This design comes from an exercise in tuning for small area, a short achievable clock period and few clock cycles per item on the open sky130 flow, not from production work.
Function was checked by simulation only, so behaviour that the tests miss may differ from the original.
The series may have gaps, and a smaller design here may also do less where the tests do not look.

run_1/layer_met4.png
Drawn at 1 px/um. Supply wires on this layer in gray.
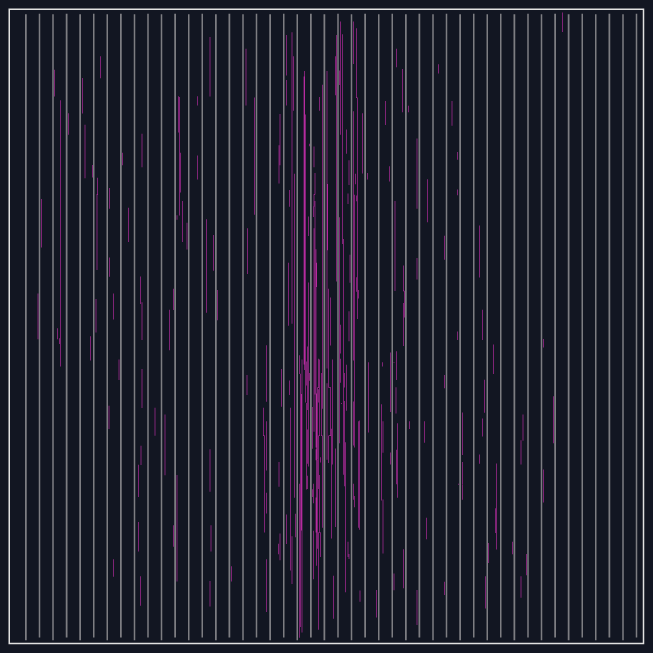
run_1/layer_met3.png
Drawn at 1 px/um.
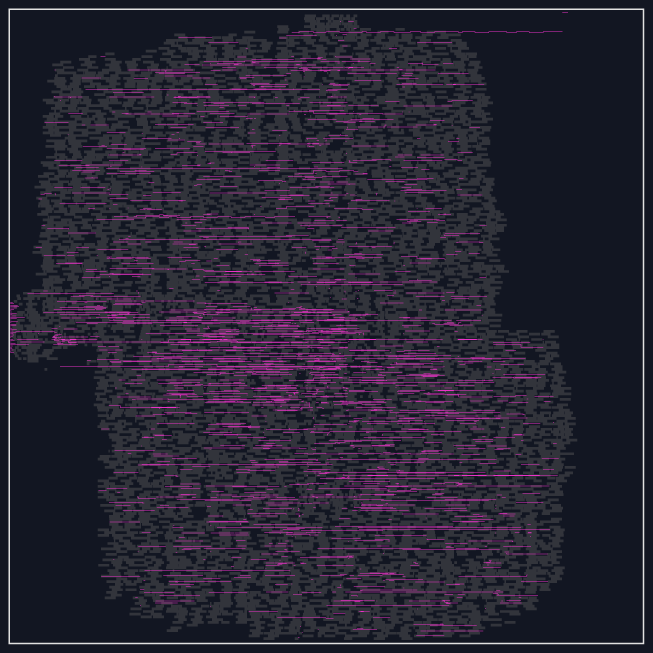
run_1/routing.png
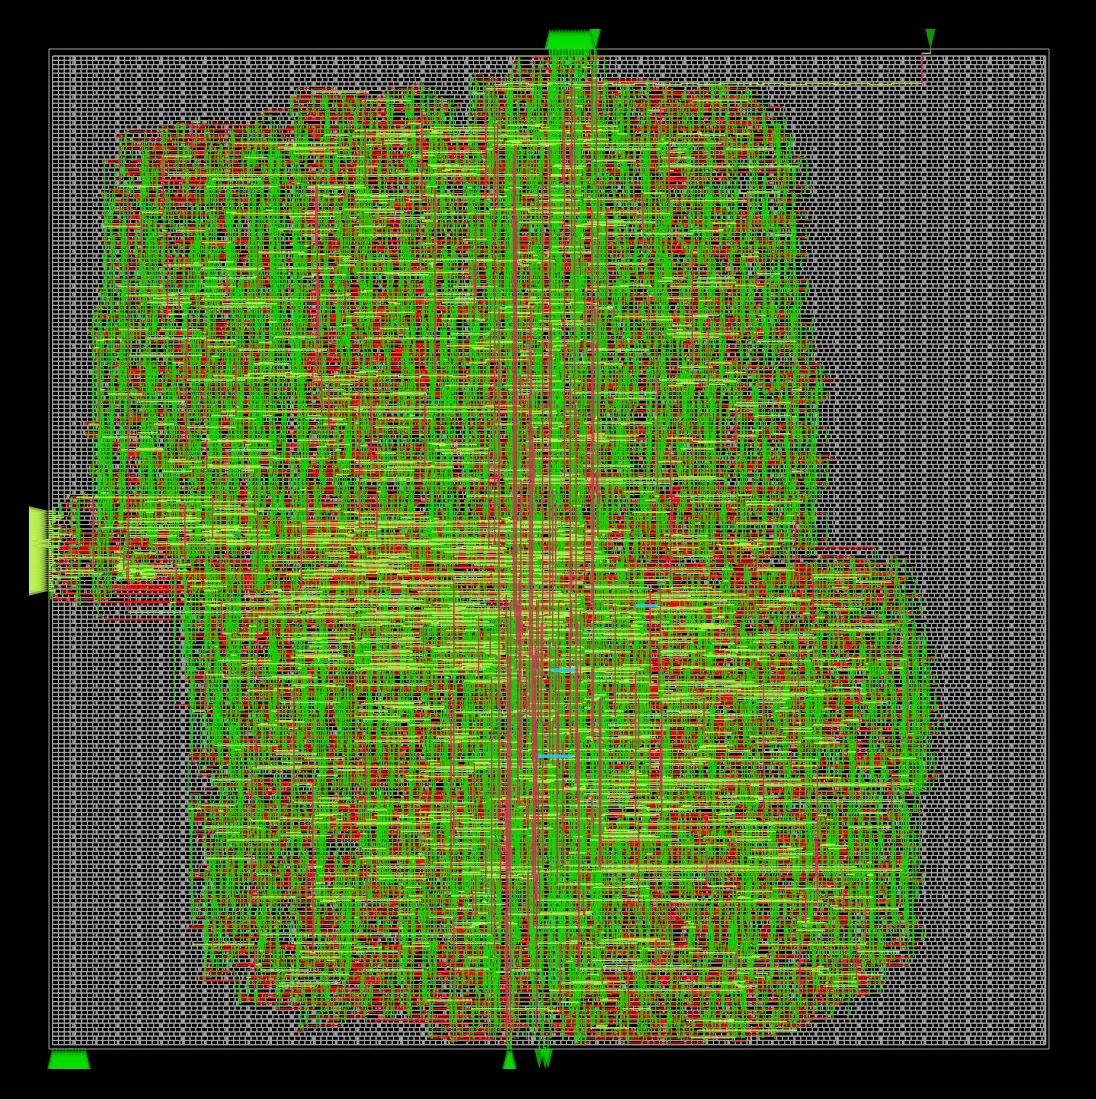
$ cat run.sh
#!/bin/bash
# synth_recipe.tcl (not shown) runs the flow's synth.tcl, then flattens the netlist and writes it again
# the make line also repeats each setting of config.mk as NAME=value (left out here)
make -C /OpenROAD-flow-scripts/flow DESIGN_CONFIG=/design/flow/config.mk WORK_HOME=/design/flow/orfs CLKGATE_MAP_FILE= SYNTH_SCRIPT=/design/flow/synth_recipe.tcl finish
$ cat config.mk
export PLATFORM = sky130hd
export DESIGN_NAME = sdram_top
export DESIGN_NICKNAME = sdram_top
export VERILOG_FILES = /design/flow/design.v
export SDC_FILE = /design/flow/constraint.sdc
export NUM_CORES = 4
export LEC_CHECK = 0
export CAP_MARGIN = 20
export CORE_MARGIN = 2
export CORE_UTILIZATION = 40
export SLEW_MARGIN = 20
export SYNTH_MEMORY_MAX_BITS = 8192
$ cat constraint.sdc
create_clock -name core_clock -period 5.0 [get_ports {in_HCLK}]
set_input_delay 1.0000 -clock core_clock [delete_from_list [all_inputs] [get_ports {in_HCLK}]]
set_output_delay 1.0000 -clock core_clock [all_outputs]
set_load 0.01 [all_outputs]
$ cat design.v
module sdram_controller(
input        in_HCLK,
input        in_HRESET,
input        in_HWRITE,
input        in_HSEL,
input [31:0] in_HWDATA,
input [31:0] in_HADDR,
output reg        out_HREADY,
output reg [31:0] out_HRDATA,
input [31:0] in_sdram_read_data,
output reg       out_CS,               
output reg       out_write_en,
output reg       out_CAS,              
output reg       out_RAS,              
output reg[1:0]  out_bank_select,      
output reg[13:0] out_sdram_addr,      
output reg[31:0] out_sdram_write_data 
);
	reg [31:0] hold_HWDATA;
	reg [31:0] hold_sdram_read_data;
	reg [3:0] state, next_state;
	localparam IDLE       = 4'b0000,
			READ_ACT      = 4'b0001,
			READ_NOP1     = 4'b0010,
			READ_CAS      = 4'b0011,
			READ_NOP2     = 4'b0100,
			READ_NOP3     = 4'b0101,
			WRITE_ACT     = 4'b0110,
			WRITE_NOP1    = 4'b0111,
			WRITE_CAS     = 4'b1000,
			WRITE_NOP2    = 4'b1001,
			WRITE_NOP3    = 4'b1010;
	always @(posedge (in_HRESET) or posedge(in_HCLK))begin
		if (in_HRESET)begin
			state                            <= IDLE;
		end
		else begin
			state                            <= next_state;
		end
	end
	always @(posedge in_HCLK) begin
		if (state == IDLE && in_HSEL == 1'b1 && in_HWRITE == 1'b1)
			hold_HWDATA <= in_HWDATA;
		if (state == READ_NOP2)
			hold_sdram_read_data <= in_sdram_read_data;
	end
	always @(*) begin
		out_HREADY           = 1'b0;
		out_HRDATA           = hold_sdram_read_data;
		out_sdram_write_data = hold_HWDATA;
		out_sdram_addr       = 14'b0;
		out_bank_select      = 2'b0;
		out_CS               = 1'b1;
		out_RAS              = 1'b1;
		out_CAS              = 1'b1;
		out_write_en         = 1'b1;
		next_state           = IDLE;
		case(state)
		IDLE: begin
			if (in_HSEL == 1'b1 && in_HWRITE == 1'b0) begin   
				out_HREADY = 1'b0;
				next_state = READ_ACT;
			end
			else if(in_HSEL == 1'b1 && in_HWRITE == 1'b1) begin   
				out_HREADY = 1'b0;
				next_state = WRITE_ACT;                
			end
			else begin
				out_HREADY = 1'b1;   
				next_state = IDLE;
			end
		end
			READ_ACT: begin          
				out_sdram_addr[13:0] = in_HADDR[13:0];
				out_bank_select[1:0] = in_HADDR[15:14];				
				out_CS       = 1'b0;
				out_RAS      = 1'b0;
				out_CAS      = 1'b1;
				out_write_en = 1'b1;
				next_state = READ_NOP1;
			end
			READ_NOP1: begin 
				out_CS       = 1'b0;
				out_RAS      = 1'b1;
				out_CAS      = 1'b1;
				out_write_en = 1'b1;
				next_state   = READ_CAS;
			end
			READ_CAS: begin 
				out_sdram_addr[13:0] = {5'b0, in_HADDR[24:16]};
				out_bank_select[1:0] = in_HADDR[15:14];			
				out_CS       = 1'b0;
				out_RAS      = 1'b1;
				out_CAS      = 1'b0;
				out_write_en = 1'b1;
				next_state   = READ_NOP2;				
			end
			READ_NOP2: begin 
				out_CS = 1'b0;
				out_RAS = 1'b1;
				out_CAS = 1'b1;
				out_write_en = 1'b1;
				next_state = READ_NOP3;
			end
			READ_NOP3: begin 
				out_HREADY       = 1'b1;
				out_CS       = 1'b0;
				out_RAS      = 1'b1;
				out_CAS      = 1'b1;
				out_write_en = 1'b1;
				next_state   = IDLE;
			end
			WRITE_ACT: begin          
				out_sdram_addr[13:0] = in_HADDR[13:0];
				out_bank_select[1:0] = in_HADDR[15:14];				
				out_CS       = 1'b0;
				out_RAS      = 1'b0;
				out_CAS      = 1'b1;
				out_write_en = 1'b1;
				next_state = WRITE_NOP1;
			end
			WRITE_NOP1: begin 
				out_CS       = 1'b0;
				out_RAS      = 1'b1;
				out_CAS      = 1'b1;
				out_write_en = 1'b1;
				next_state   = WRITE_CAS;
			end		
			WRITE_CAS: begin 
				out_sdram_addr[13:0] = {5'b0, in_HADDR[24:16]};
				out_bank_select[1:0] = in_HADDR[15:14];
				out_CS       = 1'b0;
				out_RAS      = 1'b1;
				out_CAS      = 1'b0;
				out_write_en = 1'b0;
				next_state   = WRITE_NOP2;					
			end
			WRITE_NOP2: begin 
				out_CS       = 1'b0;
				out_RAS      = 1'b1;
				out_CAS      = 1'b1;
				out_write_en = 1'b1;
				next_state   = WRITE_NOP3;
			end
			WRITE_NOP3: begin 
				out_HREADY   = 1'b1;
				out_CS       = 1'b0;
				out_RAS      = 1'b1;
				out_CAS      = 1'b1;
				out_write_en = 1'b1;
				next_state   = IDLE;
			end		
			default: begin  
				out_CS       = 1'b1;
				out_RAS      = 1'b1;
				out_CAS      = 1'b1;
				out_write_en = 1'b1;
				next_state   = IDLE;
			end
		endcase
	end
endmodule
module sdram_model
(
input       in_CLK,
input       in_CS,               
input       in_write_en,
input       in_CAS,              
input       in_RAS,              
input[1:0]  in_bank_select,      
input[13:0] in_sdram_addr,      
input[31:0] in_sdram_write_data,
output [31:0] out_sdram_read_data 
);
	parameter DATA     = 32,
			  ROW_BITS = 2,
			  COL_BITS = 3;
	localparam ROW    = 1 << ROW_BITS,
			   COLUMN = 1 << COL_BITS,
			   WORDS  = 4 * ROW * COLUMN;
	wire ACT,
		 READ_CAS,
		 WRITE_CAS,
		 NOP,
		 WRITE_READY;
	reg [ROW_BITS-1:0] registered_row;
	reg [COL_BITS-1:0] registered_column;
	reg [1:0]          registered_bank_sel;
	reg                write_cas_d1, write_cas_d2;
	assign ACT         = ~in_CS && ~in_RAS && in_CAS && in_write_en;
	assign READ_CAS    = ~in_CS && in_RAS && ~in_CAS && in_write_en;
	assign WRITE_CAS   = ~in_CS && in_RAS && ~in_CAS && ~in_write_en;
	assign NOP         = ~in_CS && in_RAS && in_CAS && in_write_en;
	assign WRITE_READY = write_cas_d2 && NOP; 
	reg [DATA-1 : 0] mem [0 : WORDS-1];
	wire [ROW_BITS+COL_BITS+1:0] word_addr = {registered_bank_sel, registered_row, registered_column};
	always @(posedge in_CLK)begin
		if(ACT) begin
			registered_row           <= in_sdram_addr[ROW_BITS-1:0];
			registered_bank_sel[1:0] <= in_bank_select[1:0];
		end
		else if (READ_CAS || WRITE_CAS)begin
			registered_column        <= in_sdram_addr[COL_BITS-1:0];
			registered_bank_sel[1:0] <= in_bank_select[1:0];
		end
		write_cas_d1 <= WRITE_CAS;
		write_cas_d2 <= write_cas_d1 && NOP;
		if(WRITE_READY)
			mem[word_addr] <= in_sdram_write_data;
	end
	assign out_sdram_read_data = mem[word_addr];
endmodule
module sdram_top
(input        in_HCLK,        
 input        in_HRESET,      
 input        in_HWRITE,         
 input        in_HSEL,        
 input [31:0] in_HWDATA,      
 input [31:0] in_HADDR,       
 output         out_HREADY,
 output  [31:0] out_HRDATA
);
    wire [31:0]sdram_read_data;
    wire CS, write_en, CAS, RAS;
    wire [1:0]bank_select;
    wire [13:0]sdram_addr;
    wire [31:0]sdram_write_data;
        sdram_controller sdram_controller(in_HCLK, in_HRESET, in_HWRITE, in_HSEL, in_HWDATA,in_HADDR,
                                          out_HREADY, out_HRDATA,
                                          sdram_read_data,
                                          CS, write_en, CAS, RAS, bank_select, sdram_addr, sdram_write_data); 
        sdram_model sdram_model(in_HCLK, CS, write_en, CAS, RAS, bank_select, sdram_addr, sdram_write_data, sdram_read_data); 
endmodule
==> results.txt, run 1 <==
gr busiest metal=met2; Seq. cell area=125000 um2; most frequent cells in the layout=4167 x edfxtp_1, 1344 x mux4_2, 421 x clkbuf_16, 268 x buf_4, 128 x nor2_4; I/O Pins=101; Vias/cell=5.82; Finish-stage setup viols=0; Placed Cells=11400; GR Overflow Total=0; reg2reg path depth=7; Worst R2R End=sdram_controller.hold_sdram_read_data[10]$_DFFE_PP_; HP Class=input pin to async pin; antenna violations before repair=45; DRT met1 WL=163 mm; worst setup margin=1.04 ns; Worst EP arrival=4.65 ns; Buf/Inv on CP=3; ANT cells=32; Levels on crit path=7; Total Neg Setup Slack=0 ns; max_cap viols=0; CP max-delay cell=mux4_2; Setup crit end=sdram_controller.hold_sdram_read_data[10]$_DFFE_PP_; synthesis-stage register bit count=4173; max reg flops=4096; number of remaining DRC errors=0; total CTS buffers=413; CP Capture Type=flop; ClkCell Share=0.0713; Inverters excl. clock=6; Multi-input gate area=32700 um2; # rows=230; Max FO, Critical Path=31; critical path's largest stage delay=0.71 ns; TritonCTS clock tree=built; initial core utilization=0.402; Starting DRT DRC Count=9724; commonest non-fill, non-tap cell in the layout=edfxtp_1; delay-heaviest family, CP=multiplexers; Critical Path RT=5.69 ns; area of the mapped netlist=158000 um2; leading registers by flop count=sdram_model.mem: 4096 flops, sdram_controller.hold_HWDATA: 32 flops, sdram_controller.hold_sdram_read_data: 32 flops; f_max=252 MHz; H-Tree Depth=5; CTS Hold Bufs=0; pre-CTS setup slack=1.04 ns; #MultiIn Comb=1576; Post-synth top flop=edfxtp_1; run status=complete, no violations; DR WL met2=194 mm; Seq area share=0.689; post-synthesis compound-gate area fraction=0.00112; Synth cell types=29; worst hold slack=0.293 ns; post-layout utilization of the core=0.463; Final min period=3.96 ns; Least-Margin Pin Slew=1.17 ns; Tap Count=5220; first-pass GRT wire length=560 mm; largest class=flip-flops and latches; Reg2Reg Launch Point=sdram_model.registered_column[0]$_DFFE_PP_; post-synth top area share=0.791; num sequential=4173; HPWL after DPL=223 mm; P&R area growth vs syn=15.0%; skew final=0.0394 ns; final slew viol count=0; met2 Use GR=0.319; met1 GRT Util=0.280; remaining antenna violation count=0; CP cell instances=buf_12, buf_12, buf_12, mux4_2, mux4_2, mux4_2, mux2_2; CLK BUF=507; Post-CTS Setup Inserts=0; fraction of area in multi-input gates=0.180; port bufs=76; Post-Syn Instances=6075; TritonRoute pass-1 iters=8; clock buffer depth=4; # nets final=6661; number of enable flip-flop cells after synthesis=4167; post-synthesis mux area share=0.194; average size of a mapped cell=26.0 um2; Seq/Total Area, Yosys=0.792; clock slew at reported path FFs=0.07 ns; post-route cell area=182000 um2; post-synth top area cell=edfxtp_1; Post-Synth Adder-Cell Area=0; top-count cell post-synth=edfxtp_1; Biggest register=sdram_model.mem; non-clk buf share=0.0240
Testbench counts for the RTL of run 1, summed over its fixed seeds: cycles 76,800, items 12,800.
Back to the opening pictures, layer_met4.png:
The layer holds 3.4% of the routed length. The layer carries 13600 um of wire. The longest straight run is 324 um. The wires run mostly vertical.
final wirelength: 403 mm
detailed-route via count: 70900

Back to the opening pictures, layer_met3.png:
667 nets have wire on it. The layer carries 32.8 mm of wire. The wires run mostly horizontal.
met3 GRT Util: 0.0355

Back to the opening pictures, routing.png:
Top Metal Used: met5
Routed WL per cell: 33.1 um
met3 wire len: 32.8 mm

==> run 2: changes to the inputs <==
==> design.v (replaced) <==
module sdram_model
(
input        in_CLK,
input        in_we,
input  [6:0] in_addr,
input [31:0] in_wdata,
output [31:0] out_rdata
);
	reg [31:0] mem [0:127];
	always @(posedge in_CLK)
		if (in_we)
			mem[in_addr] <= in_wdata;
	wire [15:0] hi = 16'b1 << in_addr[6:3];
	wire [7:0]  lo = 8'b1 << in_addr[2:0];
	reg [31:0] rd;
	integer i;
	always @(*) begin
		rd = 32'b0;
		for (i = 0; i < 128; i = i + 1)
			rd = rd | ({32{hi[i >> 3] & lo[i & 7]}} & mem[i]);
	end
	assign out_rdata = rd;
endmodule
module sdram_top
(input        in_HCLK,
 input        in_HRESET,
 input        in_HWRITE,
 input        in_HSEL,
 input [31:0] in_HWDATA,
 input [31:0] in_HADDR,
 output         out_HREADY,
 output  [31:0] out_HRDATA
);
    wire [6:0] word = {in_HADDR[15:14], in_HADDR[1:0], in_HADDR[18:16]};
    wire [31:0] rdata;
    sdram_model sdram_model(
        .in_CLK(in_HCLK),
        .in_we(in_HSEL & in_HWRITE & ~in_HRESET),
        .in_addr(word),
        .in_wdata(in_HWDATA),
        .out_rdata(rdata));
    reg        read_pending;
    reg [31:0] hold_rdata;
    always @(posedge in_HRESET or posedge in_HCLK)
        if (in_HRESET)
            read_pending <= 1'b0;
        else
            read_pending <= in_HSEL & ~in_HWRITE & ~read_pending;
    always @(posedge in_HCLK)
        hold_rdata <= rdata;
    assign out_HREADY = in_HWRITE | read_pending;
    assign out_HRDATA = hold_rdata;
endmodule
==> config.mk (replaced) <==
export PLATFORM = sky130hd
export DESIGN_NAME = sdram_top
export DESIGN_NICKNAME = sdram_top
export VERILOG_FILES = /design/flow/design.v
export SDC_FILE = /design/flow/constraint.sdc
export NUM_CORES = 4
export LEC_CHECK = 0
export CAP_MARGIN = 10
export CORE_MARGIN = 2
export CORE_UTILIZATION = 60
export CTS_CLUSTER_DIAMETER = 80
export CTS_CLUSTER_SIZE = 30
export SETUP_SLACK_MARGIN = 2.7
export SLEW_MARGIN = 10
export SYNTH_MEMORY_MAX_BITS = 8192
==> run 2 against run 1 <==
Net effect: the run now fails in global routing; synthesized cell count grew 41%; area after synthesis down 3.8%.
==> results.txt, run 2 <==
Synth cell types=68 (+130%); clock buffer depth=3 (-1); met3 GRT Util=0.756; post-synth top area share=0.809 (+0.0174); Async SR Flop Fraction=0.000242; I/O Pins=101 (unchanged); Placed Cells=12400 (+9.0%); yosys warns=2; post-synthesis mux area share=0.00386 (-0.190); synthesis-stage register bit count=4129 (-1.1%); Post-synth top flop=edfxtp_1; first-pass GRT wire length=1380 mm; port bufs=75 (-1.3%); Post-CTS Setup Inserts=912 (+912); met1 GRT Util=0.858; pre-CTS setup slack=0.0231 ns (-1.02 ns); gpl congestion=1.05; clock root buffer master=clkbuf_16; post-synthesis compound-gate area fraction=0.104 (+0.103); CTS resizes=1792; Net Count, Synth=8651; First Err=[ERROR GRT-0116] Global routing finished with congestion. Check the congestion regions in the DRC Viewer.; CTS Sinks=4129; number of global-route vias before repair=127000; dominant cells by area after synthesis=edfxtp_1 81%, a22oi_1 5.4%, nand3_1 1.7%, nand4_1 1.0%, and3_1 0.97%; average size of a mapped cell=17.7 um2 (-32%); Synth Area in XOR/XNOR=0; Seq/Total Area, Yosys=0.813 (+0.0209); largest family of logic cells by synthesized area=compound AO/OA/AOI/OAI gates; run status=stopped before the end; Post-Syn Instances=8583 (+41%); number of enable flip-flop cells after synthesis=4096 (-1.7%); simple-gate share of the synthesized area=0.0618; Die Y=508 um; Die Wd=508 um; met2 Use GR=0.910; GRT Overall Usage=0.826; initial core utilization=0.604 (+0.202); # rows=184 (-20%); Fail Step=global routing; total CTS buffers=166 (-60%); gr busiest metal=met2; area of the mapped netlist=152000 um2 (-3.8%); H-Tree Depth=4 (-1); HPWL after DPL=481 mm (+120%); CTS Hold Bufs=0 (unchanged); top-count cell post-synth=edfxtp_1; GR Overflow Total=657; placed cell area=168000 um2; largest net degree at the start of global routing=129; Post-Synth Adder-Cell Area=0 (unchanged); synth cell count leaders=4096 x edfxtp_1, 1087 x a22oi_1, 513 x nand3_1; post-synth top area cell=edfxtp_1
Testbench counts for the RTL of run 2, summed over its fixed seeds: cycles 19,172, items 12,800.
==> run 3: changes to the inputs <==
--- a/design.v
+++ b/design.v
@@ -10,16 +10,7 @@
 	always @(posedge in_CLK)
 		if (in_we)
 			mem[in_addr] <= in_wdata;
-	wire [15:0] hi = 16'b1 << in_addr[6:3];
-	wire [7:0]  lo = 8'b1 << in_addr[2:0];
-	reg [31:0] rd;
-	integer i;
-	always @(*) begin
-		rd = 32'b0;
-		for (i = 0; i < 128; i = i + 1)
-			rd = rd | ({32{hi[i >> 3] & lo[i & 7]}} & mem[i]);
-	end
-	assign out_rdata = rd;
+	assign out_rdata = mem[in_addr];
 endmodule
 module sdram_top
 (input        in_HCLK,
--- a/config.mk
+++ b/config.mk
@@ -7,9 +7,9 @@
 export LEC_CHECK = 0
 export CAP_MARGIN = 10
 export CORE_MARGIN = 2
-export CORE_UTILIZATION = 60
+export CORE_UTILIZATION = 40
 export CTS_CLUSTER_DIAMETER = 80
 export CTS_CLUSTER_SIZE = 30
-export SETUP_SLACK_MARGIN = 2.7
+export SETUP_SLACK_MARGIN = 2.0
 export SLEW_MARGIN = 10
 export SYNTH_MEMORY_MAX_BITS = 8192
run_3/layer_met3.png
Drawn at 1 px/um.
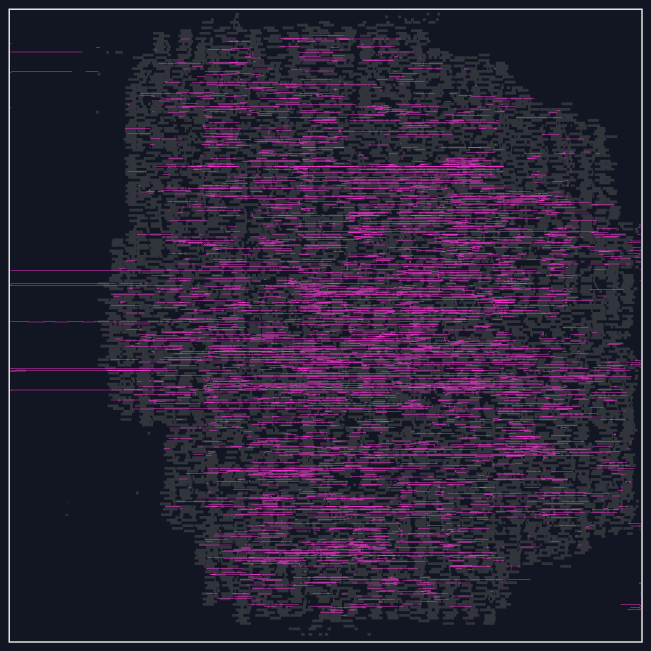
The layer carries 58.5 mm of wire. 1219 nets have wire on it. The wires run mostly horizontal. The layer holds 11% of the routed length. The longest straight run is 353 um.
detailed-route via count: 93800
final wirelength: 510 mm
met3 GRT Util: 0.0568

==> run 3 against run 2 <==
Net effect: the run now finishes clean; area after synthesis rose by 3.4%; synthesized cell count rose by 5.6%.
==> results.txt, run 3 <==
synthesis-stage register bit count=4129 (unchanged); H-Tree Depth=4 (unchanged); Non-CTS buffers=754; leading registers by flop count=sdram_model.mem: 4096 flops, hold_rdata: 32 flops, read_pending: 1 flops; post-synthesis compound-gate area fraction=0.135 (+0.0308); gr busiest metal=met2; CORE AREA=392000 um2; clock buffer depth=4 (+1); ANT cells=24; Routed WL per cell=34.9 um; total CTS buffers=174 (+4.8%); Critical Path Start=in_HADDR[16]; Async SR Flop Fraction=0.000242 (unchanged); Max FO, Critical Path=59; post-synth top area share=0.782 (-0.0269); Synth Area in XOR/XNOR=0 (unchanged); average size of a mapped cell=17.4 um2 (-2.1%); TritonCTS clock tree=built; Final min period=3.14 ns; Post-synth top flop=edfxtp_1; num sequential=4129; RSZ-0062 raised after global routing=yes; Die Y=631 um (+24%); CP Capture Type=flop; met2 Use GR=0.391; Critical Path RT=5.84 ns; HP Class=input pin to async pin; pre-CTS setup slack=0.489 ns (+0.466 ns); fill cell instance count of the final layout=33400; max_cap viols=0; first-pass GRT wire length=701 mm; Least-Margin Pin Slew=1.26 ns; period utilisation layout=0.627; top-count cell post-synth=edfxtp_1; Worst R2R End=hold_rdata[11]$_DFF_P_; largest family of logic cells by synthesized area=compound AO/OA/AOI/OAI gates; simple-gate share of the synthesized area=0.0303 (-0.0315); Levels on crit path=10; met1 GRT Util=0.332; Final Non-Filler Cells=14600; dominant cells by area after synthesis=edfxtp_1 78%, a22oi_1 2.9%, a221oi_1 2.8%, a21oi_1 1.2%, mux2i_1 1.1%; skew final=0.0730 ns; reg2reg path depth=8; Synth cell types=77 (+13%); Placed Cells=14300 (+15%); post-layout utilization of the core=0.450; commonest non-fill, non-tap cell in the layout=edfxtp_1; remaining antenna violation count=0; post-synthesis mux area share=0.0273 (+0.0234); Seq. cell area=124000 um2; HPWL after DPL=301 mm (-38%); GRT Overall Usage=0.247; post-synth top area cell=edfxtp_1; Starting DRT DRC Count=16300; DR WL met2=235 mm; worst hold slack=0.184 ns; CTS Hold Bufs=0 (unchanged); #MultiIn Comb=4189; TritonRoute pass-1 iters=10; number of global-route vias before repair=88800; delay-heaviest family, CP=buffers and inverters; worst setup margin=1.86 ns; Post-CTS Setup Inserts=15 (-98%); initial core utilization=0.401 (-0.203); synth cell count leaders=4096 x edfxtp_1, 606 x a22oi_1, 499 x a221oi_1; Reg2Reg Launch Point=sdram_model.mem[47][11]$_DFFE_PP_; Seq/Total Area, Yosys=0.786 (-0.0270); Worst EP arrival=3.97 ns; placed cell area=170000 um2 (+1.0%); number of enable flip-flop cells after synthesis=4096 (unchanged); run status=complete, no violations; Die Wd=631 um (+24%); met3 wire len=58.5 mm; Fin. Hold Viols=0; GR Overflow Total=0; # rows=230 (+25%); I/O Pins=101 (unchanged); Seq area share=0.701; Die Area=398000 um2; critical path's largest stage delay=0.51 ns; final slew viol count=0; Total Neg Setup Slack=0 ns; largest net degree at the start of global routing=129; port bufs=75 (unchanged); Finish-stage setup viols=0; Startpoint Class=input pin; yosys warns=2 (unchanged); Inverters excl. clock=18; later-pin clock latency in the skew report=0.95 ns; ClkCell Share=0.0311; Tap Count=5220; fraction of area in multi-input gates=0.182; number of remaining DRC errors=0; Net Count, Synth=9133 (+5.6%); Setup crit end=hold_rdata[1]$_DFF_P_; # nets final=9334; non-clk buf share=0.0484; area of the mapped netlist=157000 um2 (+3.4%); CTS Sinks=4129 (unchanged); Multi-input gate area=32000 um2; most frequent cells in the layout=4096 x edfxtp_1, 606 x a22oi_1, 495 x buf_4, 483 x a221oi_1, 390 x a21oi_1; post-route cell area=176000 um2; gpl congestion=0.915 (-13%); Worst R2R Setup Slack=2.34 ns; P&R area growth vs syn=12.1%; clock root buffer master=clkbuf_16; CLK BUF=204; max reg flops=4096; Post-Synth Adder-Cell Area=0 (unchanged); CTS resizes=98 (-95%); largest class=flip-flops and latches; Post-Syn Instances=9065 (+5.6%)
Testbench counts for the RTL of run 3, summed over its fixed seeds: cycles 19,172, items 12,800.
run_3/layer_met4.png
Drawn at 1 px/um. Supply wires on this layer in gray.
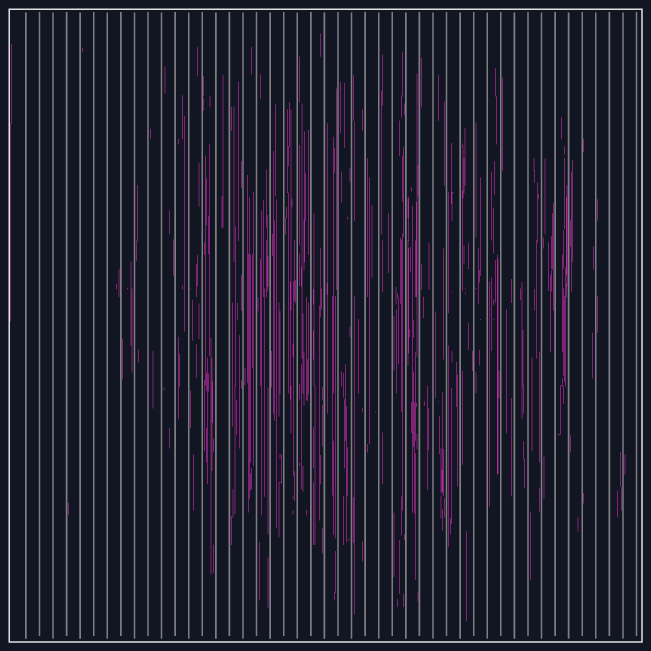
The longest straight run is 328 um. 221 nets have wire on it. The layer carries 24.0 mm of wire. The layer holds 4.7% of the routed length.

run_3/cell_density.png
Drawn at 0.5 px/um. 32 x 32 tiles, from black (low) to pale yellow (high), 0 to 100% covered.
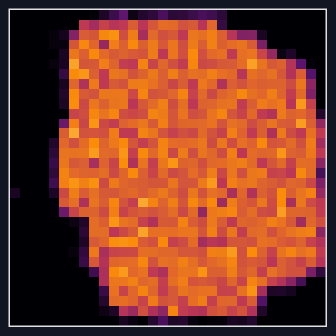

==> run 4: changes to the inputs <==
--- a/config.mk
+++ b/config.mk
@@ -10,6 +10,6 @@
 export CORE_UTILIZATION = 40
 export CTS_CLUSTER_DIAMETER = 80
 export CTS_CLUSTER_SIZE = 30
-export SETUP_SLACK_MARGIN = 2.0
+export SETUP_SLACK_MARGIN = 2.4
 export SLEW_MARGIN = 10
 export SYNTH_MEMORY_MAX_BITS = 8192
run_4/cell_density.png
Drawn at 0.5 px/um. 32 x 32 tiles, from black (low) to pale yellow (high), 0 to 100% covered.
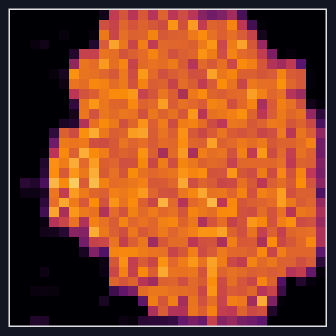
6.7% of the tiles are over 75% full. The emptiest ninth of the die: bottom left. The fullest tile reaches 89%. 25% of the tiles are nearly empty.
initial core utilization: 0.401
CORE AREA: 392000 um2
post-layout utilization of the core: 0.463

run_4/layer_met4.png
Drawn at 1 px/um. Supply wires on this layer in gray.
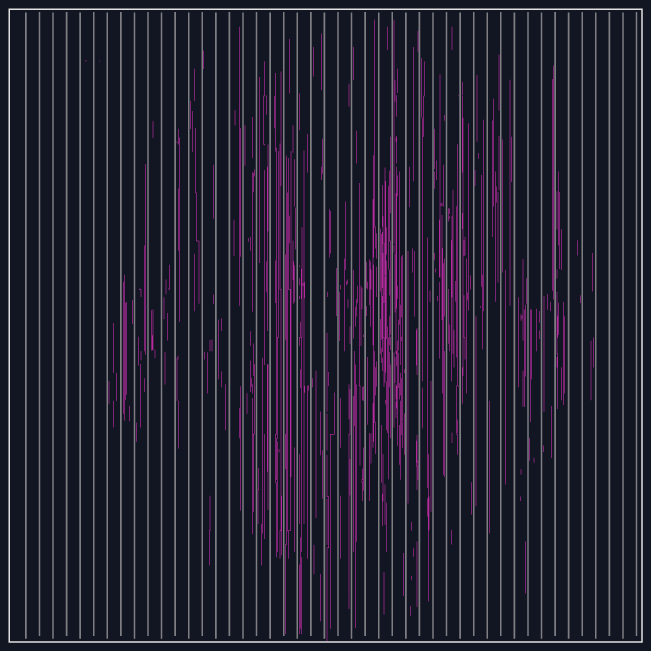
The layer carries 27.6 mm of wire. 300 nets have wire on it. The layer holds 5.1% of the routed length.
final wirelength: 538 mm
detailed-route via count: 96300

==> run 4 against run 3 <==
Net effect: critical endpoint is now hold_rdata[19]$_DFF_P_; global-route usage up 1.2 points; final cell count up 1.4%; worst setup slack better by 0.17 ns; clock-buffer cell count down 1; non-clock buffer count up 215; area after synthesis unchanged; still clean; register-to-register slack better by 0.15 ns.
==> results.txt, run 4 <==
CTS Hold Bufs=0 (unchanged); TritonCTS clock tree=built; Non-CTS buffers=969 (+29%); post-synthesis compound-gate area fraction=0.135 (unchanged); P&R area growth vs syn=15.4%; remaining antenna violation count=0 (unchanged); leading registers by flop count=sdram_model.mem: 4096 flops, hold_rdata: 32 flops, read_pending: 1 flops; Seq/Total Area, Yosys=0.786 (unchanged); ANT cells=18 (-25%); commonest non-fill, non-tap cell in the layout=edfxtp_1; max reg flops=4096 (unchanged); post-synth top area share=0.782 (unchanged); placed cell area=170000 um2 (-0.14%); reg2reg path depth=7 (-1); fraction of area in multi-input gates=0.185 (+0.00379); largest net degree at the start of global routing=129 (unchanged); number of enable flip-flop cells after synthesis=4096 (unchanged); Starting DRT DRC Count=16400 (+1.1%); pre-CTS setup slack=0.401 ns (-0.0881 ns); gr busiest metal=met2; RSZ-0062 raised after global routing=yes; Synth cell types=77 (unchanged); most frequent cells in the layout=4096 x edfxtp_1, 560 x buf_4, 548 x a22oi_1, 444 x a221oi_1, 384 x a21oi_1; run status=complete, no violations; synth cell count leaders=4096 x edfxtp_1, 606 x a22oi_1, 499 x a221oi_1; #MultiIn Comb=4202 (+0.31%); met2 Use GR=0.394 (+0.00327); dominant cells by area after synthesis=edfxtp_1 78%, a22oi_1 2.9%, a221oi_1 2.8%, a21oi_1 1.2%, mux2i_1 1.1%; Reg2Reg Launch Point=sdram_model.mem[47][22]$_DFFE_PP_; Final Non-Filler Cells=14800 (+1.4%); met3 wire len=70.1 mm (+20%); yosys warns=2 (unchanged); number of remaining DRC errors=0 (unchanged); Fin. Hold Viols=0 (unchanged); Worst EP arrival=3.78 ns (-0.19 ns); largest family of logic cells by synthesized area=compound AO/OA/AOI/OAI gates; Final min period=2.96 ns (-0.174 ns); Inverters excl. clock=17 (-1); Die Y=631 um (unchanged); Multi-input gate area=33600 um2 (+5.0%); skew final=0.0635 ns (-0.00944 ns); H-Tree Depth=4 (unchanged); average size of a mapped cell=17.4 um2 (unchanged); Max FO, Critical Path=41 (-31%); Post-Syn Instances=9065 (unchanged); delay-heaviest family, CP=compound AO/OA/AOI/OAI gates; critical path's largest stage delay=0.55 ns (+0.04 ns); Net Count, Synth=9133 (unchanged); Post-synth top flop=edfxtp_1; Post-Synth Adder-Cell Area=0 (unchanged); Die Wd=631 um (unchanged); total CTS buffers=173 (-0.57%); GR Overflow Total=0 (unchanged); HP Class=input pin to async pin; top-count cell post-synth=edfxtp_1; Critical Path Start=in_HADDR[17]; TritonRoute pass-1 iters=9 (-1); met3 GRT Util=0.0714 (+0.0146); Finish-stage setup viols=0 (unchanged); Routed WL per cell=36.3 um (+4.1%); area of the mapped netlist=157000 um2 (unchanged); Seq. cell area=124000 um2 (about the same); max_cap viols=0 (unchanged); post-route cell area=182000 um2 (+2.9%); CTS Sinks=4129 (unchanged); Setup crit end=hold_rdata[19]$_DFF_P_; Least-Margin Pin Slew=1.39 ns (+0.133 ns)
run_4/layer_met3.png
Drawn at 1 px/um.
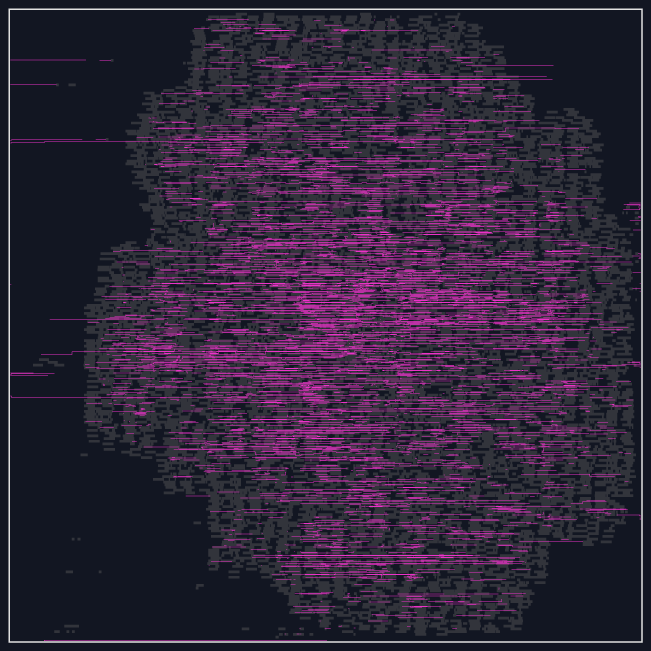

==> run 5: changes to the inputs <==
--- a/config.mk
+++ b/config.mk
@@ -7,7 +7,7 @@
 export LEC_CHECK = 0
 export CAP_MARGIN = 10
 export CORE_MARGIN = 2
-export CORE_UTILIZATION = 40
+export CORE_UTILIZATION = 48
 export CTS_CLUSTER_DIAMETER = 80
 export CTS_CLUSTER_SIZE = 30
 export SETUP_SLACK_MARGIN = 2.4
run_5/layer_met3.png
Drawn at 1 px/um.
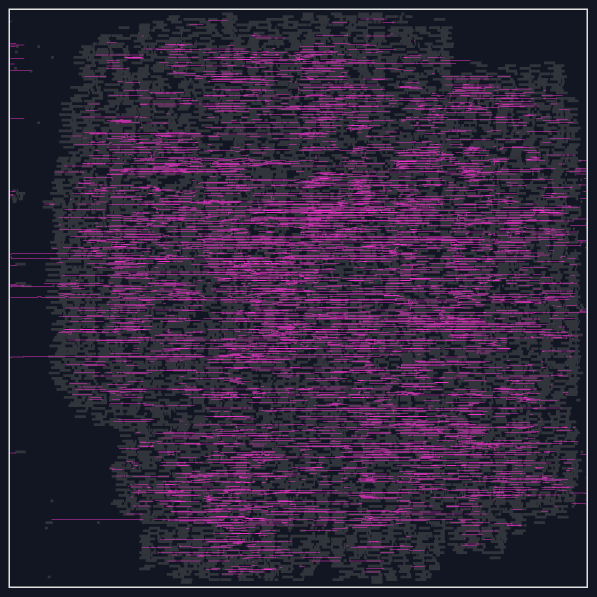
1368 nets have wire on it. The longest straight run is 272 um. The layer carries 67.1 mm of wire. The layer holds 13% of the routed length.
detailed-route via count: 96200
final wirelength: 535 mm

==> run 5 against run 4 <==
Net effect: still clean on timing, DRC and antenna; area after synthesis unchanged; cell area down 0.99%; register-to-register slack worse by 0.12 ns; critical path depth down 2; critical path type unchanged; largest cell class unchanged.
==> results.txt, run 5 <==
Seq. cell area=124000 um2 (about the same); Top Metal Used=met5; CTS resizes=530; GR Overflow Total=0 (unchanged); gpl congestion=0.872; DR WL met2=245 mm; num sequential=4129; TritonRoute pass-1 iters=12 (+3); delay-heaviest family, CP=compound AO/OA/AOI/OAI gates; simple-gate share of the synthesized area=0.0303; gr busiest metal=met2; Routed WL per cell=38.6 um (+6.2%); post-synth top area cell=edfxtp_1; number of global-route vias before repair=89500; period utilisation layout=0.589; Finish-stage setup viols=0 (unchanged); Multi-input gate area=33700 um2 (+0.17%); H-Tree Depth=4 (unchanged); non-clk buf share=0.0607; leading registers by flop count=sdram_model.mem: 4096 flops, hold_rdata: 32 flops, read_pending: 1 flops; Die Wd=577 um (-8.7%); largest class=flip-flops and latches; Least-Margin Pin Slew=1.29 ns (-0.0997 ns); CP max-delay cell=a222oi_1; post-synth top area share=0.782 (unchanged); reg2reg path depth=5 (-2); post-route cell area=180000 um2 (-0.99%); Fin. Hold Viols=0 (unchanged); skew final=0.0497 ns (-0.0138 ns); max_slew headroom=0.141; fill cell instance count of the final layout=25000; Seq/Total Area, Yosys=0.786 (unchanged); most frequent cells in the layout=4096 x edfxtp_1, 566 x a22oi_1, 480 x buf_4, 444 x a221oi_1, 384 x a21oi_1; Inverters excl. clock=17 (unchanged); Post-synth top flop=edfxtp_1; max_cap viols=0 (unchanged); first-pass GRT wire length=723 mm; met3 wire len=67.1 mm (-4.4%); HP Class=input pin to async pin; number of enable flip-flop cells after synthesis=4096 (unchanged); Buf/Inv on CP=3; pre-CTS setup slack=0.365 ns (-0.0355 ns); Worst R2R End=hold_rdata[4]$_DFF_P_; yosys warns=2 (unchanged); Starting DRT DRC Count=17100 (+4.2%); top-count cell post-synth=edfxtp_1; I/O Pins=101; largest family of logic cells by synthesized area=compound AO/OA/AOI/OAI gates; Synth cell types=77 (unchanged); clock root buffer master=clkbuf_16; cell mode on critical path=buf_12; P&R area growth vs syn=14.2%; CP cell instances=buf_16, buf_12, nor2_4, buf_12, a22o_1, a222oi_1, o311ai_2, a311o_2, a32o_1; commonest non-fill, non-tap cell in the layout=edfxtp_1; Net Count, Synth=9133 (unchanged); Post-Synth Adder-Cell Area=0 (unchanged); area of the mapped netlist=157000 um2 (unchanged); Seq area share=0.688; # rows=210; TritonCTS clock tree=built; critical path's largest stage delay=0.79 ns (+0.24 ns); synthesis-stage register bit count=4129; # nets final=9464; later-pin clock latency in the skew report=0.94 ns; WS Path Type=input pin to flop; largest net degree at the start of global routing=129 (unchanged); Final min period=2.95 ns (-0.0159 ns); Max FO, Critical Path=32 (-22%); Placed Cells=13300; total CTS buffers=179 (+3.5%); synth cell count leaders=4096 x edfxtp_1, 606 x a22oi_1, 499 x a221oi_1; Post-CTS Setup Inserts=107; fraction of area in multi-input gates=0.187 (+0.00218); clock buffer depth=4; run status=complete, no violations; Reg2Reg Launch Point=sdram_model.mem[22][4]$_DFFE_PP_; RSZ-0062 raised after global routing=yes; worst hold slack=0.222 ns; CTS Sinks=4129 (unchanged); worst setup margin=2.05 ns; Critical Path Start=in_HADDR[17]; DRT met1 WL=201 mm; max reg flops=4096 (unchanged); met2 Use GR=0.481 (+0.0874); dominant cells by area after synthesis=edfxtp_1 78%, a22oi_1 2.9%, a221oi_1 2.8%, a21oi_1 1.2%, mux2i_1 1.1%; CP Capture Type=flop; GRT Overall Usage=0.311; post-synthesis compound-gate area fraction=0.135 (unchanged); Die Y=577 um (-8.7%); met3 GRT Util=0.0660 (-0.00541); average size of a mapped cell=17.4 um2 (unchanged); Non-CTS buffers=873 (-9.9%); antenna violations before repair=50; Final Non-Filler Cells=13900 (-6.4%); CTS Hold Bufs=0 (unchanged); met1 GRT Util=0.437; f_max=340 MHz; Async SR Flop Fraction=0.000242; Critical Path RT=5.84 ns; Worst R2R Setup Slack=2.37 ns; ClkCell Share=0.0324; post-synthesis mux area share=0.0273; remaining antenna violation count=0 (unchanged); ANT cells=18 (unchanged); Startpoint Class=input pin; #MultiIn Comb=4196 (-0.14%); final slew viol count=0; Post-Syn Instances=9065 (unchanged); Setup crit end=hold_rdata[4]$_DFF_P_; placed cell area=168000 um2 (-1.1%); Worst EP arrival=3.79 ns (about the same); number of remaining DRC errors=0 (unchanged)
run_5/cell_density.png
Drawn at 0.5 px/um. 29 x 29 tiles, from black (low) to pale yellow (high), 0 to 100% covered.
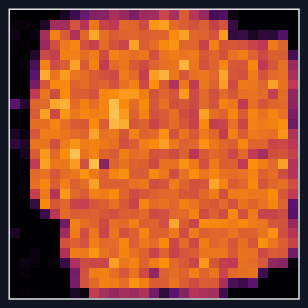
7.0% of the tiles are over 75% full. The fullest tile reaches 87%. The mean over all tiles is 52%.
initial core utilization: 0.482
CORE AREA: 327000 um2
post-layout utilization of the core: 0.550

run_5/layer_met4.png
Drawn at 1 px/um. Supply wires on this layer in gray.
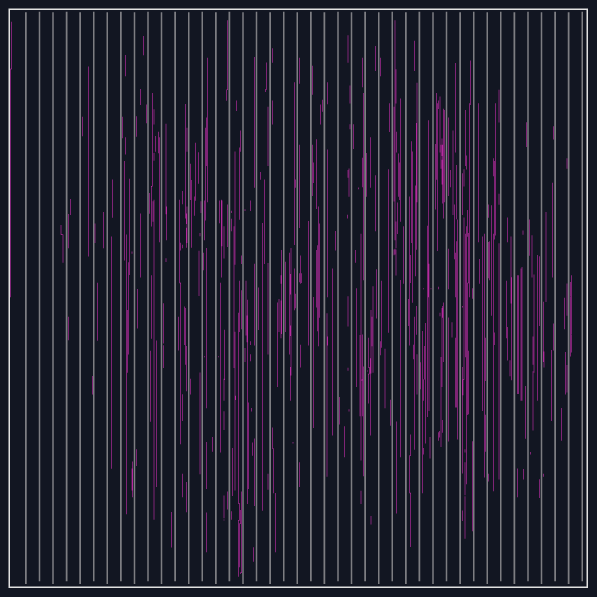

==> run 6: changes to the inputs <==
--- a/config.mk
+++ b/config.mk
@@ -7,7 +7,7 @@
 export LEC_CHECK = 0
 export CAP_MARGIN = 10
 export CORE_MARGIN = 2
-export CORE_UTILIZATION = 48
+export CORE_UTILIZATION = 55
 export CTS_CLUSTER_DIAMETER = 80
 export CTS_CLUSTER_SIZE = 30
 export SETUP_SLACK_MARGIN = 2.4
run_6/layer_met4.png
Drawn at 1 px/um. Supply wires on this layer in gray.
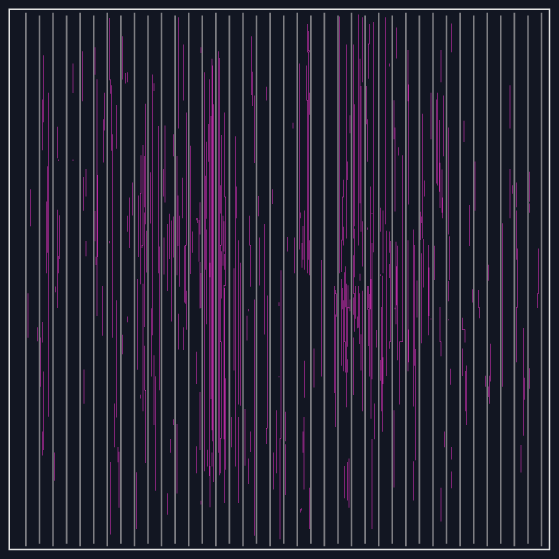
The longest straight run is 417 um. 233 nets have wire on it. The layer holds 4.4% of the routed length.
final wirelength: 528 mm
detailed-route via count: 95500

==> run 6 against run 5 <==
Net effect: still clean; clock-buffer cell count is 1 higher; first-iteration DRC count is 0.92% higher; worst hold slack worse by 0.018 ns; wire length is 1.3% lower; global-route usage is 4.3 points higher; critical path depth is 3 higher; worst setup slack better by 0.080 ns; cell area is 0.67% lower.
==> results.txt, run 6 <==
run status=complete, no violations; gr busiest metal=met2; TritonCTS clock tree=built; Top Metal Used=met5; reg2reg path depth=7 (+2); Synth cell types=77 (unchanged); fill cell instance count of the final layout=20200 (-19%); largest class=flip-flops and latches; number of global-route vias before repair=88700 (-0.90%); HP Class=input pin to async pin; Critical Path Start=in_HADDR[17]; synth cell count leaders=4096 x edfxtp_1, 606 x a22oi_1, 499 x a221oi_1; simple-gate share of the synthesized area=0.0303 (unchanged); clock root buffer master=clkbuf_16; TritonRoute pass-1 iters=9 (-3); Starting DRT DRC Count=17300 (+0.92%); worst setup margin=2.13 ns (+0.0795 ns); Least-Margin Pin Slew=1.31 ns (+0.0164 ns); critical path's largest stage delay=0.48 ns (-0.31 ns); GR Overflow Total=0 (unchanged); post-route cell area=179000 um2 (-0.67%); initial core utilization=0.552 (+0.0704); post-synth top area cell=edfxtp_1; Levels on crit path=12; total CTS buffers=177 (-1.1%); HPWL after DPL=299 mm; CP max-delay cell=or4_4; Routed WL per cell=39.7 um (+2.9%); RSZ-0062 raised after global routing=yes; Fin. Hold Viols=0 (unchanged); most frequent cells in the layout=4096 x edfxtp_1, 574 x a22oi_1, 526 x buf_4, 442 x a221oi_1, 380 x a21oi_1; H-Tree Depth=4 (unchanged); largest family of logic cells by synthesized area=compound AO/OA/AOI/OAI gates; average size of a mapped cell=17.4 um2 (unchanged); CP Capture Type=flop; period utilisation layout=0.573 (-0.0159); Reg2Reg Launch Point=sdram_model.mem[15][17]$_DFFE_PP_; Finish-stage setup viols=0 (unchanged); Non-CTS buffers=897 (+2.7%); number of enable flip-flop cells after synthesis=4096 (unchanged); # nets final=9485 (+0.22%); largest net degree at the start of global routing=129 (unchanged); Die Area=290000 um2; Seq/Total Area, Yosys=0.786 (unchanged); DR WL met2=236 mm (-3.6%); first-pass GRT wire length=717 mm (-0.77%); area of the mapped netlist=157000 um2 (unchanged); dominant cells by area after synthesis=edfxtp_1 78%, a22oi_1 2.9%, a221oi_1 2.8%, a21oi_1 1.2%, mux2i_1 1.1%; CTS resizes=476 (-10%); leading registers by flop count=sdram_model.mem: 4096 flops, hold_rdata: 32 flops, read_pending: 1 flops; Critical Path RT=5.84 ns (about the same); WS Path Type=input pin to flop; synthesis-stage register bit count=4129 (unchanged); top-count cell post-synth=edfxtp_1; Placed Cells=12800 (-4.0%); ClkCell Share=0.0319 (-0.000537); CORE AREA=285000 um2 (-13%); clock slew at reported path FFs=0.12 ns; clock buffer depth=4 (unchanged); max reg flops=4096 (unchanged); antenna violations before repair=51 (+2.0%); commonest non-fill, non-tap cell in the layout=edfxtp_1; Worst R2R Setup Slack=2.47 ns (+0.10 ns); post-synthesis compound-gate area fraction=0.135 (unchanged); CP cell instances=buf_16, and2b_4, buf_12, buf_8, buf_12, buf_4, a22oi_2, o22ai_2, or4_4, o311a_1, buf_6, a311o_1; Die Y=539 um (-6.5%); Async SR Flop Fraction=0.000242 (unchanged); GRT Overall Usage=0.354 (+0.0430); post-synthesis mux area share=0.0273 (unchanged); Startpoint Class=input pin; remaining antenna violation count=0 (unchanged); delay-heaviest family, CP=compound AO/OA/AOI/OAI gates; ANT cells=14 (-4); Buf/Inv on CP=6 (+3); pre-CTS setup slack=0.519 ns (+0.154 ns); Vias/cell=7.17; gpl congestion=0.916 (+5.1%); Net Count, Synth=9133 (unchanged); post-synth top area share=0.782 (unchanged); port bufs=75; Total Neg Setup Slack=0 ns; P&R area growth vs syn=13.5%; skew final=0.0457 ns (-0.00392 ns); Worst EP arrival=3.71 ns (-0.08 ns); final slew viol count=0 (unchanged); Post-Syn Instances=9065 (unchanged); yosys warns=2 (unchanged); fraction of area in multi-input gates=0.186 (-0.00129); Tap Count=3762; Synth Area in XOR/XNOR=0; max_cap viols=0 (unchanged); DRT met1 WL=200 mm (-0.18%); Multi-input gate area=33200 um2 (-1.4%); number of remaining DRC errors=0 (unchanged); max_slew headroom=0.130 (-0.0109); Post-CTS Setup Inserts=86 (-20%); share of layout cells above drive strength 1=0.202; CTS Sinks=4129 (unchanged); cell mode on critical path=buf_12; I/O Pins=101 (unchanged); worst hold slack=0.203 ns (-0.0185 ns); CLK BUF=204; Post-synth top flop=edfxtp_1; # rows=196 (-6.7%); Die Wd=539 um (-6.5%); Final min period=2.87 ns (-0.0795 ns); met3 GRT Util=0.0921 (+0.0260); Setup crit end=hold_rdata[17]$_DFF_P_; Final Non-Filler Cells=13300 (-4.1%); Max FO, Critical Path=8 (-75%); met1 GRT Util=0.505 (+0.0677); non-clk buf share=0.0613 (+0.000628); met2 Use GR=0.523 (+0.0412); Worst R2R End=hold_rdata[17]$_DFF_P_; later-pin clock latency in the skew report=0.95 ns (about the same); met3 wire len=68.7 mm (+2.5%); Inverters excl. clock=19 (+2); CTS Hold Bufs=0 (unchanged); #MultiIn Comb=4193 (-0.071%); f_max=349 MHz (+2.8%); num sequential=4129 (unchanged); Post-Synth Adder-Cell Area=0 (unchanged); placed cell area=168000 um2 (-0.14%); Biggest register=sdram_model.mem
run_6/flops_by_reg.png
Drawn at 1 px/um.
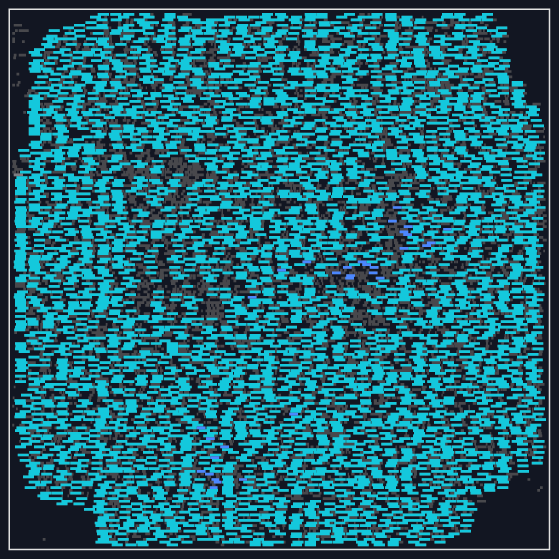
hold_rdata: marked blue, sequential cells 32. sdram_model.mem: marked cyan, sequential cells 4096, where widely spread.
Seq area share: 0.693
Seq. cell area: 124000 um2
post-layout utilization of the core: 0.626

run_6/routing.png
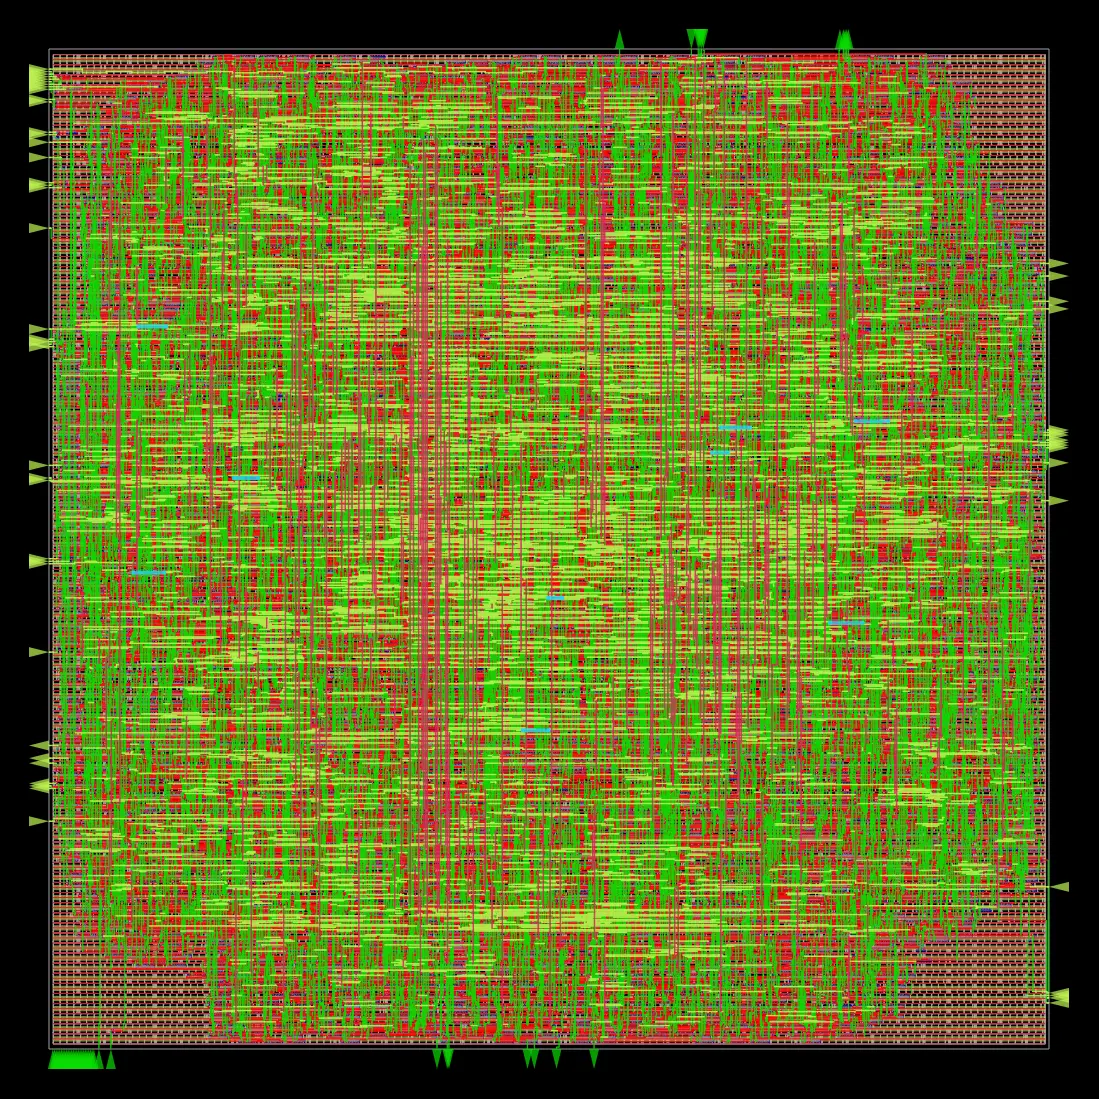

==> run 7: changes to the inputs <==
==> flow/run.sh (new file) <==
#!/bin/bash
# The standard layout (standard synthesis unchanged), with the clock tree
# built without dummy loads.
set -euo pipefail
here=$(pwd)
export CTS_ARGS="-sink_clustering_enable -repair_clock_nets -sink_clustering_size 30 -sink_clustering_max_diameter 80 -dont_use_dummy_load"
bash standard.sh > "$here/make_flow.log" 2>&1
==> standard.sh (new file) <==
#!/bin/bash
# synth_recipe.tcl (not shown) runs the flow's synth.tcl, then flattens the netlist and writes it again
# the make line also repeats each setting of config.mk as NAME=value (left out here)
make -C /OpenROAD-flow-scripts/flow DESIGN_CONFIG=/design/flow/config.mk WORK_HOME=/design/flow/orfs CLKGATE_MAP_FILE= SYNTH_SCRIPT=/design/flow/synth_recipe.tcl "${@:-finish}"
--- a/config.mk
+++ b/config.mk
@@ -7,9 +7,9 @@
 export LEC_CHECK = 0
 export CAP_MARGIN = 10
 export CORE_MARGIN = 2
-export CORE_UTILIZATION = 55
+export CORE_UTILIZATION = 40
 export CTS_CLUSTER_DIAMETER = 80
 export CTS_CLUSTER_SIZE = 30
-export SETUP_SLACK_MARGIN = 2.4
+export SETUP_SLACK_MARGIN = 2.0
 export SLEW_MARGIN = 10
 export SYNTH_MEMORY_MAX_BITS = 8192
removed: run.sh
run_7/routing.png
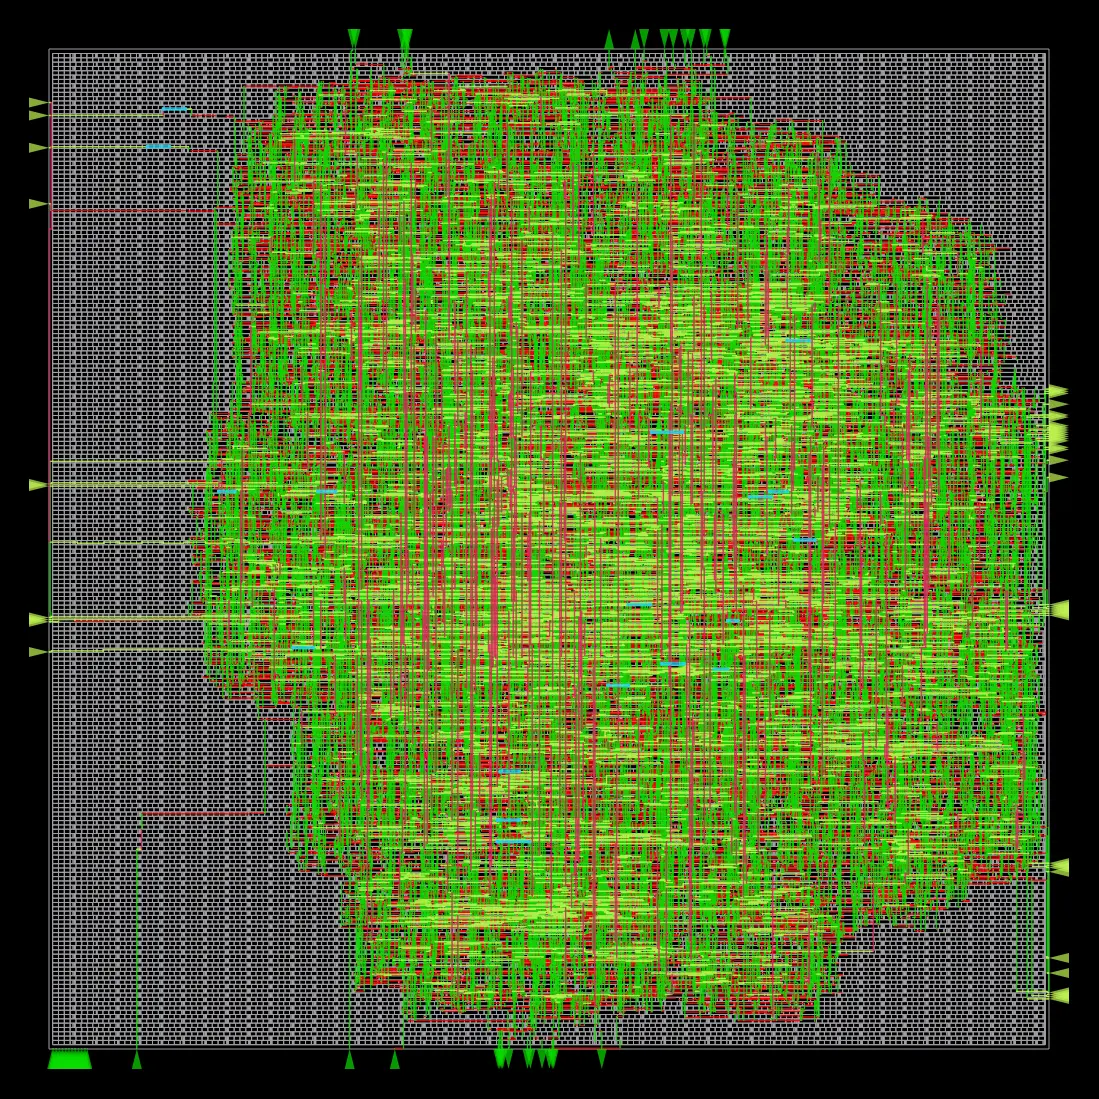
final wirelength: 509 mm
detailed-route via count: 93300
DR WL met2: 233 mm
DRT met1 WL: 192 mm
Routed WL per cell: 35.1 um

run_7/cell_density.png
Drawn at 0.5 px/um. 32 x 32 tiles, from black (low) to pale yellow (high), 0 to 100% covered.
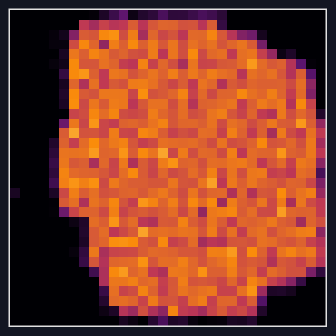
2.6% of the tiles are over 75% full. The fullest tile reaches 81%. 26% of the tiles are nearly empty. The mean over all tiles is 42%. The emptiest ninth of the die: bottom left.
post-layout utilization of the core: 0.447
CORE AREA: 392000 um2
initial core utilization: 0.401

==> run 7 against run 6 <==
Net effect: final cell count grew 9.1%; core utilization fell by 18 points; sequential cell count unchanged; cell area down 1.8%; sequential share of layout area grew 1.2 points; clock-buffer cell count shrank 30; global-route usage down 11 points; synthesized cell count unchanged; clock skew is 0.078 ns higher; worst hold slack worse by 0.0091 ns; maximum frequency fell by 11%; critical endpoint is now hold_rdata[31]$_DFF_P_.
==> results.txt, run 7 <==
run status=complete, no violations; clock buffer depth=4 (unchanged); area of the mapped netlist=157000 um2 (unchanged); clock root buffer master=clkbuf_16; Vias/cell=6.43 (-10%); Max FO, Critical Path=29 (+21); HP Class=input pin to async pin; Worst R2R End=hold_rdata[11]$_DFF_P_; worst hold slack=0.194 ns (-0.00908 ns); number of global-route vias before repair=88600 (-0.081%); reg2reg path depth=8 (+1); Post-synth top flop=edfxtp_1; #MultiIn Comb=4188 (-0.12%); CTS Sinks=4129 (unchanged); Least-Margin Pin Slew=1.19 ns (-0.112 ns); Synth cell types=77 (unchanged); number of enable flip-flop cells after synthesis=4096 (unchanged); post-synthesis mux area share=0.0273 (unchanged); average size of a mapped cell=17.4 um2 (unchanged); Levels on crit path=8 (-4); Total Neg Setup Slack=0 ns (unchanged); post-route cell area=175000 um2 (-1.8%); Seq. cell area=124000 um2 (about the same); I/O Pins=101 (unchanged); Seq area share=0.705 (+0.0121); total CTS buffers=174 (-1.7%); cell mode on critical path=or4_1; Top Metal Used=met5; Startpoint Class=input pin; TritonCTS clock tree=built; synth cell count leaders=4096 x edfxtp_1, 606 x a22oi_1, 499 x a221oi_1; max_cap viols=0 (unchanged); non-clk buf share=0.0490 (-0.0123); Seq/Total Area, Yosys=0.786 (unchanged); Die Wd=631 um (+17%); largest net degree at the start of global routing=129 (unchanged); commonest non-fill, non-tap cell in the layout=edfxtp_1; Final min period=3.21 ns (+0.342 ns); Non-CTS buffers=760 (-15%); number of remaining DRC errors=0 (unchanged); Buf/Inv on CP=2 (-4); pre-CTS setup slack=0.489 ns (-0.0306 ns); most frequent cells in the layout=4096 x edfxtp_1, 606 x a22oi_1, 499 x buf_4, 491 x a221oi_1, 390 x a21oi_1; Post-Syn Instances=9065 (unchanged); ClkCell Share=0.0248 (-0.00704); Fin. Hold Viols=0 (unchanged); fill cell instance count of the final layout=33500 (+66%); TritonRoute pass-1 iters=10 (+1); Finish-stage setup viols=0 (unchanged); yosys warns=2 (unchanged); Inverters excl. clock=18 (-1); fraction of area in multi-input gates=0.182 (-0.00377); gr busiest metal=met2; # nets final=9339 (-1.5%); clock slew at reported path FFs=0.11 ns (about the same); CTS Hold Bufs=0 (unchanged); antenna violations before repair=52 (+2.0%); Async SR Flop Fraction=0.000242 (unchanged); leading registers by flop count=sdram_model.mem: 4096 flops, hold_rdata: 32 flops, read_pending: 1 flops; Reg2Reg Launch Point=sdram_model.mem[47][11]$_DFFE_PP_; CLK BUF=174 (-15%); post-synth top area cell=edfxtp_1; Post-Synth Adder-Cell Area=0 (unchanged); period utilisation layout=0.642 (+0.0684); ANT cells=27 (+13); Die Area=398000 um2 (+37%); GRT Overall Usage=0.246 (-0.107); Net Count, Synth=9133 (unchanged); CTS resizes=90 (-81%); post-synthesis compound-gate area fraction=0.135 (unchanged); # rows=230 (+17%); port bufs=75 (unchanged); Post-CTS Setup Inserts=18 (-79%); met2 Use GR=0.387 (-0.135); critical path's largest stage delay=0.57 ns (+0.09 ns); dominant cells by area after synthesis=edfxtp_1 78%, a22oi_1 2.9%, a221oi_1 2.8%, a21oi_1 1.2%, mux2i_1 1.1%; Biggest register=sdram_model.mem; Critical Path Start=in_HADDR[18]; Critical Path RT=5.79 ns (-0.05 ns); Setup crit end=hold_rdata[31]$_DFF_P_; remaining antenna violation count=0 (unchanged); met3 GRT Util=0.0560 (-0.0361); max reg flops=4096 (unchanged); P&R area growth vs syn=11.4%; placed cell area=170000 um2 (+1.3%); max_slew headroom=0.204 (+0.0744); Multi-input gate area=32000 um2 (-3.8%); share of layout cells above drive strength 1=0.157 (-0.0457); CP cell instances=buf_16, and3_4, buf_4, a22oi_1, a41o_1, nand4_1, or4_1, or4_1; worst setup margin=1.79 ns (-0.342 ns); Worst EP arrival=3.99 ns (+0.28 ns); CP Capture Type=flop; final slew viol count=0 (unchanged); Synth Area in XOR/XNOR=0 (unchanged); GR Overflow Total=0 (unchanged); num sequential=4129 (unchanged); delay-heaviest family, CP=simple AND/OR/NAND/NOR gates; HPWL after DPL=301 mm (+0.68%); met1 GRT Util=0.331 (-0.174); skew final=0.124 ns (+0.0784 ns); gpl congestion=0.915 (-0.11%); simple-gate share of the synthesized area=0.0303 (unchanged); Starting DRT DRC Count=16000 (-7.5%); Tap Count=5220 (+39%); Placed Cells=14300 (+12%); met3 wire len=58.1 mm (-15%); Final Non-Filler Cells=14500 (+9.1%); Die Y=631 um (+17%); synthesis-stage register bit count=4129 (unchanged); largest class=flip-flops and latches; post-synth top area share=0.782 (unchanged); RSZ-0062 raised after global routing=yes; H-Tree Depth=4 (unchanged); f_max=312 MHz (-11%); first-pass GRT wire length=698 mm (-2.7%); WS Path Type=input pin to flop; CP max-delay cell=or4_1; top-count cell post-synth=edfxtp_1; Worst R2R Setup Slack=2.40 ns (-0.07 ns); later-pin clock latency in the skew report=0.94 ns (about the same); largest family of logic cells by synthesized area=compound AO/OA/AOI/OAI gates
run_7/flops_by_reg.png
Drawn at 1 px/um.
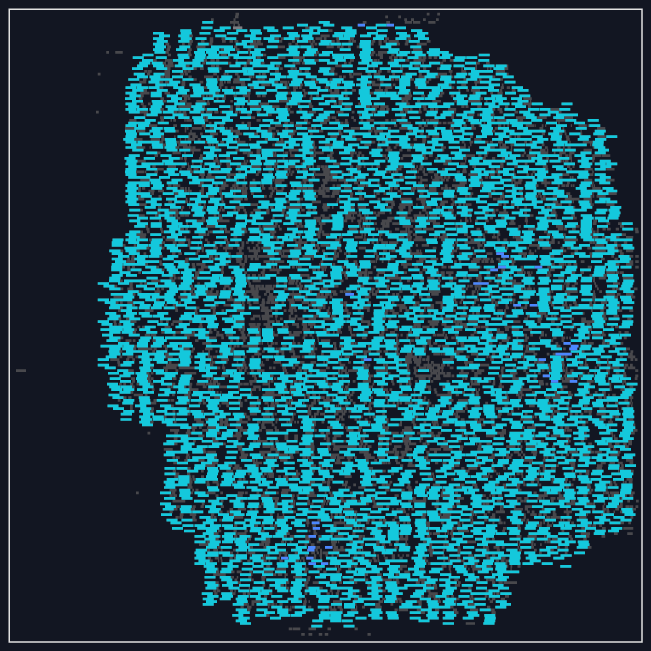

==> run 8: changes to the inputs <==
--- a/config.mk
+++ b/config.mk
@@ -7,9 +7,9 @@
 export LEC_CHECK = 0
 export CAP_MARGIN = 10
 export CORE_MARGIN = 2
-export CORE_UTILIZATION = 40
+export CORE_UTILIZATION = 48
 export CTS_CLUSTER_DIAMETER = 80
 export CTS_CLUSTER_SIZE = 30
-export SETUP_SLACK_MARGIN = 2.0
+export SETUP_SLACK_MARGIN = 2.4
 export SLEW_MARGIN = 10
 export SYNTH_MEMORY_MAX_BITS = 8192
run_8/flops_by_reg.png
Drawn at 1 px/um.
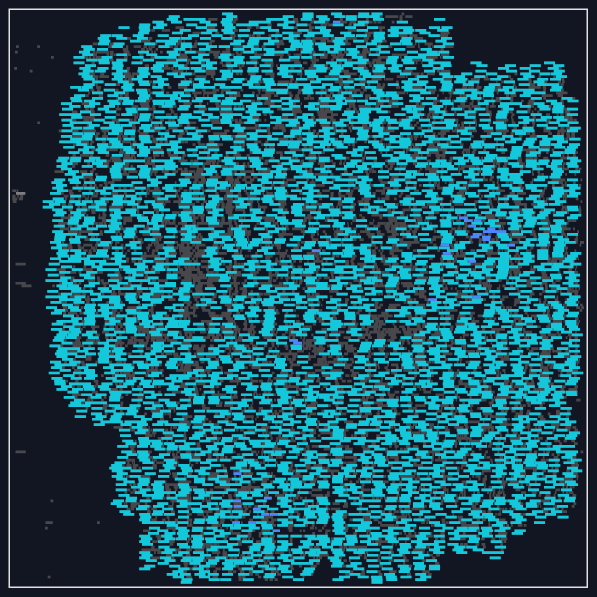
hold_rdata: marked blue, sequential cells 32. sdram_model.mem: marked cyan, sequential cells 4096, where widely spread.
Another 1 sequential cells are not colored.
post-layout utilization of the core: 0.550
Seq. cell area: 124000 um2
Seq area share: 0.688

run_8/layer_met4.png
Drawn at 1 px/um. Supply wires on this layer in gray.
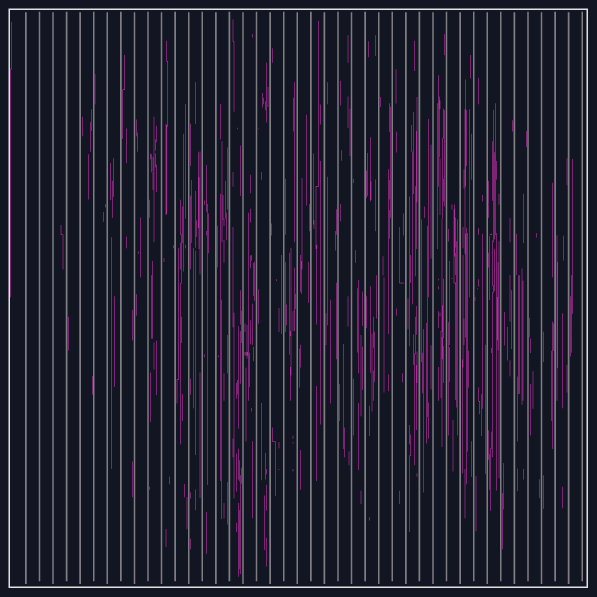
The layer holds 4.2% of the routed length. The wires run mostly vertical. 266 nets have wire on it.
final wirelength: 541 mm
detailed-route via count: 96300

==> run 8 against run 7 <==
Net effect: via count rose by 3.2%; clock skew fell by 0.035 ns; sequential cell count did not move; non-clock buffer count rose by 153; clock-buffer cell count rose by 5; highest routed layer unchanged.
==> results.txt, run 8 <==
Setup crit end=hold_rdata[4]$_DFF_P_; max_slew headroom=0.155 (-0.0495); num sequential=4129 (unchanged); DR WL met2=248 mm (+6.4%); later-pin clock latency in the skew report=0.94 ns (about the same); # rows=210 (-8.7%); top-count cell post-synth=edfxtp_1; run status=complete, no violations; number of enable flip-flop cells after synthesis=4096 (unchanged); cell mode on critical path=buf_12; Critical Path Start=in_HADDR[17]; initial core utilization=0.482 (+0.0803); largest class=flip-flops and latches; post-synth top area share=0.782 (unchanged); Starting DRT DRC Count=17700 (+11%); period utilisation layout=0.587 (-0.0550); Post-synth top flop=edfxtp_1; CTS resizes=556 (+520%); non-clk buf share=0.0655 (+0.0165); clock root buffer master=clkbuf_16; Biggest register=sdram_model.mem; max_cap viols=0 (unchanged); CP max-delay cell=a222oi_1; RSZ-0062 raised after global routing=yes; CTS Sinks=4129 (unchanged); fill cell instance count of the final layout=24900 (-26%); Reg2Reg Launch Point=sdram_model.mem[15][8]$_DFFE_PP_; Die Area=332000 um2 (-17%); post-synthesis compound-gate area fraction=0.135 (unchanged); TritonCTS clock tree=built; Synth cell types=77 (unchanged); area of the mapped netlist=157000 um2 (unchanged); post-synth top area cell=edfxtp_1; Final min period=2.93 ns (-0.275 ns); pre-CTS setup slack=0.365 ns (-0.124 ns); #MultiIn Comb=4195 (+0.17%); GR Overflow Total=0 (unchanged); Fin. Hold Viols=0 (unchanged); share of layout cells above drive strength 1=0.209 (+0.0519); gr busiest metal=met2; most frequent cells in the layout=4096 x edfxtp_1, 568 x a22oi_1, 480 x buf_4, 401 x a221oi_1, 381 x a21oi_1; placed cell area=168000 um2 (-1.2%); delay-heaviest family, CP=compound AO/OA/AOI/OAI gates; Max FO, Critical Path=8 (-72%); I/O Pins=101 (unchanged); P&R area growth vs syn=14.3%; CP cell instances=buf_16, buf_6, nor2b_4, buf_12, buf_12, buf_4, a22o_1, a222oi_1, o311ai_2, a311o_2, a32o_1; WS Path Type=input pin to flop; Post-CTS Setup Inserts=116 (+98); CTS Hold Bufs=0 (unchanged); Worst R2R Setup Slack=2.51 ns (+0.11 ns); Vias/cell=6.98 (+8.5%); final slew viol count=0 (unchanged); reg2reg path depth=8 (unchanged); synth cell count leaders=4096 x edfxtp_1, 606 x a22oi_1, 499 x a221oi_1; max reg flops=4096 (unchanged); Least-Margin Pin Slew=1.27 ns (+0.0742 ns); fraction of area in multi-input gates=0.190 (+0.00768); Placed Cells=13300 (-6.7%); Post-Synth Adder-Cell Area=0 (unchanged); met3 GRT Util=0.0722 (+0.0163); CP Capture Type=flop; Buf/Inv on CP=5 (+3); Tap Count=4346 (-17%); worst hold slack=0.269 ns (+0.0753 ns); Worst EP arrival=3.77 ns (-0.22 ns); leading registers by flop count=sdram_model.mem: 4096 flops, hold_rdata: 32 flops, read_pending: 1 flops; # nets final=9503 (+1.8%); port bufs=75 (unchanged); Worst R2R End=hold_rdata[8]$_DFF_P_; met1 GRT Util=0.436 (+0.105); HP Class=input pin to async pin; total CTS buffers=179 (+2.9%); skew final=0.0889 ns (-0.0353 ns); DRT met1 WL=202 mm (+4.9%); Levels on crit path=11 (+3); met2 Use GR=0.484 (+0.0969); CLK BUF=179 (+2.9%); ClkCell Share=0.0249 (+0.0000808); met3 wire len=68.6 mm (+18%); first-pass GRT wire length=725 mm (+3.9%); Die Wd=577 um (-8.7%); critical path's largest stage delay=0.65 ns (+0.08 ns); TritonRoute pass-1 iters=9 (-1); HPWL after DPL=298 mm (-0.99%); CORE AREA=327000 um2 (-17%); yosys warns=2 (unchanged); Routed WL per cell=39.2 um (+12%); largest family of logic cells by synthesized area=compound AO/OA/AOI/OAI gates; largest net degree at the start of global routing=129 (unchanged); simple-gate share of the synthesized area=0.0303 (unchanged); average size of a mapped cell=17.4 um2 (unchanged); Non-CTS buffers=913 (+20%); Net Count, Synth=9133 (unchanged); Finish-stage setup viols=0 (unchanged); Startpoint Class=input pin; Async SR Flop Fraction=0.000242 (unchanged); post-synthesis mux area share=0.0273 (unchanged); dominant cells by area after synthesis=edfxtp_1 78%, a22oi_1 2.9%, a221oi_1 2.8%, a21oi_1 1.2%, mux2i_1 1.1%; post-route cell area=180000 um2 (+2.5%); worst setup margin=2.07 ns (+0.275 ns); commonest non-fill, non-tap cell in the layout=edfxtp_1; Critical Path RT=5.84 ns (+0.05 ns); antenna violations before repair=55 (+5.8%); Post-Syn Instances=9065 (unchanged); Synth Area in XOR/XNOR=0 (unchanged); Top Metal Used=met5; gpl congestion=0.872 (-4.8%); remaining antenna violation count=0 (unchanged); clock slew at reported path FFs=0.11 ns (about the same)

## Gallery

M3 wires.
Drawn at 1 px/um.
image #1
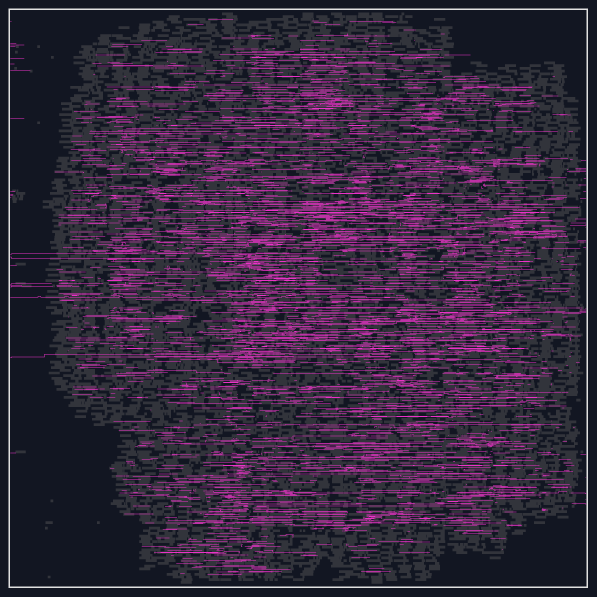
image #2
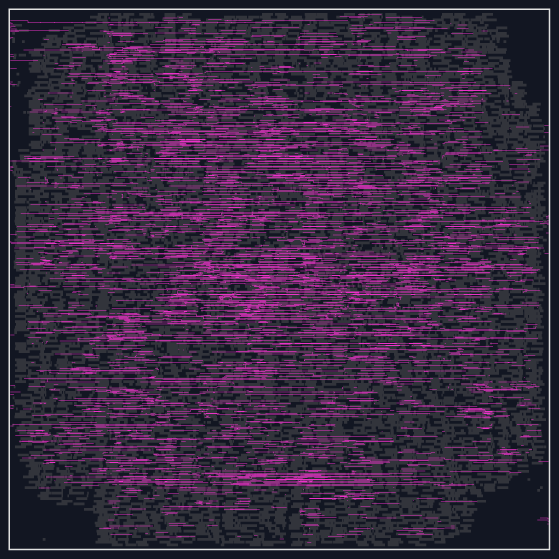
image #3
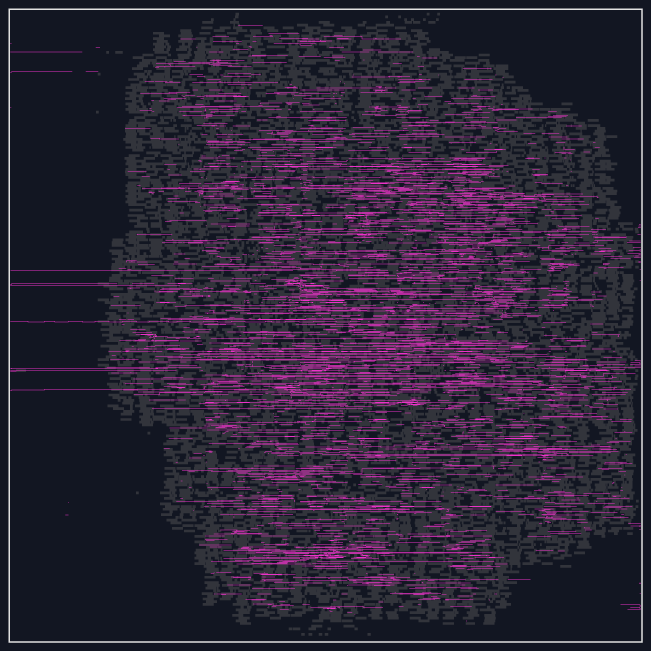
Run 8 is image #1.
Run 6 is image #2.
Run 7 is image #3.

Key to image #3:
The wires run mostly horizontal. The layer carries 58.1 mm of wire.


## Gallery

Signal routing as the flow saved it.
(a)
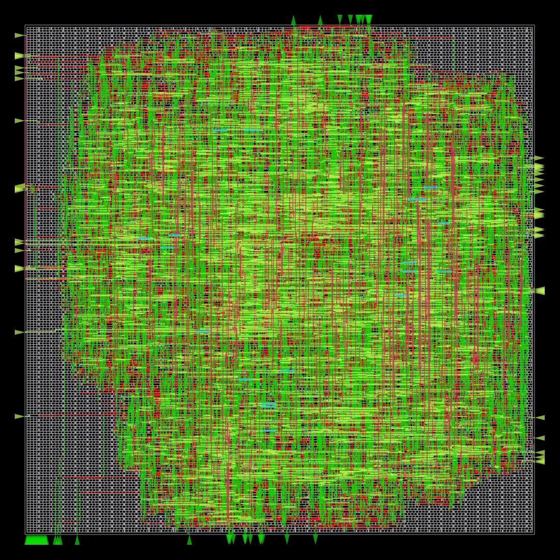
(b)
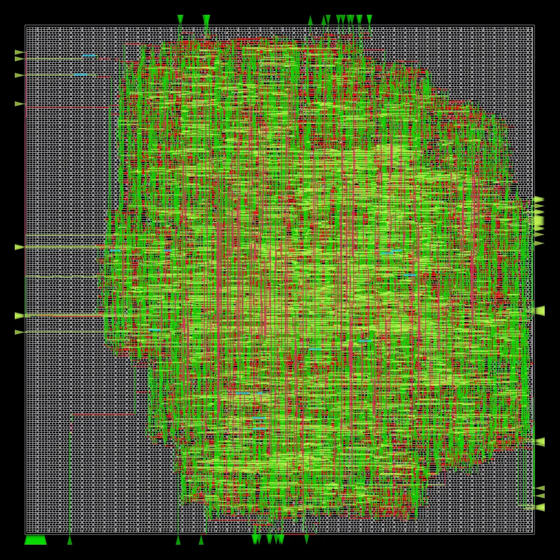
(a) is run 8.
(b) is run 3.
Of these, highest track usage: (a)

[separate check: timing with driven ports]
The flow's constraints put no driver on any port. The routed layouts listed below were extracted and timed again, unchanged, in two steps. Step 1: set_driving_cell puts a clkbuf_16 on in_HCLK and a buf_2 on each other input, an assumption about the parent block. Step 2 moves the port delays by t, midway between the first and last clock arrival at a register: inputs arrive t later, outputs are due t later. That takes back most of the time a late clock gives input paths. Three values: ideal, step 1, step 2; two values: the first two.
| run | t, ns | setup slack, ns | latest minus earliest clock arrival (ns) |
|---|---|---|---|
| run 1 | 1.056 | 1.037 / 1.037 / 1.037 | 0.040 / 0.040 |
| run 3 | 1.033 | 1.865 / 1.580 / 0.547 | 0.094 / 0.094 |
| run 4 | 1.028 | 2.039 / 1.615 / 0.587 | 0.093 / 0.093 |
| run 5 | 1.020 | 2.055 / 1.682 / 0.662 | 0.068 / 0.069 |
| run 6 | 1.028 | 2.134 / 1.686 / 0.658 | 0.046 / 0.046 |
| run 7 | 1.010 | 1.792 / 1.528 / 0.518 | 0.156 / 0.156 |
| run 8 | 0.988 | 2.067 / 1.754 / 0.766 | 0.116 / 0.115 |
After both steps every run listed still meets setup and hold. For run 6, which loses most, drivers alone change the setup slack by -0.448 ns; drivers and shift together by -1.476 ns.
